This is an optimization exercise on Yosys and OpenROAD, whose aim is small area, a short achievable clock period and few clock cycles per item, not a production implementation.
RTL that was checked went through simulation tests only; none was proved equivalent to the original.
Not every run is shown, and edits may drop behaviour that the tests do not exercise.
Function not checked in runs 8 and 9: the RTL went through the layout flow alone.

## flow/design.v in outline (module list and top-level ports)
// module iterative_karatsuba_32_16: 3892 lines
module iterative_karatsuba_32_16(clk, rst, enable, A, B, C, done);
  // ...
==> flow/flow/run.sh <==
#!/bin/bash
# The standard layout with two changes:
#  - synthesis skips Yosys's early "abc -fast" (SYNTH_ARGS=-noabc), so the
#    multiplier's full adders reach extract_fa as written and no inverters
#    land between the adder cells;
#  - every port still gets its buffer, but a plain buf_2 rather than the
#    delay cell buffer_ports picks by default.
set -euo pipefail
export BUFFER_PORTS_ARGS="-buffer_cell sky130_fd_sc_hd__buf_2"
export SETUP_SLACK_MARGIN=18
bash standard.sh SYNTH_ARGS=-noabc synth > synth.log 2>&1
bash standard.sh > layout.log 2>&1
==> flow/standard.sh <==
#!/bin/bash
# synth_recipe.tcl (not shown) runs the flow's synth.tcl, then flattens the netlist and writes it again
# the make line also repeats each setting of config.mk as NAME=value (left out here)
make -C /OpenROAD-flow-scripts/flow DESIGN_CONFIG=/design/flow/config.mk WORK_HOME=/design/flow/orfs CLKGATE_MAP_FILE= SYNTH_SCRIPT=/design/flow/synth_recipe.tcl "${@:-finish}"
==> flow/config.mk <==
export PLATFORM = sky130hd
export DESIGN_NAME = iterative_karatsuba_32_16
export DESIGN_NICKNAME = iterative_karatsuba_32_16
export VERILOG_FILES = /design/flow/design.v
export SDC_FILE = /design/flow/constraint.sdc
export NUM_CORES = 4
export LEC_CHECK = 0
export ABC_AREA = 1
export CAP_MARGIN = 20
export CORE_MARGIN = 2
export CORE_UTILIZATION = 60
export PLACE_DENSITY = 0.7
export SLEW_MARGIN = 20
==> flow/constraint.sdc <==
create_clock -name core_clock -period 42.0 [get_ports {clk}]
set_input_delay 8.4000 -clock core_clock [delete_from_list [all_inputs] [get_ports {clk}]]
set_output_delay 8.4000 -clock core_clock [all_outputs]
set_load 0.01 [all_outputs]
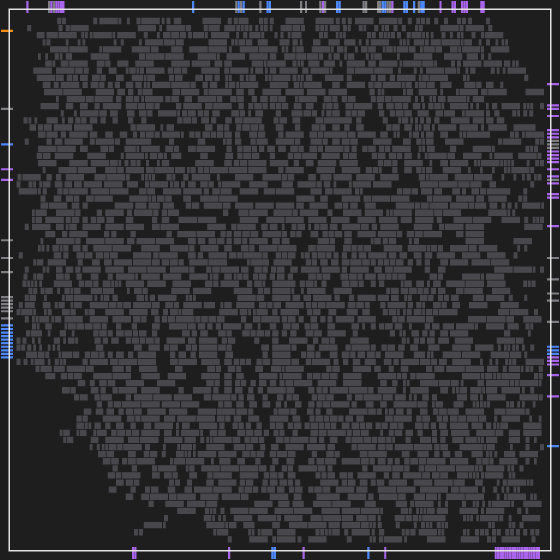
Fig. 1. Pin placement (run 1).
Pins as bars across the die edge, other pins in grey.
`B`: in blue, pins 32, direction input, edge 14 top, 11 left, 4 right, 3 bottom. `C`: in purple, pins 64, direction output, edge 24 bottom, 22 right, 16 top, 2 left. `clk`: in orange, pins 1, direction input, edge left.
All pins by edge: 46 top, 35 right, 27 bottom, 24 left.

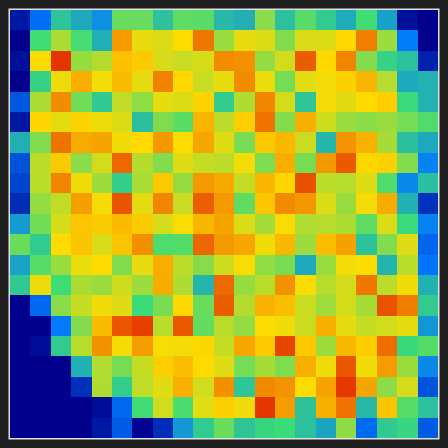
Fig. 2. Cell area per tile (run 1).
21 x 21 tiles, from dark blue (low) to red (high), 0 to 100% covered.
The fullest tile reaches 94%. The mean over all tiles is 60%. The emptiest ninth of the die: bottom left. 5.2% of the tiles are nearly empty. 29% of the tiles are over 75% full.
starting density of the core: 0.606
Util after Layout: 0.647

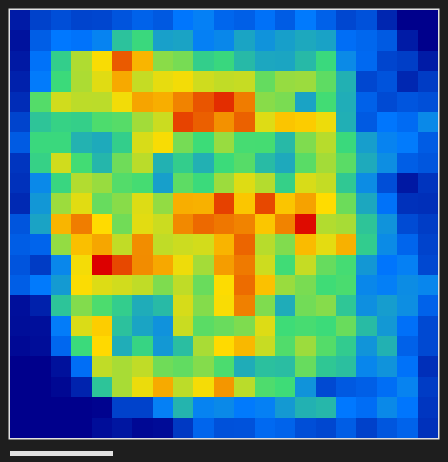
Fig. 3. Wiring heat map (run 1).
Scale bar: 50 µm. 21 x 21 tiles, from dark blue (low) to red (high), scaled to the fullest tile. Values are wire area over tile area, all layers added.
4.3% of the tiles are nearly empty. 43% of the tiles are over half the peak. The densest ninth of the die: middle. The fullest tile reaches 0.88.

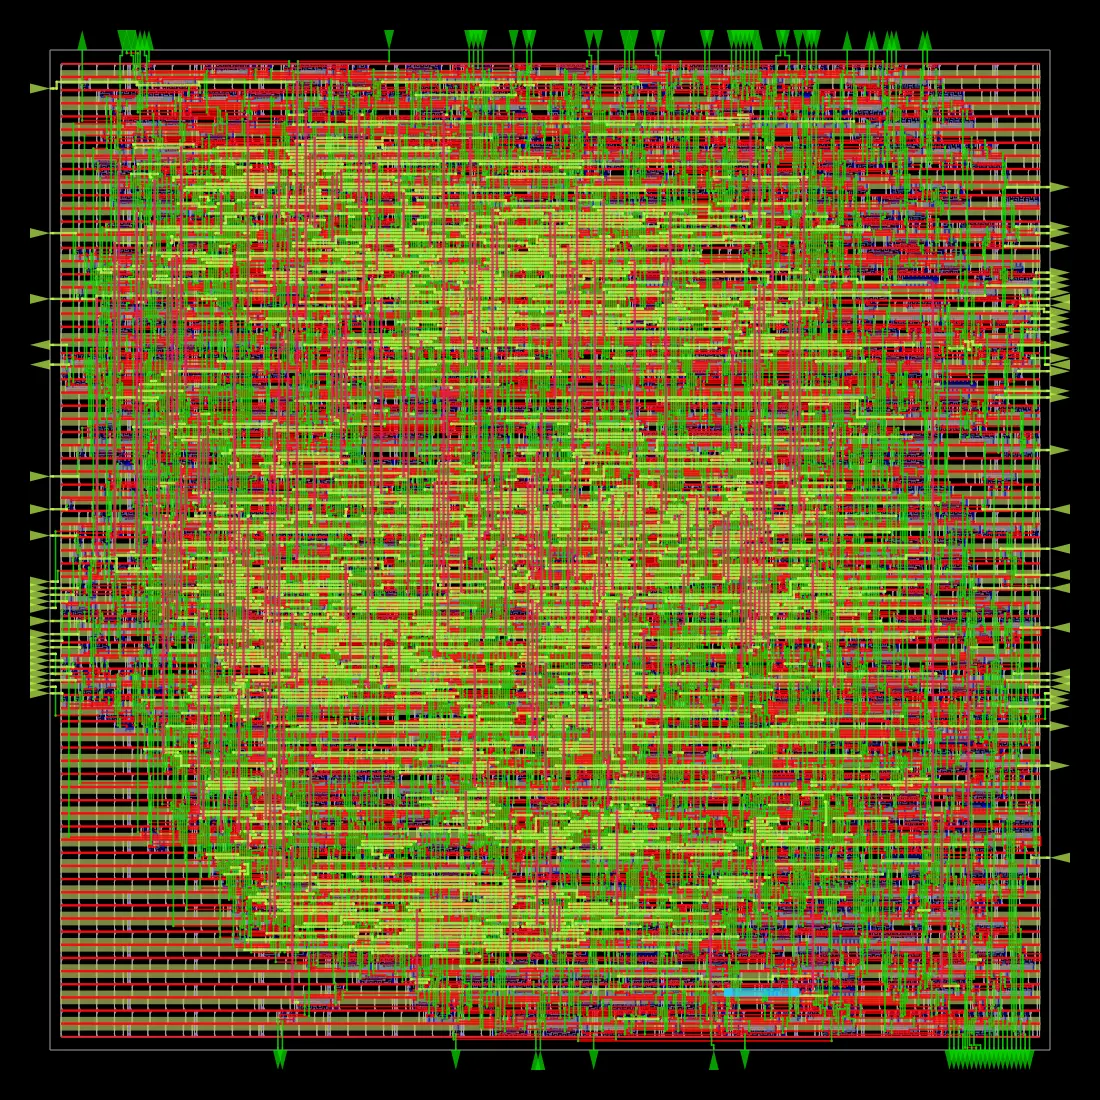
Fig. 4. The routed nets (run 1).
GRT Overall Usage: 0.425
top layer reached by signal wires: met5

==> metrics list, run 1 <==
- The run finished with no timing, DRC or antenna violations.
* Routability Congestion: slightly above 1
* Count of different cell masters after synthesis: 29
- Pin count of the biggest net entering global routing: 62
- Adding up every negative setup slack in the final design gives 0 ps.
- Placed wire-length estimate: between 50,000 and 60,000 µm
- Die Ht: 207 µm
- The compound-gate portion of the synthesized area came to 0.144.
- FF-to-FF setup slack: 40,330 ps
- Vias/cell: between 6 and 7
* Endpoint required time on the critical path: 33,600 ps
- After clock tree synthesis, the clock-pin slew on the worst setup and hold paths is approximately 50 ps.
* Main area contributors after synthesis: fa_1 (40%), xor2_1 (18%), o22ai_1 (13%), ha_1 (6.6%), dfxtp_1 (5.3%)
- Worst slew margin relative to its limit: 0.409
- The critical path contains buffers and inverters numbering 4 combined.
- Of the cells placed in the final design, the portion with a size suffix greater than 1 is 0.117.
* Setup repair after global routing missed its margin: no
* Most Used Layer, Global Route: met2
- The worst path needs about 24,000 ps of the cycle, external delays included.
- Critical path start-end classification: in2out
* Number of DRC violations after detailed routing: 0
* Fraction of registers with async set or reset after synthesis: 0
- Global routing met3 resource utilization: 0.175
- Among all stages on the critical path, the largest delay is contributed by fa_1.
- Chip Width: roughly 210 µm
- Post-synth EDFFs: 0
- Insertion delay of the later-clocked pin in the worst-skew pair: roughly 380 ps
- Share of the yosys chip area belonging to registers: 0.0527
* Depth of the worst register-to-register path: 2
- Buffer type at the clock tree root: clkbuf_16
- Met2 demand-to-capacity share in global routing: 0.598
- Final-stage net count: about 3,300
- After detailed routing, the average wire length per cell comes to between 20 and 30 µm.
- Layout overhead on the synthesized area: 6.75%
* Core Box Area: 40,700 µm²
- Top_reg_cell synth: dfxtp_1
- Of the post-synthesis cell area, the dominant cell type holds 0.405.
* Number of sinks driven by the clock tree: between 60 and 70
* Global-route track usage on met1: 0.560
- Input and output buffers added on the ports amount to between 100 and 150.
Testbench counts for the RTL of run 1, summed over its fixed seeds: cycles 3,208, items 3,200.
[run 1: cell type report]
cell class / instances / area, µm² / area share
timing repair inverter: 1 / 5.00 / 0.000190
clock buffer: 11 / 233 / 0.00883
inverter: 179 / 698 / 0.0265
timing repair buffer: 235 / 1530 / 0.0580
tap: 532 / 666 / 0.0253
clock inverter: 5 / 81.3 / 0.00309
multi-input combinational: 2146 / 21800 / 0.829
sequential: 65 / 1310 / 0.0495
[run 1: worst min-delay path, delay by kind of cell, from the launching register on]
kind | cells | cell delay (ps)
simple gates | 2 | 110
flops | 1 | 300
[run 1: metal layers]
metal | routed length [µm] | vias up | part of all wire
met1 | 32800 | 10600 | 0.37
met2 | 36700 | 2031 | 0.41
met5 | 13 | - | 0.00015
met3 | 14800 | 478 | 0.17
met4 | 5270 | 2 | 0.059
li1 | - | 8807 | -
[run 1: stage by stage]
step                 util  hold slack (ps)  std cells  instance area, µm²
global route        0.647              472       3174               26400
global placement    0.631              432       3133               25700
CTS                 0.640              452       3154               26100
floorplan               -              484       2649               24700
finish              0.647              448       3174               26400
detailed placement  0.631              436       3133               25700
[run 1: repair_timing]
action                                 4_1_cts  5_1_grt
endpoints found under the hold margin        0        0
setup endpoints to repair                   17       12
gates resized for setup                      6       26
cloned                                       0        2
setup buffers                                5       18
pin swaps                                    1        1
[run 1: layout by cell type (no fill, tap or decap), types with 6 or more instances in the layout]
master | Yosys | final
a21o_1 | 7 | 7
a21oi_1 | 18 | 16
a31o_2 | 10 | 10
buf_2 | 48 | 130
buf_4 | 0 | 93
buf_6 | 0 | 6
clkbuf_16 | 0 | 10
clkinvlp_4 | 0 | 8
dfxtp_1 | 65 | 64
fa_1 | 499 | 499
ha_1 | 131 | 131
inv_1 | 177 | 171
nand2_1 | 290 | 287
nand2_2 | 8 | 10
nand2_4 | 7 | 8
nand3_1 | 30 | 30
nand4_1 | 6 | 6
nor2_1 | 38 | 25
nor2_4 | 0 | 14
o21ai_0 | 34 | 32
o22ai_1 | 496 | 495
xnor2_1 | 54 | 52
xor2_1 | 506 | 506
==> inputs of run 2 (changes only) <==
--- a/flow/config.mk
+++ b/flow/config.mk
@@ -8,6 +8,7 @@
 export ABC_AREA = 1
 export CAP_MARGIN = 20
 export CORE_MARGIN = 2
-export CORE_UTILIZATION = 60
-export PLACE_DENSITY = 0.7
+export CORE_UTILIZATION = 40
+export CTS_BUF_LIST = sky130_fd_sc_hd__clkbuf_4 sky130_fd_sc_hd__clkbuf_8
+export PLACE_DENSITY = 0.8
 export SLEW_MARGIN = 20
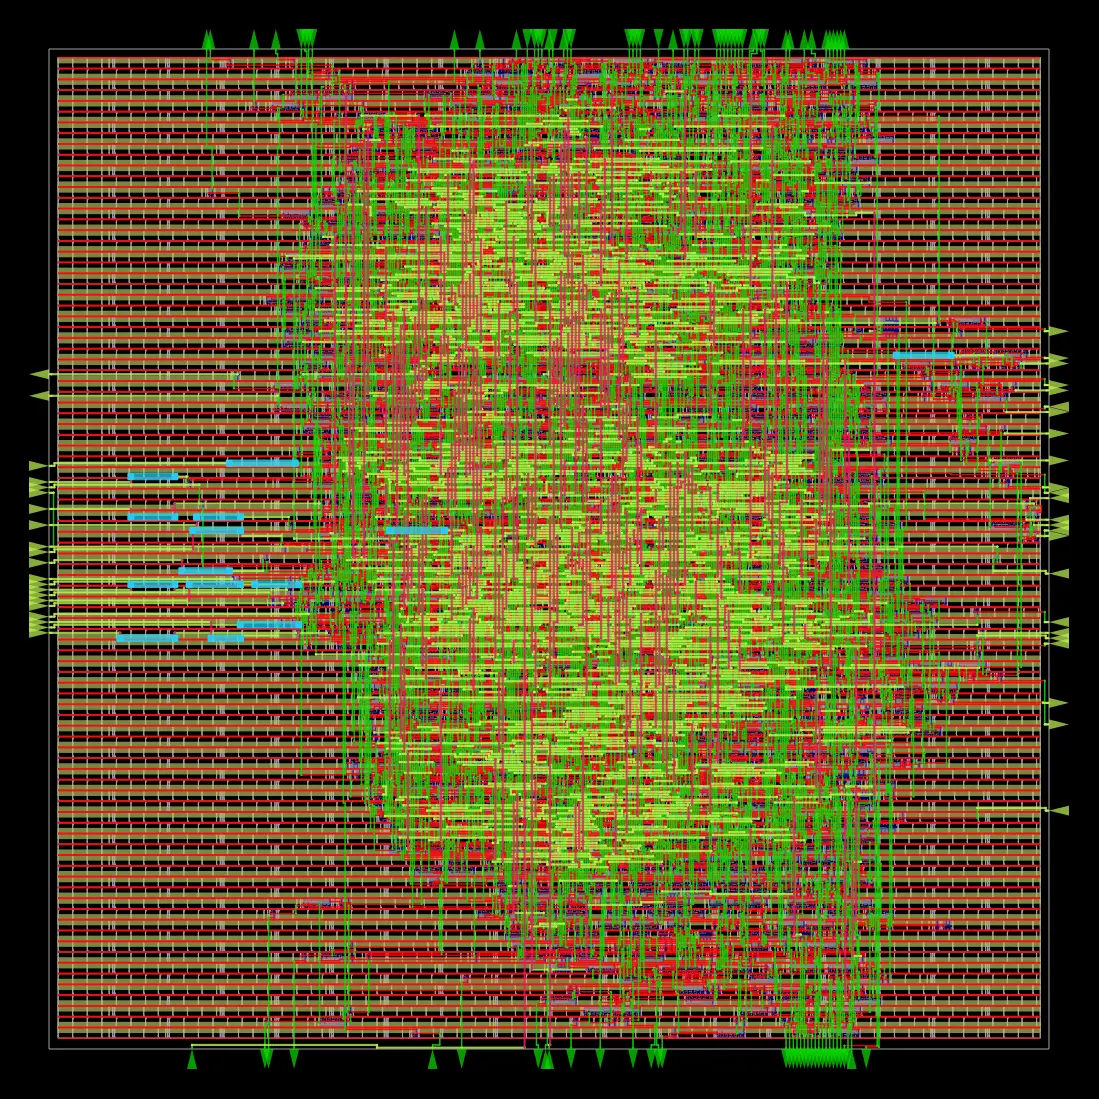
Fig. 5. The routed nets (run 2).
detail-routed net length per standard cell: 25.3 µm
Via Count: 22,000
Met2 Routed Length: 36,900 µm
GRT Overall Usage: 0.271

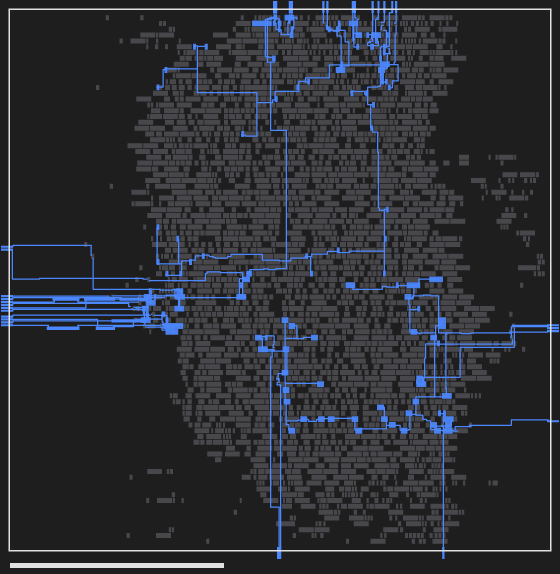
Fig. 6. Wires at chosen ports, followed through buffers (run 2).
Scale bar: 100 µm.
`B`: in blue, bits 32, direction input, edge 13 top, 12 left, 4 right, 3 bottom, end cells 136, buffers 34, wire 3,170 µm.
number of buffer cells added on primary ports: 131
num ports: 132

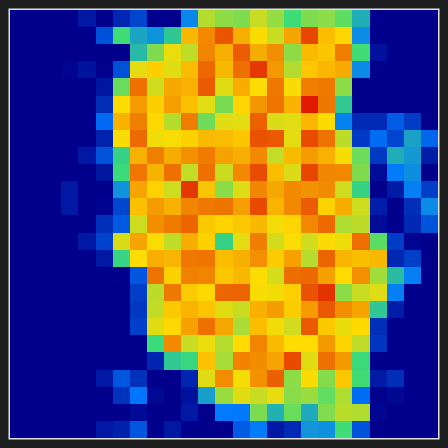
Fig. 7. Cell area per tile (run 2).
25 x 25 tiles, from dark blue (low) to red (high), 0 to 100% covered.
The mean over all tiles is 40%. The densest ninth of the die: middle. 35% of the tiles are nearly empty. 30% of the tiles are over 75% full. The fullest tile reaches 97%.
Util after Layout: 0.432
Core Box Area: 61,400 µm²
starting density of the core: 0.402

==> metrics list, run 2 <==
- Result of the run: timing/DRC/antenna clean
* Cell taking the most area after synthesis: fa_1
* Gr ovfl total: 0
- Based on the critical path, the design can be clocked at up to between 0.04 and 0.05 GHz.
* Area fraction in and, or, nand and nor cells after synthesis: 0.0648
- The fraction of layout instances using a drive strength above 1 is 0.117 (-0.000246).
- The tool flagged a number of max-cap violations equal to 0.
- Top_reg_cell synth: dfxtp_1
- The initial antenna violation count was 22.
- Commonest non-fill, non-tap cell in the layout: xor2_1
* Cell Area, Synth: 24,700 µm²
* Die Ht: 252 µm (+22%)
- Setup repair after global routing left no endpoint under its margin.
- The number of buffers and inverters on the critical path came to 5 (+1).
- Proportion of synthesized area in mux cells: 0
- Post-CTS clock slew at the launch and capture registers of the worst setup and hold paths: 80 ps (+30 ps)
* Fraction of registers with async set or reset after synthesis: 0 (unchanged)
- Main combinational cell family by area after synthesis: adder cells
- The maximum number of pins on one net before global-route repair came to 51 (-18%).
* Chip Width: 252 µm (+22%)
- After filler insertion, the fill cell instance count of the layout stands at ~5,700.
- The number of clock sinks came to 65 (unchanged).
- Insertion delay of the later-clocked pin in the worst-skew pair: 450 ps (+70 ps)
* Worst setup skew after layout: 8.59 ps
- Full die area: between 60,000 and 70,000 µm²
- The worst-case headroom to the max-slew limit is 0.446 (+0.0373).
- Clock tree synthesis selected as its root buffer the cell clkbuf_8.
- In this run the core area contains 91 standard-cell rows.
- FF-to-FF setup slack: 40,000 ps (-330 ps)
- Worst Max-Slew Pin Slew: 830 ps
- Routability Congestion: 0.982 (-3.3%)
- TritonCTS built the clock tree.
* Synthesized flop and latch total: 65
* Count of different cell masters after synthesis: 29 (unchanged)
* Number of DRC violations after detailed routing: 0 (unchanged)
- Final-stage net count: 3,331 (-0.090%)
* Stages on the worst setup path: 28
- For this run, the number of Yosys warnings is 1.
* Compound-cell area share of the yosys netlist: 0.144 (unchanged)
- Data arrival, critical path: roughly 15,000 ps
- The longest clock path from root to sink contains 2 buffers.
* Post-synthesis share of cell area spent on xor and xnor gates: 0.199
- The number of nets in the synthesized netlist is 3,346.
- The minimum clock period after layout is 23,800 ps (-17.7 ps).
* Number of flip-flops in the largest register: 64
- The setup TNS came to 0 ps (unchanged).
- The worst setup path is launched from an input pin.
- Post-synth EDFFs: 0 (unchanged)
* Mean post-synth cell area: 9.32 µm²
- Area share of the largest cell type after synthesis: 0.405 (unchanged)
- Layout overhead on the synthesized area: 7.36%
- The depth of the worst register-to-register path was 5 (+3).
- Most common cell in the synthesized netlist: xor2_1
- Highest-delay cell along the critical path: fa_1
- The required time reported for the critical path endpoint came to 33,600 ps (about the same).
* Share of the yosys chip area belonging to registers: 0.0527 (unchanged)
- Main area contributors after synthesis: fa_1 (40%), xor2_1 (18%), o22ai_1 (13%), ha_1 (6.6%), dfxtp_1 (5.3%)
- Critical path start-end classification: in2out
- The per-cell via count in the routed design is 6.40 (-7.4%).
* Synthesized netlist cell count: 2,649
* Total count of hold-check failures in the final report: 0
- In this design, the critical path's most frequently occurring cell is fa_1.
* Inserted Clock Buffers: 9
- The tightest min-delay check is of the reg2reg type.
- Vias in the first global route: 22,400
- In this run the worst path has a maximum fanout of 19.
* Gate family responsible for the most delay along the worst path: adder cells
- Count of cells along the worst hold path: 2
* Antenna Violating Nets Remaining: 0
* Type of element capturing the critical path: primary output
- Period utilisation layout: 0.567
- Most frequent cells in the layout: xor2_1 (506), fa_1 (499), o22ai_1 (496), nand2_1 (288), inv_1 (168)
- Placed wire-length estimate: 58,900 µm (-1.7%)
- Across all setup checks in the final design, the least slack found is approximately 18,000 ps.
* Maximum level of the CTS H-tree: 3
* Adder and majority gate portion of the synthesized area: 0.471
* Number of max-slew violations in the final report: 0
* Most frequent cells after synthesis: xor2_1 (506), fa_1 (499), o22ai_1 (496)
* Worst path max stage delay: around 560 ps
* DR pass1 iterations: 10
- Initial detailed-routing violation count: 3,798
* WL final: ~87,000 µm
- DP Worst Slack: roughly 18,000 ps
- Final-report setup violation count: 0
- First-pass GRT wire length: 131,000 µm
[run 2: changes by cell type in the layout (fill, tap and decap cells not counted), moves of 2 or more]
cell and change:
clkbuf_16 -10, clkbuf_8 +10, diode_2 +8, buf_12 -3
clkinvlp_4 +3, inv_1 -3, a21oi_1 +2, a21oi_2 -2
buf_6 -2, clkbuf_1 -2, inv_2 +2, o21ai_0 +2
o21ai_1 -2
[run 2: cell type report]
class                      instances  area [µm²]  share of cell area
sequential                        65        1310              0.0492
tap                              790         988              0.0373
inverter                         179         702              0.0265
antenna                            8        20.0            0.000755
timing repair buffer             231        1450              0.0548
multi-input combinational       2146       21800               0.823
timing repair inverter             2        12.5            0.000472
clock inverter                     6        67.6             0.00255
clock buffer                      10         138             0.00519
[run 2: stage by stage]
| step | hold WS (ps) | std cells | util | cell area [µm²] |
|---|---|---|---|---|
| 2_1_floorplan | 484 | 2649 | - | 24700 |
| 3_3_place_gp | 430 | 3389 | 0.424 | 26000 |
| 3_5_place_dp | 436 | 3390 | 0.424 | 26000 |
| 4_1_cts | 456 | 3410 | 0.428 | 26300 |
| 5_1_grt | 471 | 3436 | 0.432 | 26500 |
| 6_report | 453 | 3437 | 0.432 | 26500 |
[run 2: what timing repair did]
item,in CTS,in global routing
buffers inserted,3,18
setup endpoints to repair,19,21
pin swaps,0,4
hold buffers,0,0
gates resized for setup,4,20
cloned,1,1
[run 2: worst reg2reg max path: stages (launching register included)]
cell      delay (ps)
dfxtp_4          670
buf_4            480
clkinv_1         140
buf_4            300
nand2_1          210
nand2_1           90
[run 2: logic make-up (layout without fill, tap and decap cells)]
logic type,count (synthesis),after routing
adders and majority gates,630,630
DFF,65,65
other,0,8
and+or+nand+nor,385,385
xor gates and xnor gates,560,560
AOI/OAI and AO/OA,571,571
buffers and inverters,438,428
[run 2: layer usage]
layer | global-route usage | part of all wire | vias to the layer above
li1 | - | - | 8800
met3 | 0.118 | 0.16 | 625
met1 | 0.329 | 0.34 | 10500
met2 | 0.400 | 0.43 | 2062
met4 | 0.155 | 0.073 | 28
met5 | 0 | 0.0020 | -
==> inputs of run 3 (changes only) <==
--- a/flow/config.mk
+++ b/flow/config.mk
@@ -10,5 +10,4 @@
 export CORE_MARGIN = 2
 export CORE_UTILIZATION = 40
 export CTS_BUF_LIST = sky130_fd_sc_hd__clkbuf_4 sky130_fd_sc_hd__clkbuf_8
-export PLACE_DENSITY = 0.8
 export SLEW_MARGIN = 20
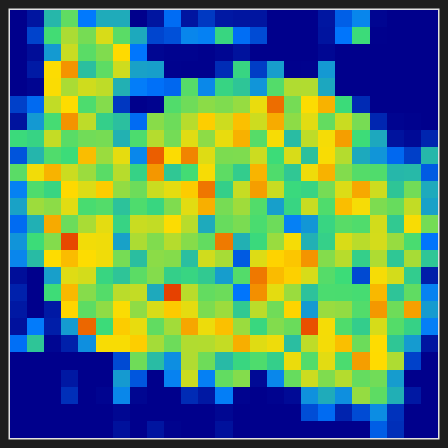
Fig. 8. Cell area per tile (run 3).
25 x 25 tiles, from dark blue (low) to red (high), 0 to 100% covered.
8.6% of the tiles are over 75% full. 21% of the tiles are nearly empty. The fullest tile reaches 93%.
Util after Layout: 0.433

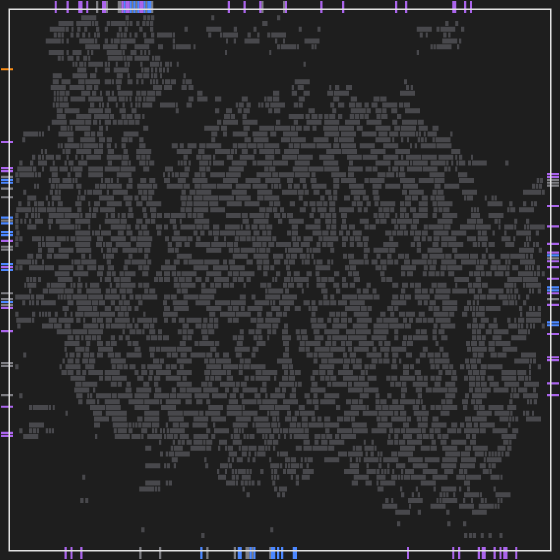
Fig. 9. Pin placement (run 3).
Pins as bars across the die edge, other pins in grey.
`C`: in purple, pins 64, direction output, edge 24 top, 16 right, 14 bottom, 10 left. `clk`: in orange, pins 1, direction input, edge left. `B`: in blue, pins 32, direction input, edge 11 bottom, 9 left, 7 top, 5 right.
All pins by edge: 41 top, 33 bottom, 32 left, 26 right.

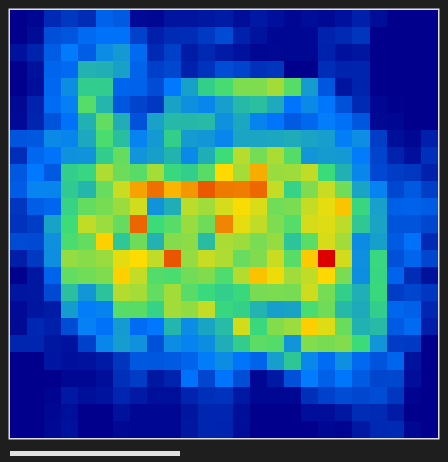
Fig. 10. Wiring heat map (run 3).
Scale bar: 100 µm. 25 x 25 tiles, from dark blue (low) to red (high), scaled to the fullest tile. Values are wire area over tile area, all layers added.
The mean over all tiles is 0.25. The densest ninth of the die: middle. The fullest tile reaches 0.90.
detail-routed net length per standard cell: 26.9 µm
Via Count: 21,500
GRT Overall Usage: 0.293
WL final: 92,200 µm

==> metrics list, run 3 <==
- The worst-case headroom to the max-slew limit came to 0.447 (+0.00128).
- The number of failing setup endpoints in the final timing report was 0 (unchanged).
- Layout cell share with drive strength beyond 1: 0.119 (+0.00198)
* Vias/cell: 6.26 (-2.2%)
* Worst setup skew after layout: 15.5 ps (+6.89 ps)
- DR pass1 iterations: 7 (-3)
- Synthesized flop and latch total: 65 (unchanged)
* FF-to-FF setup slack: 40,320 ps (+320 ps)
* Antenna Violating Nets Remaining: 0 (unchanged)
* Synthesis warning total: 1 (unchanged)
- Among cell families on the critical path, the largest total delay comes from adder cells.
* Type of element capturing the critical path: primary output
* Die Ht: 252 µm (unchanged)
- Inserted Clock Buffers: 9 (unchanged)
- Total nets after synthesis: 3,346 (unchanged)
* Stages on the worst setup path: 31 (+11%)
- The final number of hold-violating endpoints is 0 (unchanged).
* Post-layout instance area: 26,600 µm² (+0.28%)
* Count of different cell masters after synthesis: 29 (unchanged)
* Number of DRC violations after detailed routing: 0 (unchanged)
- The area share of the largest cell type after synthesis is 0.405 (unchanged).
- Leaving out fill and tap cells, the most frequent cell in the layout is xor2_1.
- Number of buffer cells added on primary ports: 131 (unchanged)
- The post-synthesis instance area was 24,700 µm² (unchanged).
- Worst path max stage delay: 530 ps (-30 ps)
- Critical path start-end classification: in2out
* Maximum level of the CTS H-tree: 3 (unchanged)
- The data arrival time of the critical path was 15,310 ps (-90 ps).
- Mean post-synth cell area: 9.32 µm² (unchanged)
* Placed cell areas: 26,000 µm² (about the same)
- Critical path buffers and inverters: 5 (unchanged)
- Post-route minimum period: 23,710 ps (-89.4 ps)
- Smallest hold slack: 453 ps (+0.167 ps)
- The initial antenna violation count was 1 (-95%).
- The final-layout fill cell count is 5,940 (+4.7%).
* Worst hold path class: reg2reg
* Synthesized netlist cell count: 2,649 (unchanged)
- The slowest stage of the critical path belongs to the cell fa_1.
- Most common cell in the synthesized netlist: xor2_1
- Initial detailed-routing violation count: 2,772 (-27%)
- Result of the run: timing/DRC/antenna clean
[run 3: cell type report]
cell class              count  area share
multi-input cells        2146       0.822
diodes                      1   0.0000941
inverters                 179      0.0267
flip-flops and latches     65      0.0491
well taps                 790      0.0372
repair inverters            2    0.000471
clock buffers              10     0.00518
clock inverters             6     0.00160
repair buffers            229      0.0581
[run 3: stage by stage]
step	cells
floorplan	2649
CTS	3421
global route	3427
detailed placement	3393
finish	3428
global placement	3393
[run 3: worst register-to-register path, delay by kind of cell, from the launching register on]
family	cells	cell delay [ps]
AO/OA/AOI/OAI	1	360
buffers and inverters	1	520
flip-flops	1	640
[run 3: cells by family after synthesis]
family / Yosys count / synth area share
flops: 65 / 0.0527
xor+xnor: 560 / 0.199
fa+ha+maj: 630 / 0.471
compound gates: 571 / 0.144
buf+inv: 438 / 0.0690
simple gates: 385 / 0.0648
[run 3: repair_timing]
| item | 4_1_cts | 5_1_grt |
|---|---|---|
| hold endpoints to repair | 0 | 0 |
| gates cloned | 1 | 2 |
| pin swaps | 0 | 1 |
| resized for setup | 12 | 51 |
| setup endpoints to repair | 28 | 12 |
| buffers inserted | 11 | 4 |
[run 3: metal layers]
layer / track usage / up-vias / part of all wire / routed length (µm)
met3: 0.0798 / 440 / 0.12 / 10800
li1: - / 8788 / - / -
met1: 0.359 / 10600 / 0.37 / 33900
met4: 0.164 / 0 / 0.062 / 5720
met2: 0.467 / 1614 / 0.45 / 41900
met5: 0.00232 / - / 0 / 0
==> inputs of run 4 (changes only) <==
==> flow/flow/run.sh (replaced) <==
#!/bin/bash
# The standard layout with two changes:
#  - synthesis skips Yosys's early "abc -fast" (SYNTH_ARGS=-noabc), so the
#    multiplier's full adders reach extract_fa as written and no inverters
#    land between the adder cells;
#  - every port still gets its buffer, but a plain buf_1 rather than the
#    delay cell buffer_ports picks by default.
set -euo pipefail
export BUFFER_PORTS_ARGS="-buffer_cell sky130_fd_sc_hd__buf_1"
export SETUP_SLACK_MARGIN=18
bash standard.sh SYNTH_ARGS=-noabc synth > synth.log 2>&1
bash standard.sh > layout.log 2>&1
--- a/flow/config.mk
+++ b/flow/config.mk
@@ -9,5 +9,4 @@
 export CAP_MARGIN = 20
 export CORE_MARGIN = 2
 export CORE_UTILIZATION = 40
-export CTS_BUF_LIST = sky130_fd_sc_hd__clkbuf_4 sky130_fd_sc_hd__clkbuf_8
 export SLEW_MARGIN = 20
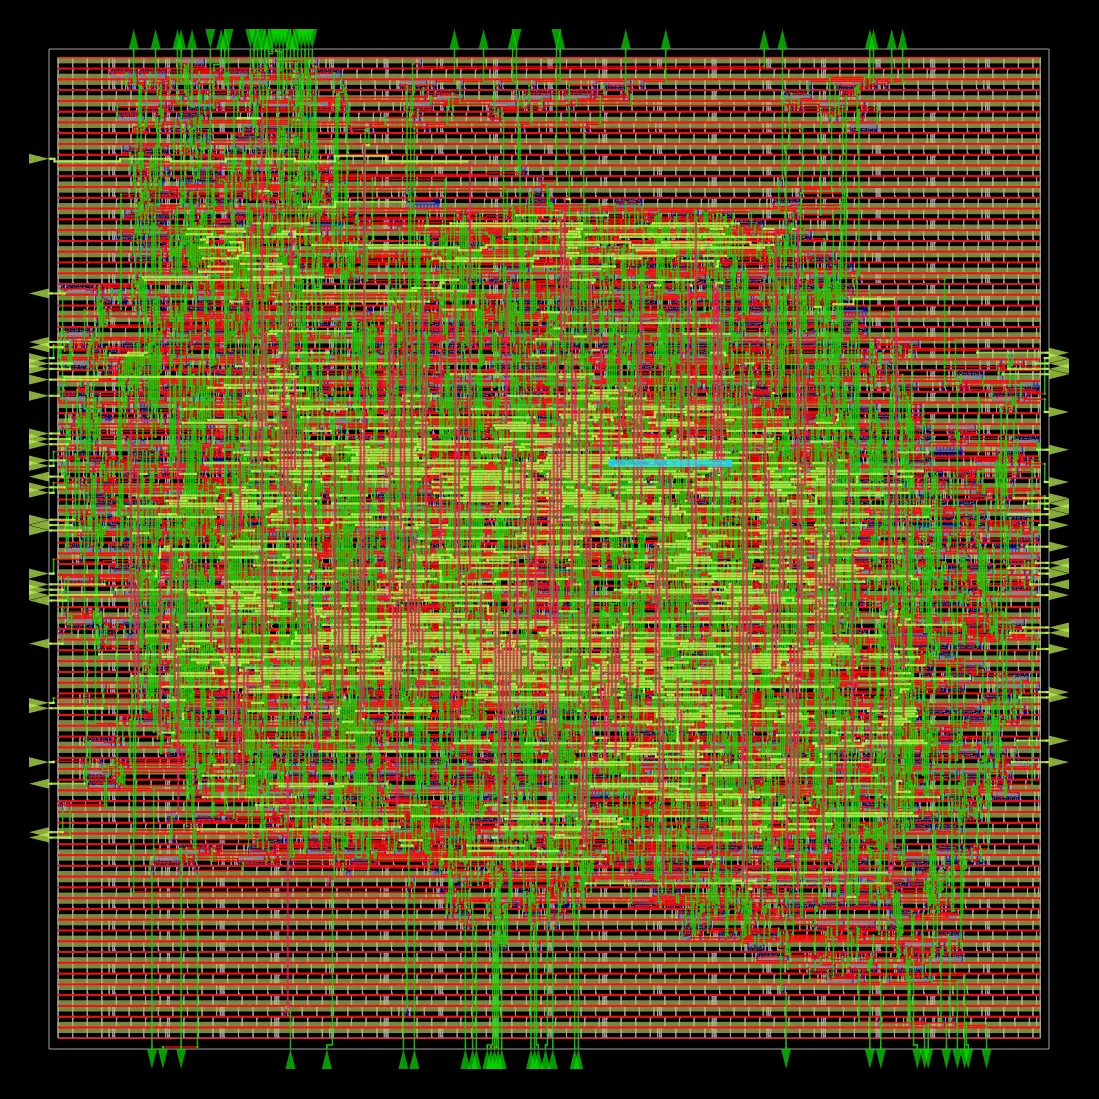
Fig. 11. The routed nets (run 4).
met1 wire length: 33,800 µm
WL final: 93,500 µm

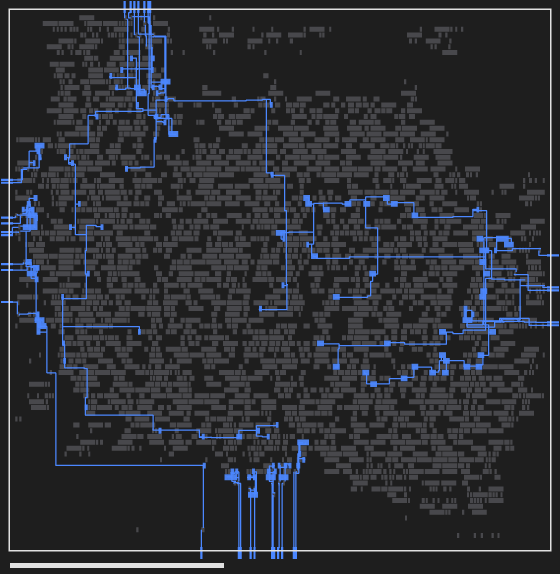
Fig. 12. Wires at chosen ports, followed through buffers (run 4).
Scale bar: 100 µm.
`B`: in blue, bits 32, direction input, edge 11 bottom, 9 left, 7 top, 5 right, end cells 136, buffers 35, wire 2,900 µm.

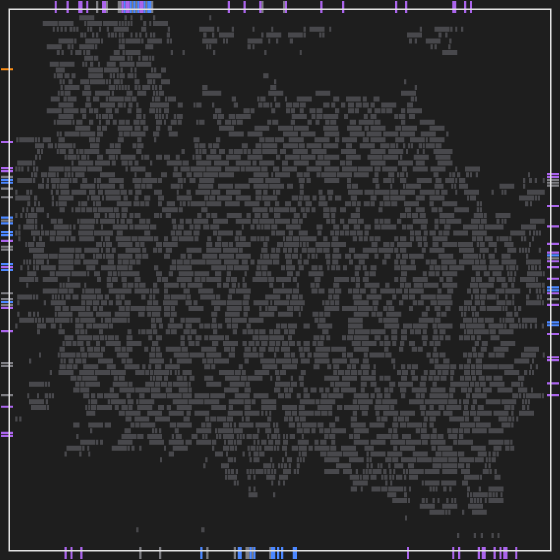
Fig. 13. Pin placement (run 4).
Pins as bars across the die edge, other pins in grey.
`clk`: in orange, pins 1, direction input, edge left. `C`: in purple, pins 64, direction output, edge 24 top, 16 right, 14 bottom, 10 left. `B`: in blue, pins 32, direction input, edge 11 bottom, 9 left, 7 top, 5 right.
All pins by edge: 41 top, 33 bottom, 32 left, 26 right.

==> metrics list, run 4 <==
- Result of the run: timing/DRC/antenna clean
- Initial antenna violation count: 2 (+1)
- Data arrival, critical path: 15,350 ps (+40 ps)
- Post-synth EDFFs: 0
- Depth of the worst register-to-register path: 4
- The library cells used most frequently in the layout, excluding fill and tap cells, are xor2_1 (506), fa_1 (498), o22ai_1 (494), nand2_1 (288), inv_1 (165).
- The count of TritonRoute iterations in the first routing pass came to 8 (+1).
- The total number of H-tree levels is 3 (unchanged).
* Cell Area, Synth: 24,700 µm² (unchanged)
- The total of buffers placed on input and output ports is 131 (unchanged).
- Count of different cell masters after synthesis: 29 (unchanged)
- In this design, the largest share of critical-path delay is due to adder cells.
- The post-synthesis register bit count is 65 (unchanged).
- Number of buffers on the longest clock path: 2
- By startpoint and endpoint, the worst setup path is classified as in2out.
- The number of warnings reported in the yosys synthesis log came to 1 (unchanged).
- The worst-case headroom to the max-slew limit was 0.362 (-0.0849).
- The number of diodes came to 0 (-1).
* Worst hold path class: reg2reg
- The fraction of layout instances using a drive strength above 1 was 0.0712 (-0.0479).
* Final-stage net count: about 3,300
- The most used flip-flop cell after synthesis is dfxtp_1.
- First-pass GRT wire length: between 100,000 and 150,000 µm
- The number of cells produced by synthesis is 2,649 (unchanged).
* Buffer type at the clock tree root: clkbuf_16
* Via Count: 21,600 (+0.67%)
* Worst setup skew after layout: 16.2 ps (+0.711 ps)
* Period utilisation layout: 0.566
* Core Box Area: 61,400 µm²
* Worst path max stage delay: 580 ps (+50 ps)
- The number of remaining DRC errors came to 0 (unchanged).
* Post-route minimum period: 23,750 ps (+44.6 ps)
- The number of CTS-inserted buffers was 9 (unchanged).
- The commonest cells after synthesis are xor2_1 (506), fa_1 (499), o22ai_1 (496).
- The vertical die dimension is 252 µm (unchanged).
- Total count of hold-check failures in the final report: 0 (unchanged)
- The aggregate global-route resource usage is 0.298 (+0.00496).
- Initial detailed-routing violation count: 2,798 (+0.94%)
- Cell taking the most area after synthesis: fa_1
- The number of nets with antenna violations after detailed routing came to 0 (unchanged).
* Mean post-synth cell area: 9.32 µm² (unchanged)
- Maximum Capacitance Violations: 0
* Chip Width: ~250 µm
- Type of element capturing the critical path: primary output
* Fmax achieved: ~0.042 GHz
* Count of filler cells inserted in the layout: 5,878 (-1.0%)
- For this configuration, the core starts out at a cell density of 0.402.
- Final-report setup violation count: 0 (unchanged)
* Setup repair after global routing missed its margin: no
- The number of buffers and inverters on the critical path was 6 (+1).
* Post-CTS clock slew at the launch and capture registers of the worst setup and hold paths: ~60 ps
* Vias/cell: 6.30 (+0.61%)
* Total nets after synthesis: 3,346 (unchanged)
* Highest-delay cell along the critical path: fa_1
* Routability Congestion: about 0.90
* Count of cells along the worst hold path: 2
- The area share of the largest cell type after synthesis is 0.405 (unchanged).
- The average wire per standard cell came to 27.3 µm (+1.3%).
- Post-layout instance area: 26,500 µm² (-0.19%)
- The worst setup slack for register-to-register paths came to 39,660 ps (-660 ps).
* Stages on the worst setup path: 31 (unchanged)
* Commonest non-fill, non-tap cell in the layout: xor2_1
- Main area contributors after synthesis: fa_1 (40%), xor2_1 (18%), o22ai_1 (13%), ha_1 (6.6%), dfxtp_1 (5.3%)
- Placed cell areas: 25,900 µm² (-0.59%)
- Number of sinks driven by the clock tree: 65
- Share of the yosys chip area belonging to registers: 0.0527
* Most common cell in the synthesized netlist: xor2_1
## run 4: what timing repair did
action,CTS,global route
buffers inserted,3,15
cloned,1,1
hold buffers,0,0
setup endpoints to repair,33,18
pin swaps,0,1
gates resized for setup,10,40
## run 4: final cells by class
cell class                      instances  area, µm²  area share
Clock buffer                            9        225     0.00849
Clock inverter                          7       93.8     0.00354
Inverter                              179        699      0.0264
Multi-Input combinational cell       2146      21800       0.823
Sequential cell                        65       1310      0.0492
Tap cell                              790        988      0.0373
Timing Repair Buffer                  233       1390      0.0522
Timing Repair inverter                  1       5.00    0.000189
## run 4: worst reg2reg max path, delay by kind of cell (launching register included)
family,cells,cell delay (ps)
buffers and inverters,2,1420
flip-flops,1,590
AND/OR/NAND/NOR,2,230
## run 4: metal layers
layer,global-route usage,share of wire,vias up
met5,0,0.00031,-
met4,0.173,0.068,2
met3,0.0898,0.12,471
met2,0.468,0.45,1640
met1,0.364,0.36,10700
li1,-,-,8804
## run 4: logic make-up (layout without fill, tap and decap cells)
| group | count (synthesis) | after routing | synth area share |
|---|---|---|---|
| compound gates | 571 | 571 | 0.144 |
| xor+xnor | 560 | 560 | 0.199 |
| fa+ha+maj | 630 | 630 | 0.471 |
| buf+inv | 438 | 429 | 0.0690 |
| flops | 65 | 65 | 0.0527 |
| simple gates | 385 | 385 | 0.0648 |
## run 4: per-stage QoR
step | cells | hold slack, ps | worst slack, ps | utilization
6_report | 3430 | 448 | 18250 | 0.432
5_1_grt | 3430 | 469 | 18000 | 0.432
4_1_cts | 3414 | 452 | 18010 | 0.428
3_5_place_dp | 3394 | 436 | 17230 | 0.422
3_3_place_gp | 3394 | 432 | 17340 | 0.422
2_1_floorplan | 2649 | 484 | 19060 | -
==> inputs of run 5 (changes only) <==
--- a/flow/config.mk
+++ b/flow/config.mk
@@ -9,4 +9,6 @@
 export CAP_MARGIN = 20
 export CORE_MARGIN = 2
 export CORE_UTILIZATION = 40
+export CTS_BUF_LIST = sky130_fd_sc_hd__clkbuf_4 sky130_fd_sc_hd__clkbuf_8
+export PLACE_DENSITY = 0.8
 export SLEW_MARGIN = 20
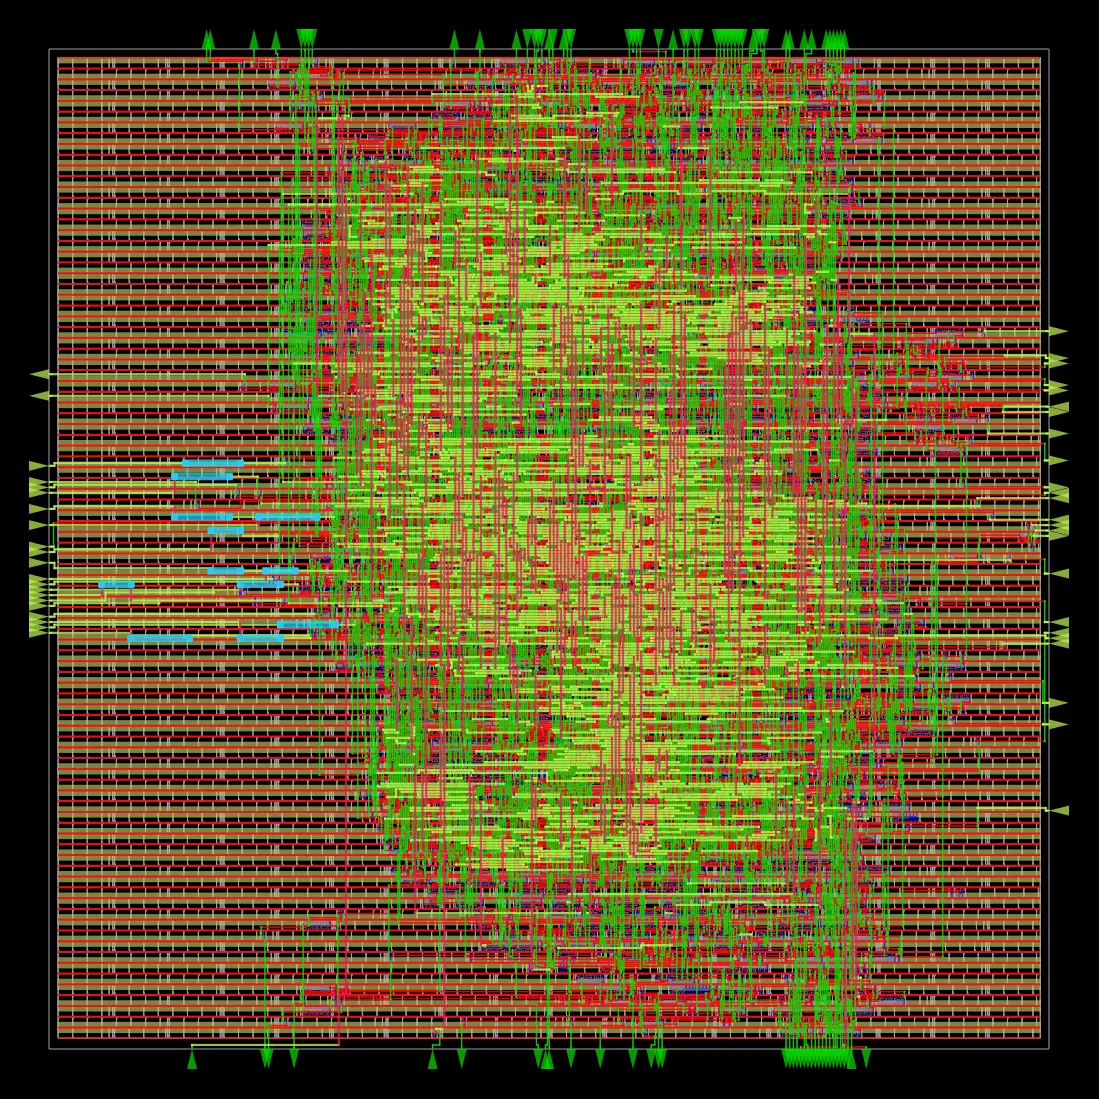
Fig. 14. The routed nets (run 5).
detail-routed net length per standard cell: 25.3 µm
Met2 Routed Length: 36,700 µm
Via Count: 22,100
met1 wire length: 29,200 µm
met3 wire length: 14,700 µm

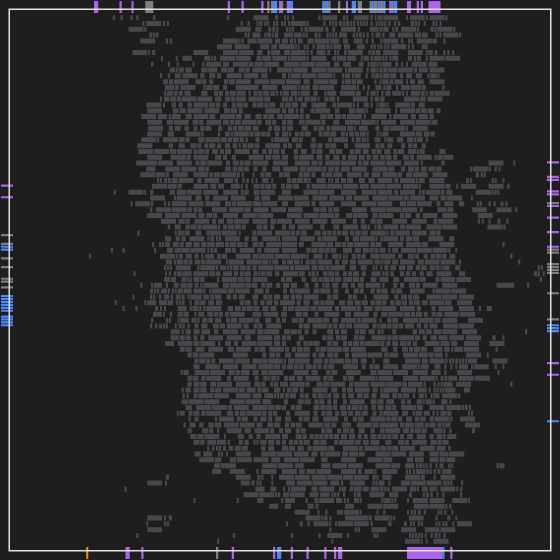
Fig. 15. Pin placement (run 5).
Pins as bars across the die edge, other pins in grey.
`clk`: in orange, pins 1, direction input, edge bottom. `B`: in blue, pins 32, direction input, edge 13 top, 12 left, 4 right, 3 bottom. `C`: in purple, pins 64, direction output, edge 30 bottom, 21 top, 11 right, 2 left.
Chip Width: 252 µm
Die Ht: 252 µm

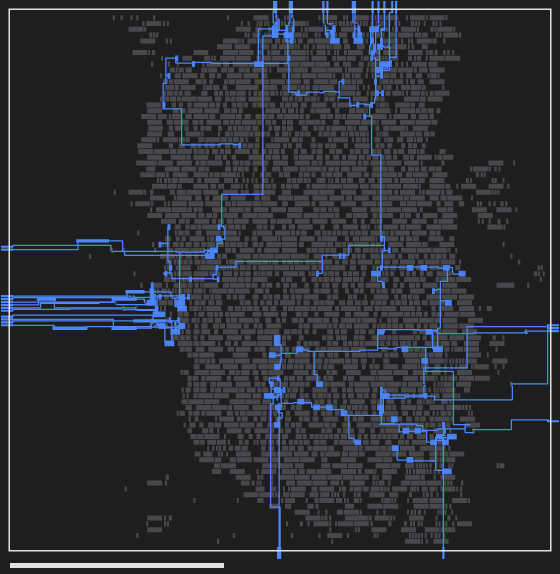
Fig. 16. Wires at chosen ports, followed through buffers (run 5).
Scale bar: 100 µm.
`B`: in blue, bits 32, direction input, edge 13 top, 12 left, 4 right, 3 bottom, end cells 136, buffers 35, wire 3,270 µm.

==> metrics list, run 5 <==
- Result of the run: timing/DRC/antenna clean
- Site row count: a little over 90
* Insertion delay of the later-clocked pin in the worst-skew pair: ~460 ps
* Initial detailed-routing violation count: 3,988 (+43%)
- The number of cells produced by synthesis came to 2,649 (unchanged).
* Cell Area, Synth: 24,700 µm² (unchanged)
- Number of buffer cells added on primary ports: 131 (unchanged)
- STA classifies the critical path endpoint as a primary output.
- Post-layout instance area: 26,500 µm² (-0.12%)
* Maximum Capacitance Violations: 0 (unchanged)
- Number of max-slew violations in the final report: 0
* Share of the yosys chip area belonging to registers: 0.0527 (unchanged)
- Critical path start-end classification: in2out
* Cell taking the most area after synthesis: fa_1
- Most frequent cells after synthesis: xor2_1 (506), fa_1 (499), o22ai_1 (496)
- Counting flops with an async set or reset pin after synthesis yields a share of 0.
* Antenna Violating Nets Remaining: 0 (unchanged)
- Dpl cells: 3,393 (-0.029%)
* Number of flip-flops in the largest register: between 60 and 70
- Highest-delay cell along the critical path: inv_1
- Global-route track usage on met1: 0.326 (-0.0377)
- TritonCTS built the clock tree.
- Met2 demand-to-capacity share in global routing: 0.396 (-0.0717)
- Global routing met3 resource utilization: 0.128 (+0.0380)
- The placeable core region was 61,400 µm² (unchanged).
- PnR worst setup slack: 18,210 ps (-35.7 ps)
* Pin count of the biggest net entering global routing: 50
- Num ports: between 100 and 150
- Count of cells along the worst hold path: 2 (unchanged)
* Final-report setup violation count: 0 (unchanged)
- Maximum level of the CTS H-tree: 3 (unchanged)
- The initial antenna violation count is 19 (+17).
- The tightest hold margin is 454 ps (+6.23 ps).
* Data arrival, critical path: 15,390 ps (+40 ps)
- Most Used Layer, Global Route: met2
- The highest achievable clock rate was 0.0420 GHz (-0.15%).
- WL final: 87,400 µm (-6.6%)
* Inserted Clock Buffers: 9 (unchanged)
* Number of buffers on the longest clock path: 2 (unchanged)
- The count of TritonRoute iterations in the first routing pass was 17 (+9).
* Main area contributors after synthesis: fa_1 (40%), xor2_1 (18%), o22ai_1 (13%), ha_1 (6.6%), dfxtp_1 (5.3%)
- The clock transition time at the flip-flop clock pins of the worst setup and hold paths was 70 ps (about the same).
- Post-synth EDFFs: 0 (unchanged)
* DP Worst Slack: 17,760 ps (+524 ps)
- Number of sinks driven by the clock tree: 65 (unchanged)
* Most common cell in the synthesized netlist: xor2_1
- The minimum clock period after layout came to 23,790 ps (+35.7 ps).
- Buffer type at the clock tree root: clkbuf_8
- The post-synthesis register bit count is 65 (unchanged).
* Setup TNS: 0 ps
* Worst slew margin relative to its limit: 0.281 (-0.0815)
* Vias/cell: 6.41 (+1.7%)
* Full die area: roughly 64,000 µm²
* Count of different cell masters after synthesis: 29 (unchanged)
- The wire length of the first global-routing pass is 132,000 µm (-7.5%).
- Placed cell areas: 25,900 µm² (about the same)
* Worst setup skew after layout: 20.4 ps (+4.25 ps)
* Commonest non-fill, non-tap cell in the layout: xor2_1
- GRT Overall Usage: 0.272 (-0.0262)
* Mean post-synth cell area: 9.32 µm² (unchanged)
- Area share of the largest cell type after synthesis: 0.405 (unchanged)
- Synthesis warning total: 1 (unchanged)
* Number of cells in the finished layout apart from fillers: 3,447 (+0.50%)
- Total count of hold-check failures in the final report: 0 (unchanged)
* Worst path max stage delay: 570 ps (about the same)
- Top_reg_cell synth: dfxtp_1
- Setup repair after global routing missed its margin: yes
- The number of buffers added to fix hold violations after cts came to 0 (unchanged).
- The post-layout net count is 3,342 (+0.30%).
- Total nets after synthesis: 3,346 (unchanged)
- The top cell types in the final layout, fill and taps aside, are xor2_1 (506), fa_1 (499), o22ai_1 (496), nand2_1 (289), inv_1 (169).
- Number of DRC violations after detailed routing: 0 (unchanged)
- Routability Congestion: 0.965 (+6.9%)
- Layout cell share with drive strength beyond 1: 0.0717 (+0.000486)
* Vias in the first global route: roughly 23,000
- FF-to-FF setup slack: 40,410 ps (+750 ps)
- Worst hold path class: reg2reg
- The depth of the worst register-to-register path came to 2 (-2).
- Layout overhead on the synthesized area: 7.33%
- Starting density of the core: 0.402 (unchanged)
* Period utilisation layout: 0.566 (+0.000850)
[run 5: cell counts after synthesis]
No cell type changed its count.
[run 5: layout make-up]
cell class,count,area [µm²]
diodes,7,17.5
clock buffers,9,124
clock inverters,7,93.8
fillers,5635,34900
inverters,179,702
multi-input cells,2146,21800
flip-flops and latches,65,1310
well taps,790,988
repair buffers,243,1450
repair inverters,1,7.51
[run 5: stage by stage]
stage / utilization
2_1_floorplan: -
3_3_place_gp: 0.421
3_5_place_dp: 0.421
4_1_cts: 0.425
5_1_grt: 0.432
6_report: 0.432
[run 5: cell families (layout without fill, tap and decap cells)]
logic type / Yosys count / count (layout) / share of synthesized area
fa+ha+maj: 630 / 630 / 0.471
compound gates: 571 / 571 / 0.144
xor+xnor: 560 / 560 / 0.199
buf+inv: 438 / 439 / 0.0690
simple gates: 385 / 385 / 0.0648
flops: 65 / 65 / 0.0527
other cells: 0 / 7 / 0
[run 5: repair_timing]
item / CTS / global route
hold endpoints to repair: 0 / 0
setup buffers: 0 / 29
gates cloned: 1 / 1
pin swaps: 0 / 5
setup endpoints to repair: 3 / 21
resized for setup: 3 / 28
[run 5: worst max-delay path, delay by kind of cell]
family	cells	cell delay, ps
buffers and inverters	4	1290
XOR/XNOR	3	500
AO/OA/AOI/OAI	4	760
adder cells (fa/ha/maj)	8	3600
AND/OR/NAND/NOR	10	810
[run 5: layer usage]
metal  vias to the layer above  share of wire
li1                       8820              -
met1                     10500           0.33
met2                      2100           0.42
met3                       654           0.17
met4                        24          0.076
met5                         -         0.0015
==> inputs of run 6 (changes only) <==
--- a/flow/config.mk
+++ b/flow/config.mk
@@ -10,5 +10,4 @@
 export CORE_MARGIN = 2
 export CORE_UTILIZATION = 40
 export CTS_BUF_LIST = sky130_fd_sc_hd__clkbuf_4 sky130_fd_sc_hd__clkbuf_8
-export PLACE_DENSITY = 0.8
 export SLEW_MARGIN = 20
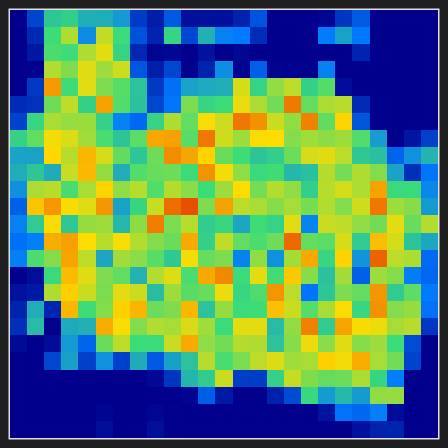
Fig. 17. Cell area per tile (run 6).
25 x 25 tiles, from dark blue (low) to red (high), 0 to 100% covered.
The mean over all tiles is 40%. 21% of the tiles are nearly empty. The fullest tile reaches 91%. The densest ninth of the die: middle.

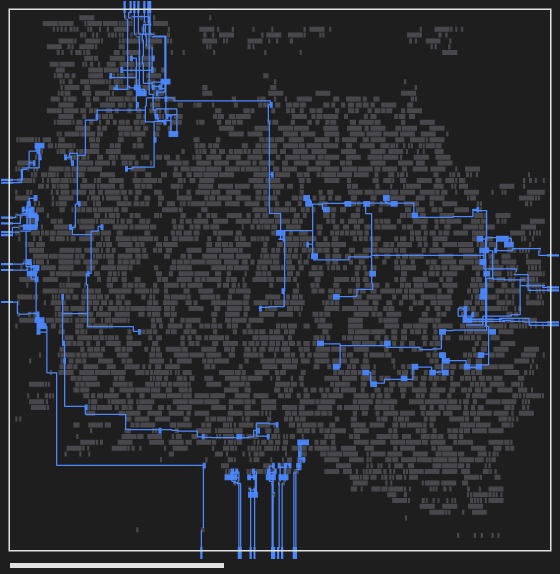
Fig. 18. Wires at chosen ports, followed through buffers (run 6).
Scale bar: 100 µm.
`B`: in blue, bits 32, direction input, edge 11 bottom, 9 left, 7 top, 5 right, end cells 136, buffers 35, wire 2,930 µm.

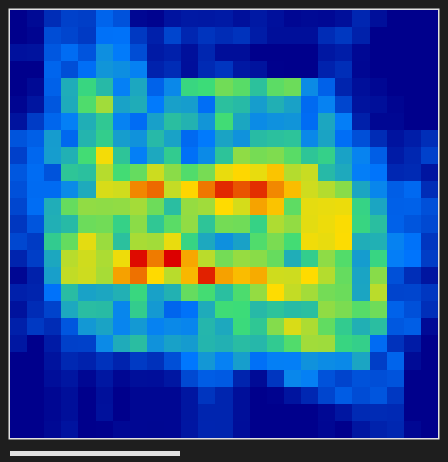
Fig. 19. Wiring heat map (run 6).
Scale bar: 100 µm. 25 x 25 tiles, from dark blue (low) to red (high), scaled to the fullest tile. Values are wire area over tile area, all layers added.
The emptiest ninth of the die: top right. 17% of the tiles are nearly empty. The mean over all tiles is 0.26.
detail-routed net length per standard cell: 27.2 µm
WL final: 93,300 µm

==> metrics list, run 6 <==
* Maximum Capacitance Violations: 0 (unchanged)
* Worst setup skew after layout: 18.1 ps (-2.39 ps)
- The fraction of registers with async set/reset is 0 (unchanged).
- Total count of hold-check failures in the final report: 0 (unchanged)
- Type of element capturing the critical path: primary output
- Starting density of the core: 0.402 (unchanged)
* Period utilisation layout: 0.566 (about the same)
- Number of max-slew violations in the final report: 0 (unchanged)
- The number of remaining DRC errors came to 0 (unchanged).
- Inserted Clock Buffers: 9 (unchanged)
* Data arrival, critical path: 15,370 ps (-20 ps)
- Initial detailed-routing violation count: 2,722 (-32%)
- Total nets after synthesis: 3,346 (unchanged)
- Maximum level of the CTS H-tree: 3 (unchanged)
- Cell taking the most area after synthesis: fa_1
- The maximum buffer depth of the clock tree is 2 (unchanged).
- Share of the yosys chip area belonging to registers: 0.0527 (unchanged)
- Full die area: 63,700 µm² (unchanged)
* Most common cell in the synthesized netlist: xor2_1
- The number of cells produced by synthesis is 2,649 (unchanged).
* Core Box Area: 61,400 µm² (unchanged)
- The number of I/O pins was 132 (unchanged).
- The source-to-sink clock delay at the later pin of the worst-skew pair is 460 ps (about the same).
- Mean post-synth cell area: 9.32 µm² (unchanged)
* Diodes inserted: 0 (-7)
* Die Ht: 252 µm (unchanged)
- Count of different cell masters after synthesis: 29 (unchanged)
- Post-CTS Hold Fix Bufs: 0 (unchanged)
- Most frequent cells in the layout: xor2_1 (506), fa_1 (498), o22ai_1 (494), nand2_1 (288), inv_1 (165)
- The number of clock sinks is 65 (unchanged).
* Critical path start-end classification: in2out
- FF-to-FF setup slack: 39,670 ps (-740 ps)
* CTS tree: done
- The post-layout net count came to 3,331 (-0.33%).
* Cell Area, Synth: 24,700 µm² (unchanged)
* Result of the run: timing/DRC/antenna clean
* Layout cell share with drive strength beyond 1: 0.0709 (-0.000838)
- Worst slew margin relative to its limit: 0.368 (+0.0871)
- Setup TNS: 0 ps (unchanged)
- The number of rows in the core area was 91 (unchanged).
- Post-CTS clock slew at the launch and capture registers of the worst setup and hold paths: 80 ps (about the same)
- The cell count of the worst hold path came to 2 (unchanged).
- Fmax achieved: 0.0421 GHz (about the same)
- Top_reg_cell synth: dfxtp_1
- Chip Width: 252 µm (unchanged)
* Synthesized flop and latch total: 65 (unchanged)
- The total of buffers placed on input and output ports came to 131 (unchanged).
- Buffer type at the clock tree root: clkbuf_8
* Antenna Violating Nets Remaining: 0 (unchanged)
- The minimum clock period after layout came to 23,770 ps (-15.8 ps).
- Among all stages on the critical path, the largest delay is contributed by fa_1.
- Commonest non-fill, non-tap cell in the layout: xor2_1
- The initial antenna violation count is 0 (-19).
==> run 6: layout make-up <==
class                      instances  area (µm²)
timing repair buffer             232        1380
inverter                         179         699
sequential                        65        1310
timing repair inverter             1        5.00
multi-input combinational       2146       21800
fill                            5895       34900
clock inverter                     7        93.8
clock buffer                       9         124
tap                              790         988
==> run 6: cells by family (layout without fill, tap and decap cells) <==
family                   after synthesis  after routing  synth area share
adder cells (fa/ha/maj)              630            630             0.471
AO/OA/AOI/OAI                        571            571             0.144
XOR/XNOR                             560            560             0.199
buffers and inverters                438            428            0.0690
AND/OR/NAND/NOR                      385            385            0.0648
flip-flops                            65             65            0.0527
==> run 6: worst max-delay path, delay by kind of cell <==
kind	cells	cell delay, ps
adder cells (fa/ha/maj)	7	3200
XOR/XNOR	2	570
buffers and inverters	6	1110
AO/OA/AOI/OAI	4	690
AND/OR/NAND/NOR	12	1350
==> run 6: what timing repair did <==
| action | 4_1_cts | 5_1_grt |
|---|---|---|
| resized for setup | 10 | 40 |
| pin swaps | 0 | 1 |
| setup buffers | 3 | 14 |
| gates cloned | 1 | 1 |
| endpoints found under the setup margin | 33 | 18 |
==> run 6: routing by layer <==
| metal | track usage | wire [µm] | vias up |
|---|---|---|---|
| li1 | - | - | 8799 |
| met1 | 0.367 | 34100 | 10600 |
| met2 | 0.468 | 42100 | 1662 |
| met3 | 0.0865 | 11000 | 454 |
| met4 | 0.168 | 6100 | 0 |
| met5 | 0.00154 | 0 | - |
==> run 6: stage by stage <==
stage                     setup WS (ps)  instances  area [µm²]  utilization
after floorplan                   19060       2649       24700            -
after global placement            17340       3394       25900        0.422
after detailed placement          17230       3394       25900        0.422
after CTS                         18010       3414       26200        0.426
after global routing              18000       3429       26400        0.431
final                             18230       3429       26400        0.431
==> inputs of run 7 (changes only) <==
--- a/flow/config.mk
+++ b/flow/config.mk
@@ -10,4 +10,5 @@
 export CORE_MARGIN = 2
 export CORE_UTILIZATION = 40
 export CTS_BUF_LIST = sky130_fd_sc_hd__clkbuf_4 sky130_fd_sc_hd__clkbuf_8
+export GPL_ROUTABILITY_DRIVEN = 0
 export SLEW_MARGIN = 20
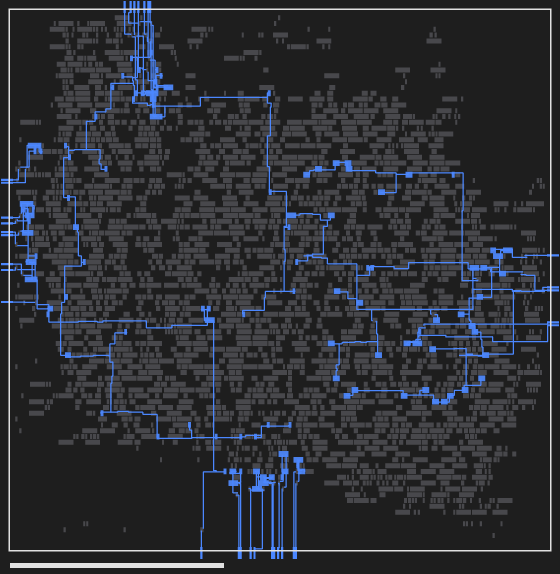
Fig. 20. Wires at chosen ports, followed through buffers (run 7).
Scale bar: 100 µm.
`B`: in blue, bits 32, direction input, edge 11 bottom, 9 left, 7 top, 5 right, end cells 136, buffers 39, wire 2,980 µm.

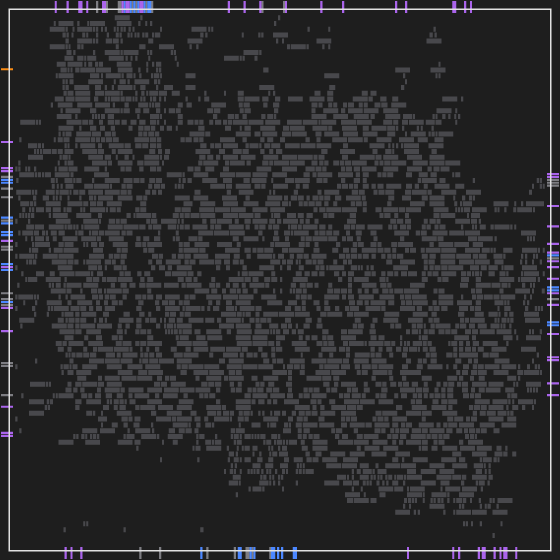
Fig. 21. Pin placement (run 7).
Pins as bars across the die edge, other pins in grey.
`B`: in blue, pins 32, direction input, edge 11 bottom, 9 left, 7 top, 5 right. `C`: in purple, pins 64, direction output, edge 24 top, 16 right, 14 bottom, 10 left. `clk`: in orange, pins 1, direction input, edge left.
All pins by edge: 41 top, 33 bottom, 32 left, 26 right.

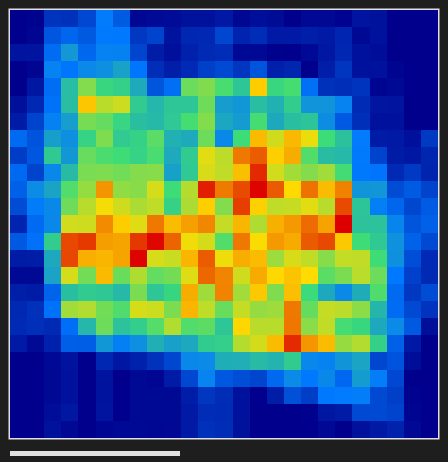
Fig. 22. Wiring heat map (run 7).
Scale bar: 100 µm. 25 x 25 tiles, from dark blue (low) to red (high), scaled to the fullest tile. Values are wire area over tile area, all layers added.
The emptiest ninth of the die: top right. 16% of the tiles are nearly empty. The densest ninth of the die: middle. The fullest tile reaches 0.77.

==> metrics list, run 7 <==
- Placed cell areas: 25,900 µm² (+0.14%)
- In the synthesized netlist the dominant register cell turns out to be dfxtp_1.
* Total count of hold-check failures in the final report: 0 (unchanged)
- The initial antenna violation count is 2 (+2).
- The number of CTS-inserted buffers was 9 (unchanged).
* Antenna Violating Nets Remaining: 0 (unchanged)
- The placeable core region is 61,400 µm² (unchanged).
- Worst setup skew after layout: 20.1 ps (+2.05 ps)
- The total of buffers placed on input and output ports came to 131 (unchanged).
- Number of DRC violations after detailed routing: 0 (unchanged)
- The number of I/O pins came to 132 (unchanged).
* Worst slew margin relative to its limit: 0.456 (+0.0878)
- The final-layout fill cell count came to 5,947 (+0.88%).
- Detail-routed net length per standard cell: 27.3 µm (+0.42%)
* Initial detailed-routing violation count: 2,920 (+7.3%)
- The depth of the critical timing path with buffers and inverters included is 29 (-6.5%).
* Gate family responsible for the most delay along the worst path: adder cells
* Type of element capturing the critical path: primary output
- Most common cell in the synthesized netlist: xor2_1
- The share of the cycle needed by the critical path after routing was 0.566 (about the same).
- The biggest area contributor in the post-synthesis netlist is fa_1.
- Fraction of registers with async set or reset after synthesis: 0 (unchanged)
- The source-to-sink clock delay at the later pin of the worst-skew pair is 440 ps (-20 ps).
- The post-synthesis instance area is 24,700 µm² (unchanged).
- The post-layout net count was 3,339 (+0.24%).
* Maximum Capacitance Violations: 0 (unchanged)
* Critical path start-end classification: in2out
* Count of cells along the worst hold path: 2 (unchanged)
* Synthesized netlist cell count: 2,649 (unchanged)
- Starting density of the core: 0.402 (unchanged)
- Util after Layout: 0.431 (about the same)
- Number of sinks driven by the clock tree: 65 (unchanged)
- The worst setup slack for register-to-register paths was 40,130 ps (+460 ps).
- Number of buffers on the longest clock path: 2 (unchanged)
- The flow ran to the end and the layout has no timing, DRC or antenna violations.
- The setup TNS came to 0 ps (unchanged).
- Full die area: 63,700 µm² (unchanged)
- Post-CTS clock slew at the launch and capture registers of the worst setup and hold paths: 70 ps (about the same)
- The data arrival time of the critical path is 15,350 ps (-20 ps).
- Chip Width: 252 µm (unchanged)
* WL final: 93,900 µm (+0.65%)
* CTS tree: done
- The minimum clock period after layout was 23,750 ps (-20.2 ps).
- Post-layout instance area: 26,400 µm² (about the same)
* Most frequent cells in the layout: xor2_1 (506), fa_1 (499), o22ai_1 (496), nand2_1 (290), inv_1 (170)
[run 7: cell counts after synthesis]
No cell type changed its count.
[run 7: logic make-up after synthesis]
kind of cell | share of synthesized area
DFF | 0.0527
buffers and inverters | 0.0690
xor gates and xnor gates | 0.199
and+or+nand+nor | 0.0648
AOI/OAI and AO/OA | 0.144
adders and majority gates | 0.471
[run 7: cell type report]
type                            instances  area (µm²)  area share
Clock inverter                          2        12.5    0.000473
Inverter                              179         693      0.0262
Tap cell                              790         988      0.0374
Multi-Input combinational cell       2146       21800       0.825
Clock buffer                           13         173     0.00653
Sequential cell                        65        1310      0.0493
Antenna cell                            1        2.50   0.0000946
Timing Repair Buffer                  241        1460      0.0552
[run 7: timing repair]
| item | 4_1_cts | 5_1_grt |
|---|---|---|
| gates cloned | 0 | 1 |
| buffers inserted | 5 | 19 |
| resized for setup | 10 | 25 |
| setup endpoints to repair | 15 | 18 |
| pin swaps | 0 | 4 |
[run 7: metrics by stage]
step                instances  hold WS [ps]  worst slack [ps]
floorplan                2649           484             19060
finish                   3437           451             18250
detailed placement       3396           437             17610
CTS                      3416           458             18030
global route             3436           476             18010
global placement         3395           433             17700
[run 7: routing by layer]
layer  vias up  part of all wire  global-route usage
met2      1725              0.45               0.465
met3       499              0.13              0.0834
met1     10600              0.36               0.363
met4         0             0.067               0.185
li1       8811                 -                   -
met5         -                 0                   0
[run 7: worst min-delay path, delay by kind of cell (launching register included)]
kind	cells	cell delay (ps)
flops	1	310
simple gates	2	110
==> inputs of run 8 (changes only) <==
--- a/flow/design.v
+++ b/flow/design.v
@@ -1941,8 +1941,8 @@
     wire pg1883;
     wire pp_1884;
     assign bx1_0 = B[0] ^ 1'b0;
-    assign bx2_0 = (B[1] & ~B[0] & ~1'b0) | (~B[1] & B[0] & 1'b0);
-    assign bng_0 = B[1] & ~(B[0] & 1'b0);
+    assign bx2_0 = (B[1] ^ B[0]) & ~(B[0] ^ 1'b0);
+    assign bng_0 = B[1];
     assign pp1 = ((A[0] & bx1_0) | (1'b0 & bx2_0)) ^ bng_0;
     assign pp2 = ((A[1] & bx1_0) | (A[0] & bx2_0)) ^ bng_0;
     assign pp3 = ((A[2] & bx1_0) | (A[1] & bx2_0)) ^ bng_0;
@@ -1979,8 +1979,8 @@
     assign pn34 = bng_0;
     assign ps35 = ~bng_0;
     assign bx1_1 = B[2] ^ B[1];
-    assign bx2_1 = (B[3] & ~B[2] & ~B[1]) | (~B[3] & B[2] & B[1]);
-    assign bng_1 = B[3] & ~(B[2] & B[1]);
+    assign bx2_1 = (B[3] ^ B[2]) & ~(B[2] ^ B[1]);
+    assign bng_1 = B[3];
     assign pp36 = ((A[0] & bx1_1) | (1'b0 & bx2_1)) ^ bng_1;
     assign pp37 = ((A[1] & bx1_1) | (A[0] & bx2_1)) ^ bng_1;
     assign pp38 = ((A[2] & bx1_1) | (A[1] & bx2_1)) ^ bng_1;
@@ -2017,8 +2017,8 @@
     assign pn69 = bng_1;
     assign ps70 = ~bng_1;
     assign bx1_2 = B[4] ^ B[3];
-    assign bx2_2 = (B[5] & ~B[4] & ~B[3]) | (~B[5] & B[4] & B[3]);
-    assign bng_2 = B[5] & ~(B[4] & B[3]);
+    assign bx2_2 = (B[5] ^ B[4]) & ~(B[4] ^ B[3]);
+    assign bng_2 = B[5];
     assign pp71 = ((A[0] & bx1_2) | (1'b0 & bx2_2)) ^ bng_2;
     assign pp72 = ((A[1] & bx1_2) | (A[0] & bx2_2)) ^ bng_2;
     assign pp73 = ((A[2] & bx1_2) | (A[1] & bx2_2)) ^ bng_2;
@@ -2055,8 +2055,8 @@
     assign pn104 = bng_2;
     assign ps105 = ~bng_2;
     assign bx1_3 = B[6] ^ B[5];
-    assign bx2_3 = (B[7] & ~B[6] & ~B[5]) | (~B[7] & B[6] & B[5]);
-    assign bng_3 = B[7] & ~(B[6] & B[5]);
+    assign bx2_3 = (B[7] ^ B[6]) & ~(B[6] ^ B[5]);
+    assign bng_3 = B[7];
     assign pp106 = ((A[0] & bx1_3) | (1'b0 & bx2_3)) ^ bng_3;
     assign pp107 = ((A[1] & bx1_3) | (A[0] & bx2_3)) ^ bng_3;
     assign pp108 = ((A[2] & bx1_3) | (A[1] & bx2_3)) ^ bng_3;
@@ -2093,8 +2093,8 @@
     assign pn139 = bng_3;
     assign ps140 = ~bng_3;
     assign bx1_4 = B[8] ^ B[7];
-    assign bx2_4 = (B[9] & ~B[8] & ~B[7]) | (~B[9] & B[8] & B[7]);
-    assign bng_4 = B[9] & ~(B[8] & B[7]);
+    assign bx2_4 = (B[9] ^ B[8]) & ~(B[8] ^ B[7]);
+    assign bng_4 = B[9];
     assign pp141 = ((A[0] & bx1_4) | (1'b0 & bx2_4)) ^ bng_4;
     assign pp142 = ((A[1] & bx1_4) | (A[0] & bx2_4)) ^ bng_4;
     assign pp143 = ((A[2] & bx1_4) | (A[1] & bx2_4)) ^ bng_4;
@@ -2131,8 +2131,8 @@
     assign pn174 = bng_4;
     assign ps175 = ~bng_4;
     assign bx1_5 = B[10] ^ B[9];
-    assign bx2_5 = (B[11] & ~B[10] & ~B[9]) | (~B[11] & B[10] & B[9]);
-    assign bng_5 = B[11] & ~(B[10] & B[9]);
+    assign bx2_5 = (B[11] ^ B[10]) & ~(B[10] ^ B[9]);
+    assign bng_5 = B[11];
     assign pp176 = ((A[0] & bx1_5) | (1'b0 & bx2_5)) ^ bng_5;
     assign pp177 = ((A[1] & bx1_5) | (A[0] & bx2_5)) ^ bng_5;
     assign pp178 = ((A[2] & bx1_5) | (A[1] & bx2_5)) ^ bng_5;
@@ -2169,8 +2169,8 @@
     assign pn209 = bng_5;
     assign ps210 = ~bng_5;
     assign bx1_6 = B[12] ^ B[11];
-    assign bx2_6 = (B[13] & ~B[12] & ~B[11]) | (~B[13] & B[12] & B[11]);
-    assign bng_6 = B[13] & ~(B[12] & B[11]);
+    assign bx2_6 = (B[13] ^ B[12]) & ~(B[12] ^ B[11]);
+    assign bng_6 = B[13];
     assign pp211 = ((A[0] & bx1_6) | (1'b0 & bx2_6)) ^ bng_6;
     assign pp212 = ((A[1] & bx1_6) | (A[0] & bx2_6)) ^ bng_6;
     assign pp213 = ((A[2] & bx1_6) | (A[1] & bx2_6)) ^ bng_6;
@@ -2207,8 +2207,8 @@
     assign pn244 = bng_6;
     assign ps245 = ~bng_6;
     assign bx1_7 = B[14] ^ B[13];
-    assign bx2_7 = (B[15] & ~B[14] & ~B[13]) | (~B[15] & B[14] & B[13]);
-    assign bng_7 = B[15] & ~(B[14] & B[13]);
+    assign bx2_7 = (B[15] ^ B[14]) & ~(B[14] ^ B[13]);
+    assign bng_7 = B[15];
     assign pp246 = ((A[0] & bx1_7) | (1'b0 & bx2_7)) ^ bng_7;
     assign pp247 = ((A[1] & bx1_7) | (A[0] & bx2_7)) ^ bng_7;
     assign pp248 = ((A[2] & bx1_7) | (A[1] & bx2_7)) ^ bng_7;
@@ -2245,8 +2245,8 @@
     assign pn279 = bng_7;
     assign ps280 = ~bng_7;
     assign bx1_8 = B[16] ^ B[15];
-    assign bx2_8 = (B[17] & ~B[16] & ~B[15]) | (~B[17] & B[16] & B[15]);
-    assign bng_8 = B[17] & ~(B[16] & B[15]);
+    assign bx2_8 = (B[17] ^ B[16]) & ~(B[16] ^ B[15]);
+    assign bng_8 = B[17];
     assign pp281 = ((A[0] & bx1_8) | (1'b0 & bx2_8)) ^ bng_8;
     assign pp282 = ((A[1] & bx1_8) | (A[0] & bx2_8)) ^ bng_8;
     assign pp283 = ((A[2] & bx1_8) | (A[1] & bx2_8)) ^ bng_8;
@@ -2283,8 +2283,8 @@
     assign pn314 = bng_8;
     assign ps315 = ~bng_8;
     assign bx1_9 = B[18] ^ B[17];
-    assign bx2_9 = (B[19] & ~B[18] & ~B[17]) | (~B[19] & B[18] & B[17]);
-    assign bng_9 = B[19] & ~(B[18] & B[17]);
+    assign bx2_9 = (B[19] ^ B[18]) & ~(B[18] ^ B[17]);
+    assign bng_9 = B[19];
     assign pp316 = ((A[0] & bx1_9) | (1'b0 & bx2_9)) ^ bng_9;
     assign pp317 = ((A[1] & bx1_9) | (A[0] & bx2_9)) ^ bng_9;
     assign pp318 = ((A[2] & bx1_9) | (A[1] & bx2_9)) ^ bng_9;
@@ -2321,8 +2321,8 @@
     assign pn349 = bng_9;
     assign ps350 = ~bng_9;
     assign bx1_10 = B[20] ^ B[19];
-    assign bx2_10 = (B[21] & ~B[20] & ~B[19]) | (~B[21] & B[20] & B[19]);
-    assign bng_10 = B[21] & ~(B[20] & B[19]);
+    assign bx2_10 = (B[21] ^ B[20]) & ~(B[20] ^ B[19]);
+    assign bng_10 = B[21];
     assign pp351 = ((A[0] & bx1_10) | (1'b0 & bx2_10)) ^ bng_10;
     assign pp352 = ((A[1] & bx1_10) | (A[0] & bx2_10)) ^ bng_10;
     assign pp353 = ((A[2] & bx1_10) | (A[1] & bx2_10)) ^ bng_10;
@@ -2359,8 +2359,8 @@
     assign pn384 = bng_10;
     assign ps385 = ~bng_10;
     assign bx1_11 = B[22] ^ B[21];
-    assign bx2_11 = (B[23] & ~B[22] & ~B[21]) | (~B[23] & B[22] & B[21]);
-    assign bng_11 = B[23] & ~(B[22] & B[21]);
+    assign bx2_11 = (B[23] ^ B[22]) & ~(B[22] ^ B[21]);
+    assign bng_11 = B[23];
     assign pp386 = ((A[0] & bx1_11) | (1'b0 & bx2_11)) ^ bng_11;
     assign pp387 = ((A[1] & bx1_11) | (A[0] & bx2_11)) ^ bng_11;
     assign pp388 = ((A[2] & bx1_11) | (A[1] & bx2_11)) ^ bng_11;
@@ -2397,8 +2397,8 @@
     assign pn419 = bng_11;
     assign ps420 = ~bng_11;
     assign bx1_12 = B[24] ^ B[23];
-    assign bx2_12 = (B[25] & ~B[24] & ~B[23]) | (~B[25] & B[24] & B[23]);
-    assign bng_12 = B[25] & ~(B[24] & B[23]);
+    assign bx2_12 = (B[25] ^ B[24]) & ~(B[24] ^ B[23]);
+    assign bng_12 = B[25];
     assign pp421 = ((A[0] & bx1_12) | (1'b0 & bx2_12)) ^ bng_12;
     assign pp422 = ((A[1] & bx1_12) | (A[0] & bx2_12)) ^ bng_12;
     assign pp423 = ((A[2] & bx1_12) | (A[1] & bx2_12)) ^ bng_12;
@@ -2435,8 +2435,8 @@
     assign pn454 = bng_12;
     assign ps455 = ~bng_12;
     assign bx1_13 = B[26] ^ B[25];
-    assign bx2_13 = (B[27] & ~B[26] & ~B[25]) | (~B[27] & B[26] & B[25]);
-    assign bng_13 = B[27] & ~(B[26] & B[25]);
+    assign bx2_13 = (B[27] ^ B[26]) & ~(B[26] ^ B[25]);
+    assign bng_13 = B[27];
     assign pp456 = ((A[0] & bx1_13) | (1'b0 & bx2_13)) ^ bng_13;
     assign pp457 = ((A[1] & bx1_13) | (A[0] & bx2_13)) ^ bng_13;
     assign pp458 = ((A[2] & bx1_13) | (A[1] & bx2_13)) ^ bng_13;
@@ -2473,8 +2473,8 @@
     assign pn489 = bng_13;
     assign ps490 = ~bng_13;
     assign bx1_14 = B[28] ^ B[27];
-    assign bx2_14 = (B[29] & ~B[28] & ~B[27]) | (~B[29] & B[28] & B[27]);
-    assign bng_14 = B[29] & ~(B[28] & B[27]);
+    assign bx2_14 = (B[29] ^ B[28]) & ~(B[28] ^ B[27]);
+    assign bng_14 = B[29];
     assign pp491 = ((A[0] & bx1_14) | (1'b0 & bx2_14)) ^ bng_14;
     assign pp492 = ((A[1] & bx1_14) | (A[0] & bx2_14)) ^ bng_14;
     assign pp493 = ((A[2] & bx1_14) | (A[1] & bx2_14)) ^ bng_14;
@@ -2511,8 +2511,8 @@
     assign pn524 = bng_14;
     assign ps525 = ~bng_14;
     assign bx1_15 = B[30] ^ B[29];
-    assign bx2_15 = (B[31] & ~B[30] & ~B[29]) | (~B[31] & B[30] & B[29]);
-    assign bng_15 = B[31] & ~(B[30] & B[29]);
+    assign bx2_15 = (B[31] ^ B[30]) & ~(B[30] ^ B[29]);
+    assign bng_15 = B[31];
     assign pp526 = ((A[0] & bx1_15) | (1'b0 & bx2_15)) ^ bng_15;
     assign pp527 = ((A[1] & bx1_15) | (A[0] & bx2_15)) ^ bng_15;
     assign pp528 = ((A[2] & bx1_15) | (A[1] & bx2_15)) ^ bng_15;
==> flow/flow/run.sh (replaced) <==
#!/bin/bash
# The standard layout with two changes:
#  - synthesis skips Yosys's early "abc -fast" (SYNTH_ARGS=-noabc), so the
#    multiplier's full adders reach extract_fa as written and no inverters
#    land between the adder cells;
#  - every port still gets its buffer, but a plain buf_2 rather than the
#    delay cell buffer_ports picks by default.
set -euo pipefail
export BUFFER_PORTS_ARGS="-buffer_cell sky130_fd_sc_hd__buf_2"
export SETUP_SLACK_MARGIN=18
bash standard.sh SYNTH_ARGS=-noabc synth > synth.log 2>&1
bash standard.sh > layout.log 2>&1
--- a/flow/config.mk
+++ b/flow/config.mk
@@ -9,6 +9,4 @@
 export CAP_MARGIN = 20
 export CORE_MARGIN = 2
 export CORE_UTILIZATION = 40
-export CTS_BUF_LIST = sky130_fd_sc_hd__clkbuf_4 sky130_fd_sc_hd__clkbuf_8
-export GPL_ROUTABILITY_DRIVEN = 0
 export SLEW_MARGIN = 20
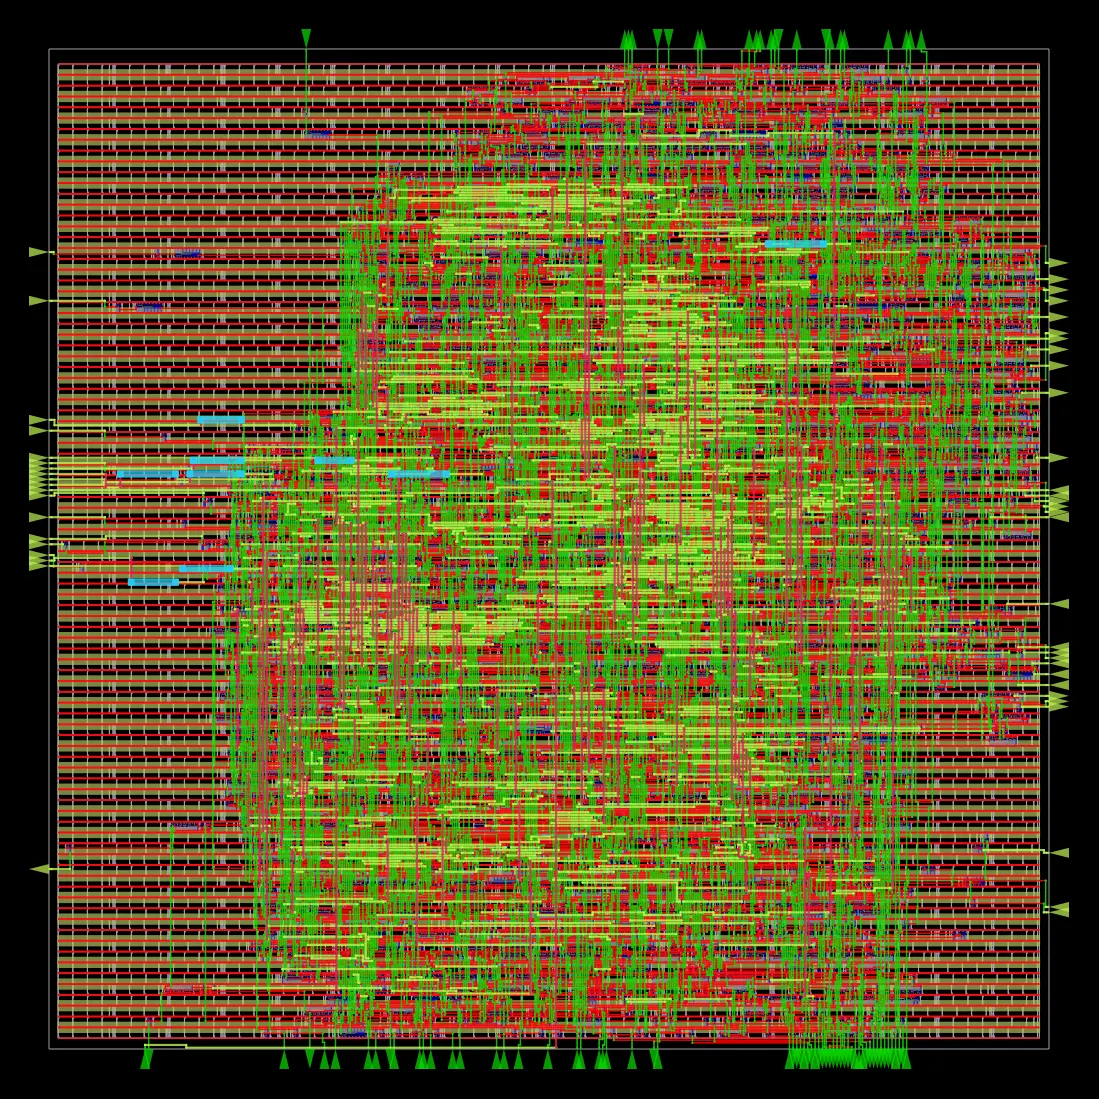
Fig. 23. The routed nets (run 8).
GRT Overall Usage: 0.286
Via Count: 21,400
met1 wire length: 35,100 µm

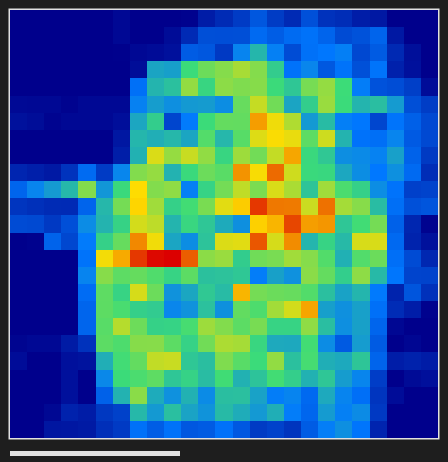
Fig. 24. Wiring heat map (run 8).
Scale bar: 100 µm. 25 x 25 tiles, from dark blue (low) to red (high), scaled to the fullest tile. Values are wire area over tile area, all layers added.
The fullest tile reaches 0.82. 25% of the tiles are over half the peak. The densest ninth of the die: middle. The mean over all tiles is 0.25. 21% of the tiles are nearly empty.
WL final: 91,100 µm
detail-routed net length per standard cell: 26.8 µm

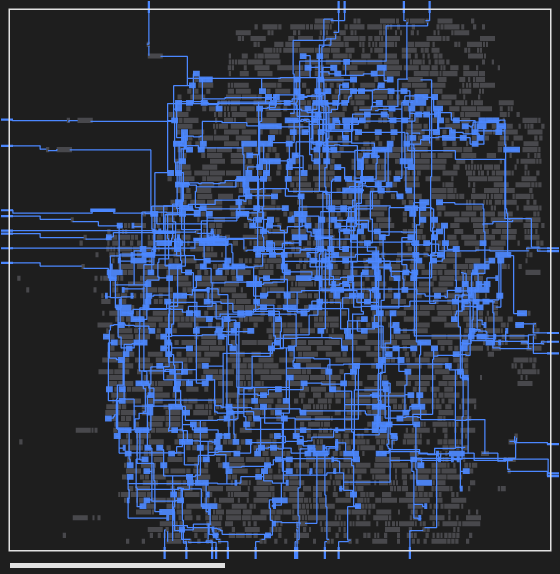
Fig. 25. Wires at chosen ports, followed through buffers (run 8).
Scale bar: 100 µm.
`B`: in blue, bits 32, direction input, edge 11 bottom, 8 right, 8 left, 5 top, end cells 607, buffers 60, wire 13,100 µm.

==> metrics list, run 8 <==
- The floorplan has 90 rows.
- The fraction of registers with async set/reset is 0 (unchanged).
- Result of the run: timing/DRC/antenna clean
- Util after Layout: 0.444 (+0.0130)
* Adder and majority gate portion of the synthesized area: 0.468 (-0.00270)
- The initial antenna violation count came to 10 (+8).
- The post-synthesis instance area is 24,500 µm² (-0.94%).
- The initial standard-cell utilization of the core is 0.405 (+0.00291).
- The number of CTS-inserted buffers is 9 (unchanged).
- Compound-cell area share of the yosys netlist: 0.154 (+0.0101)
* Area share of the largest cell type after synthesis: 0.408
* Cell taking the most area after synthesis: fa_1
- TritonCTS built the clock tree.
* Total count of hold-check failures in the final report: 0 (unchanged)
- Most frequent cells in the layout: xor2_1 (513), fa_1 (499), o22ai_1 (495), nand2_1 (265), inv_1 (151)
* Number of DRC violations after detailed routing: 0 (unchanged)
- The worst-case headroom to the max-slew limit came to 0.359 (-0.0967).
- Full die area: 63,100 µm² (-0.92%)
- The cell count of the worst hold path is 2 (unchanged).
- Post-CTS clock slew at the launch and capture registers of the worst setup and hold paths: 60 ps (about the same)
* Number of sinks driven by the clock tree: 65 (unchanged)
* Proportion of synthesized area in mux cells: 0 (unchanged)
- The number of nets with antenna violations after detailed routing came to 0 (unchanged).
- The number of cells produced by synthesis was 2,629 (-0.76%).
- The maximum buffer depth of the clock tree was 2 (unchanged).
* Initial detailed-routing violation count: 2,541 (-13%)
* Setup TNS: 0 ps (unchanged)
* Core Box Area: 60,400 µm² (-1.6%)
- Maximum Capacitance Violations: 0 (unchanged)
* Data arrival, critical path: 15,380 ps (+30 ps)
- The x dimension of the die came to 251 µm (-0.46%).
* Number of flip-flops in the largest register: 64
* Critical path start-end classification: in2out
- The total of buffers placed on input and output ports came to 131 (unchanged).
- After synthesis, the largest family of logic cells by area is adder cells.
- Area fraction in and, or, nand and nor cells after synthesis: 0.0605 (-0.00430)
* Num ports: 132 (unchanged)
- The setup clock skew after layout is 13.5 ps (-6.61 ps).
- The source-to-sink clock delay at the later pin of the worst-skew pair was 400 ps (-40 ps).
- The worst setup slack for register-to-register paths was 40,120 ps (about the same).
- The minimum clock period after layout is 23,780 ps (+26.1 ps).
- Post-synthesis share of cell area spent on xor and xnor gates: 0.195 (-0.00385)
- Worst setup SP type: input pin
[run 8: changes by cell type in the layout (fill, tap and decap cells not counted), sizes merged, moves of 6 or more]
| cell | before | now |
|---|---|---|
| ha | 131 | 117 |
| xor2 | 506 | 514 |
| nand2 | 305 | 288 |
| xnor2 | 54 | 30 |
| nand3 | 30 | 16 |
| inv | 173 | 151 |
| buf | 237 | 231 |
| o21ai | 34 | 83 |
[run 8: cell type report]
| cell class | count | area, µm² |
|---|---|---|
| fillers | 5794 | 33600 |
| multi-input cells | 2136 | 21700 |
| flip-flops and latches | 65 | 1310 |
| well taps | 782 | 978 |
| clock buffers | 10 | 239 |
| repair buffers | 237 | 1850 |
| diodes | 2 | 5.00 |
| inverters | 158 | 609 |
| clock inverters | 6 | 67.6 |
[run 8: timing repair]
item	CTS	global route
hold endpoints to repair	0	0
setup buffers	2	20
pin swaps	4	6
resized for setup	38	72
setup endpoints to repair	25	18
gates cloned	3	5
[run 8: logic make-up after synthesis]
logic type,Yosys count
fa+ha+maj,616
flops,65
xor+xnor,544
compound gates,616
buf+inv,431
simple gates,357
[run 8: stage by stage]
stage | setup slack, ps | hold slack [ps] | cells | instance area [µm²]
3_5_place_dp | 17410 | 436 | 3348 | 25700
2_1_floorplan | 18910 | 484 | 2629 | 24500
5_1_grt | 17980 | 467 | 3395 | 26800
4_1_cts | 18000 | 452 | 3369 | 26200
6_report | 18220 | 451 | 3396 | 26800
3_3_place_gp | 17480 | 431 | 3348 | 25700
[run 8: routing by layer]
metal	share of wire	vias up	global-route usage
met5	0.0012	-	0
met4	0.044	18	0.128
met3	0.12	335	0.0861
met2	0.45	1523	0.444
met1	0.39	10800	0.369
li1	-	8760	-
[run 8: critical path: cells and delay by family]
family | cells | cell delay (ps)
compound gates | 5 | 810
xor+xnor | 3 | 550
fa+ha+maj | 8 | 3700
buf+inv | 5 | 940
simple gates | 11 | 950
==> inputs of run 9 (changes only) <==
--- a/flow/config.mk
+++ b/flow/config.mk
@@ -9,4 +9,5 @@
 export CAP_MARGIN = 20
 export CORE_MARGIN = 2
 export CORE_UTILIZATION = 40
+export CTS_BUF_LIST = sky130_fd_sc_hd__clkbuf_4 sky130_fd_sc_hd__clkbuf_8
 export SLEW_MARGIN = 20
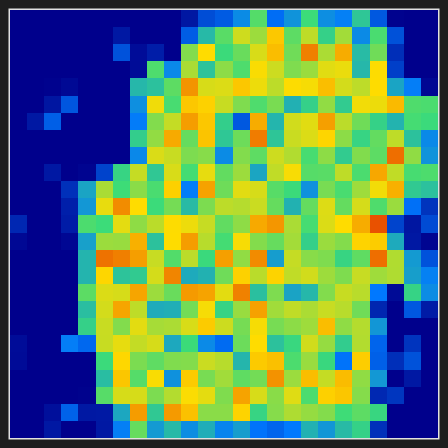
Fig. 26. Cell area per tile (run 9).
25 x 25 tiles, from dark blue (low) to red (high), 0 to 100% covered.
The fullest tile reaches 91%. 24% of the tiles are nearly empty. 11% of the tiles are over 75% full.
Core Box Area: 60,400 µm²
Util after Layout: 0.443
starting density of the core: 0.405

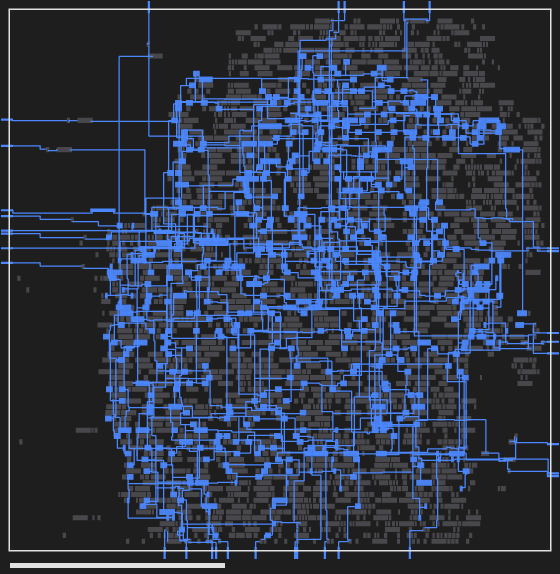
Fig. 27. Wires at chosen ports, followed through buffers (run 9).
Scale bar: 100 µm.
`B`: in blue, bits 32, direction input, edge 11 bottom, 8 right, 8 left, 5 top, end cells 607, buffers 61, wire 13,300 µm.

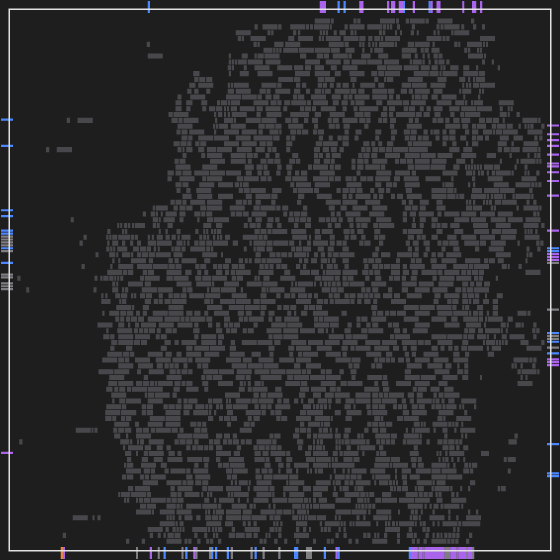
Fig. 28. Pin placement (run 9).
Pins as bars across the die edge, other pins in grey.
`clk`: in orange, pins 1, direction input, edge bottom. `B`: in blue, pins 32, direction input, edge 11 bottom, 8 right, 8 left, 5 top. `C`: in purple, pins 64, direction output, edge 28 bottom, 18 top, 17 right, 1 left.
All pins by edge: 60 bottom, 30 right, 23 top, 19 left.

==> metrics list, run 9 <==
- Dividing the final minimum period by the clock period gives 0.566.
- Initial detailed-routing violation count: 2,542 (+0.039%)
- Maximum level of the CTS H-tree: 3
* Main area contributors after synthesis: fa_1 (41%), xor2_1 (18%), o22ai_1 (13%), ha_1 (6.0%), dfxtp_1 (5.3%)
* Final-report setup violation count: 0
- The number of CTS-inserted buffers came to 9 (unchanged).
- The worst-case headroom to the max-slew limit was 0.361 (+0.00156).
* Cell Area, Synth: 24,500 µm² (unchanged)
- Via Count: 21,400 (-0.28%)
- For this run, the number of Yosys warnings is 1.
- First-pass GRT wire length: 137,000 µm
* Setup repair after global routing missed its margin: no
* Setup TNS: 0 ps (unchanged)
* CP max FO: 19
* Share of the yosys chip area belonging to registers: 0.0532
- Each instance of the synthesized netlist takes up on average around 9.3 µm².
- The average wire per standard cell is 26.9 µm (+0.28%).
* Number of flip-flops in the largest register: 64 (unchanged)
- The clock transition time at the flip-flop clock pins of the worst setup and hold paths is 70 ps (about the same).
* Critical path buffers and inverters: 3 (-2)
- Counting flops and latches in the post-synthesis netlist gives 65.
- Worst Max-Slew Pin Slew: roughly 960 ps
- The final layout contains between 3,000 and 4,000 nets.
* Post-synth EDFFs: 0
- At the end of routability-driven placement, the weighted congestion stood at 0.898.
- The data arrival time of the critical path came to 15,390 ps (about the same).
- Worst hold path class: reg2reg
* Placed wire-length estimate: slightly below 60,000 µm
- Initial antenna violation count: 11 (+1)
* Worst setup SP type: input pin
* Gr ovfl total: 0
- The setup path with the least slack is of type in2out.
- The fraction of registers with async set/reset is 0 (unchanged).
- Result of the run: timing/DRC/antenna clean
- PnR worst setup slack: 18,210 ps (-13.9 ps)
- The first detailed-routing pass ran for 8 iterations.
- Number of max-slew violations in the final report: 0
- Counting cells, the worst reg-to-reg path comes to 4.
* Highest-delay cell along the critical path: fa_1
- Synthesis instantiated 31 different standard cells from the library.
- The area growth from synthesis to layout is 9.29%.
- The number of rows in the core area came to 90 (unchanged).
* Number of buffer cells added on primary ports: 131 (unchanged)
- The via count of the first global-routing pass came to 22,900.
- The source-to-sink clock delay at the later pin of the worst-skew pair was 460 ps (+60 ps).
* Endpoint required time on the critical path: 33,600 ps
- Antenna Violating Nets Remaining: 0 (unchanged)
- Synthesized netlist cell count: 2,629 (unchanged)
- Full die area: 63,100 µm² (unchanged)
- In this run, post-CTS hold repair placed 0 buffers.
- Most common cell on crit path: fa_1
- The depth of the critical timing path with buffers and inverters included came to 30 (-6.3%).
- The number of remaining DRC errors is 0 (unchanged).
- Num ports: 132 (unchanged)
- The most common cell in the synthesized netlist is xor2_1.
- Top_reg_cell synth: dfxtp_1
* WL final: 91,400 µm (+0.33%)
- Buffer type at the clock tree root: clkbuf_8
- The number of clock sinks was 65 (unchanged).
- The number of placed cells counting well taps came to 3,348 (unchanged).
- Type of element capturing the critical path: primary output
* Area share of the largest cell type after synthesis: 0.408 (unchanged)
- GRT Overall Usage: 0.286 (about the same)
* Total nets after synthesis: 3,312
* Layout cell share with drive strength beyond 1: 0.126
- Vias/cell: between 6 and 7
- DP Worst Slack: 17,410 ps (unchanged)
- The minimum clock period after layout came to 23,790 ps (+13.9 ps).
- Entering global routing, the biggest net connects 97 pins.
- Measured along the y axis, the die boundary spans roughly 250 µm.
- The worst setup slack for register-to-register paths was 40,110 ps (about the same).
- Maximum Capacitance Violations: 0 (unchanged)
* Number of cells in the finished layout apart from fillers: 3,398 (+0.059%)
- Count of cells along the worst hold path: 2 (unchanged)
- Cell taking the most area after synthesis: fa_1
* Most frequent cells after synthesis: xor2_1 (514), fa_1 (499), o22ai_1 (496)
- The kind of cell with the highest combined delay along the critical path is adder cells.
- The setup clock skew after layout is 18.8 ps (+5.28 ps).
* CTS tree: done
- The x dimension of the die came to 251 µm (unchanged).
- Most frequent cells in the layout: xor2_1 (513), fa_1 (499), o22ai_1 (494), nand2_1 (265), inv_1 (151)
- The final number of hold-violating endpoints came to 0 (unchanged).
- Worst path max stage delay: ~600 ps
* Number of buffers on the longest clock path: 2 (unchanged)
* Commonest non-fill, non-tap cell in the layout: xor2_1
- Fmax achieved: 0.0420 GHz
## run 9: changes by cell type in the layout (fill, tap and decap cells not counted), sizes merged
cell    change
buf         -3
clkbuf      +3
diode       +2
## run 9: metal layers
layer  up-vias  global-route usage  routed length (µm)
met2      1590               0.441               40900
li1       8756                   -                   -
met5         -                   0                 107
met4        18               0.136                4250
met3       332              0.0852               11300
met1     10700               0.368               34800
## run 9: timing repair
| item | in CTS | in global routing |
|---|---|---|
| pin swaps | 4 | 6 |
| gates cloned | 3 | 6 |
| endpoints found under the setup margin | 25 | 18 |
| setup buffers | 2 | 19 |
| gates resized for setup | 38 | 71 |
## run 9: kinds of logic after synthesis
family	share of synthesized area
AOI/OAI and AO/OA	0.154
xor gates and xnor gates	0.195
adders and majority gates	0.468
buffers and inverters	0.0693
DFF	0.0532
and+or+nand+nor	0.0605
## run 9: worst register-to-register path, cell delays in order, from the launching register on
cell and delay (ps):
dfxtp_4 970, clkinv_1 170, buf_4 320, nand2_1 230, nand2_1 80
## run 9: through the flow
stage	hold WS, ps	util	area (µm²)
floorplan	484	-	24500
detailed placement	436	0.426	25700
global placement	431	0.426	25700
CTS	458	0.432	26100
global route	473	0.443	26700
finish	454	0.443	26700
## run 9: cell type report
cell class,instances,area [µm²]
multi-input cells,2136,21700
clock buffers,10,138
repair buffers,237,1880
flip-flops and latches,65,1310
inverters,158,609
diodes,4,10.0
clock inverters,6,67.6
fillers,5795,33600
well taps,782,978

-- what the ideal ports hide --
The results above use ideal ports. As a check the final layouts listed here were re-extracted and re-timed, cells and wires unchanged.
Step 1 (the two cells are an assumption about what drives the block):
set clk [get_ports {clk}]
set_driving_cell -lib_cell sky130_fd_sc_hd__clkbuf_16 $clk
set_driving_cell -lib_cell sky130_fd_sc_hd__buf_2 [delete_from_list [all_inputs] $clk]
Step 2 times the ports against the registers' clock, not the clock port: input delays grow and output delays shrink by t, the midpoint of the rising clock arrivals with the driver on.
a / b / c = no drivers / after step 1 / after step 2; a / b = the first two.
run	t (ns)	setup WS [ns]	hold WS [ns]	slew at the worst register clock pin (ns)	worst data-port slew with drivers (ns)
run 1	0.440	18.186 / 18.153 / 18.153	0.448 / 0.448 / 0.448	0.07 / 0.07	0.06
run 2	0.498	18.204 / 18.126 / 18.126	0.453 / 0.453 / 0.453	0.09 / 0.09	0.11
run 3	0.499	18.293 / 18.258 / 18.258	0.453 / 0.453 / 0.453	0.11 / 0.11	0.05
run 4	0.449	18.248 / 18.226 / 18.226	0.448 / 0.448 / 0.448	0.07 / 0.07	0.06
run 5	0.505	18.213 / 18.133 / 18.133	0.454 / 0.454 / 0.454	0.11 / 0.11	0.11
run 6	0.504	18.228 / 18.206 / 18.206	0.453 / 0.453 / 0.453	0.10 / 0.10	0.06
run 7	0.492	18.249 / 18.218 / 18.218	0.451 / 0.451 / 0.451	0.09 / 0.09	0.08
run 8	0.448	18.223 / 18.202 / 18.202	0.451 / 0.451 / 0.451	0.08 / 0.08	0.12
run 9	0.503	18.209 / 18.185 / 18.185	0.454 / 0.454 / 0.454	0.11 / 0.11	0.13
After both steps setup and hold are still met in every run listed. The setup slack of run 5, which loses most, moves by -0.080 ns with the drivers and by -0.080 ns with both steps.
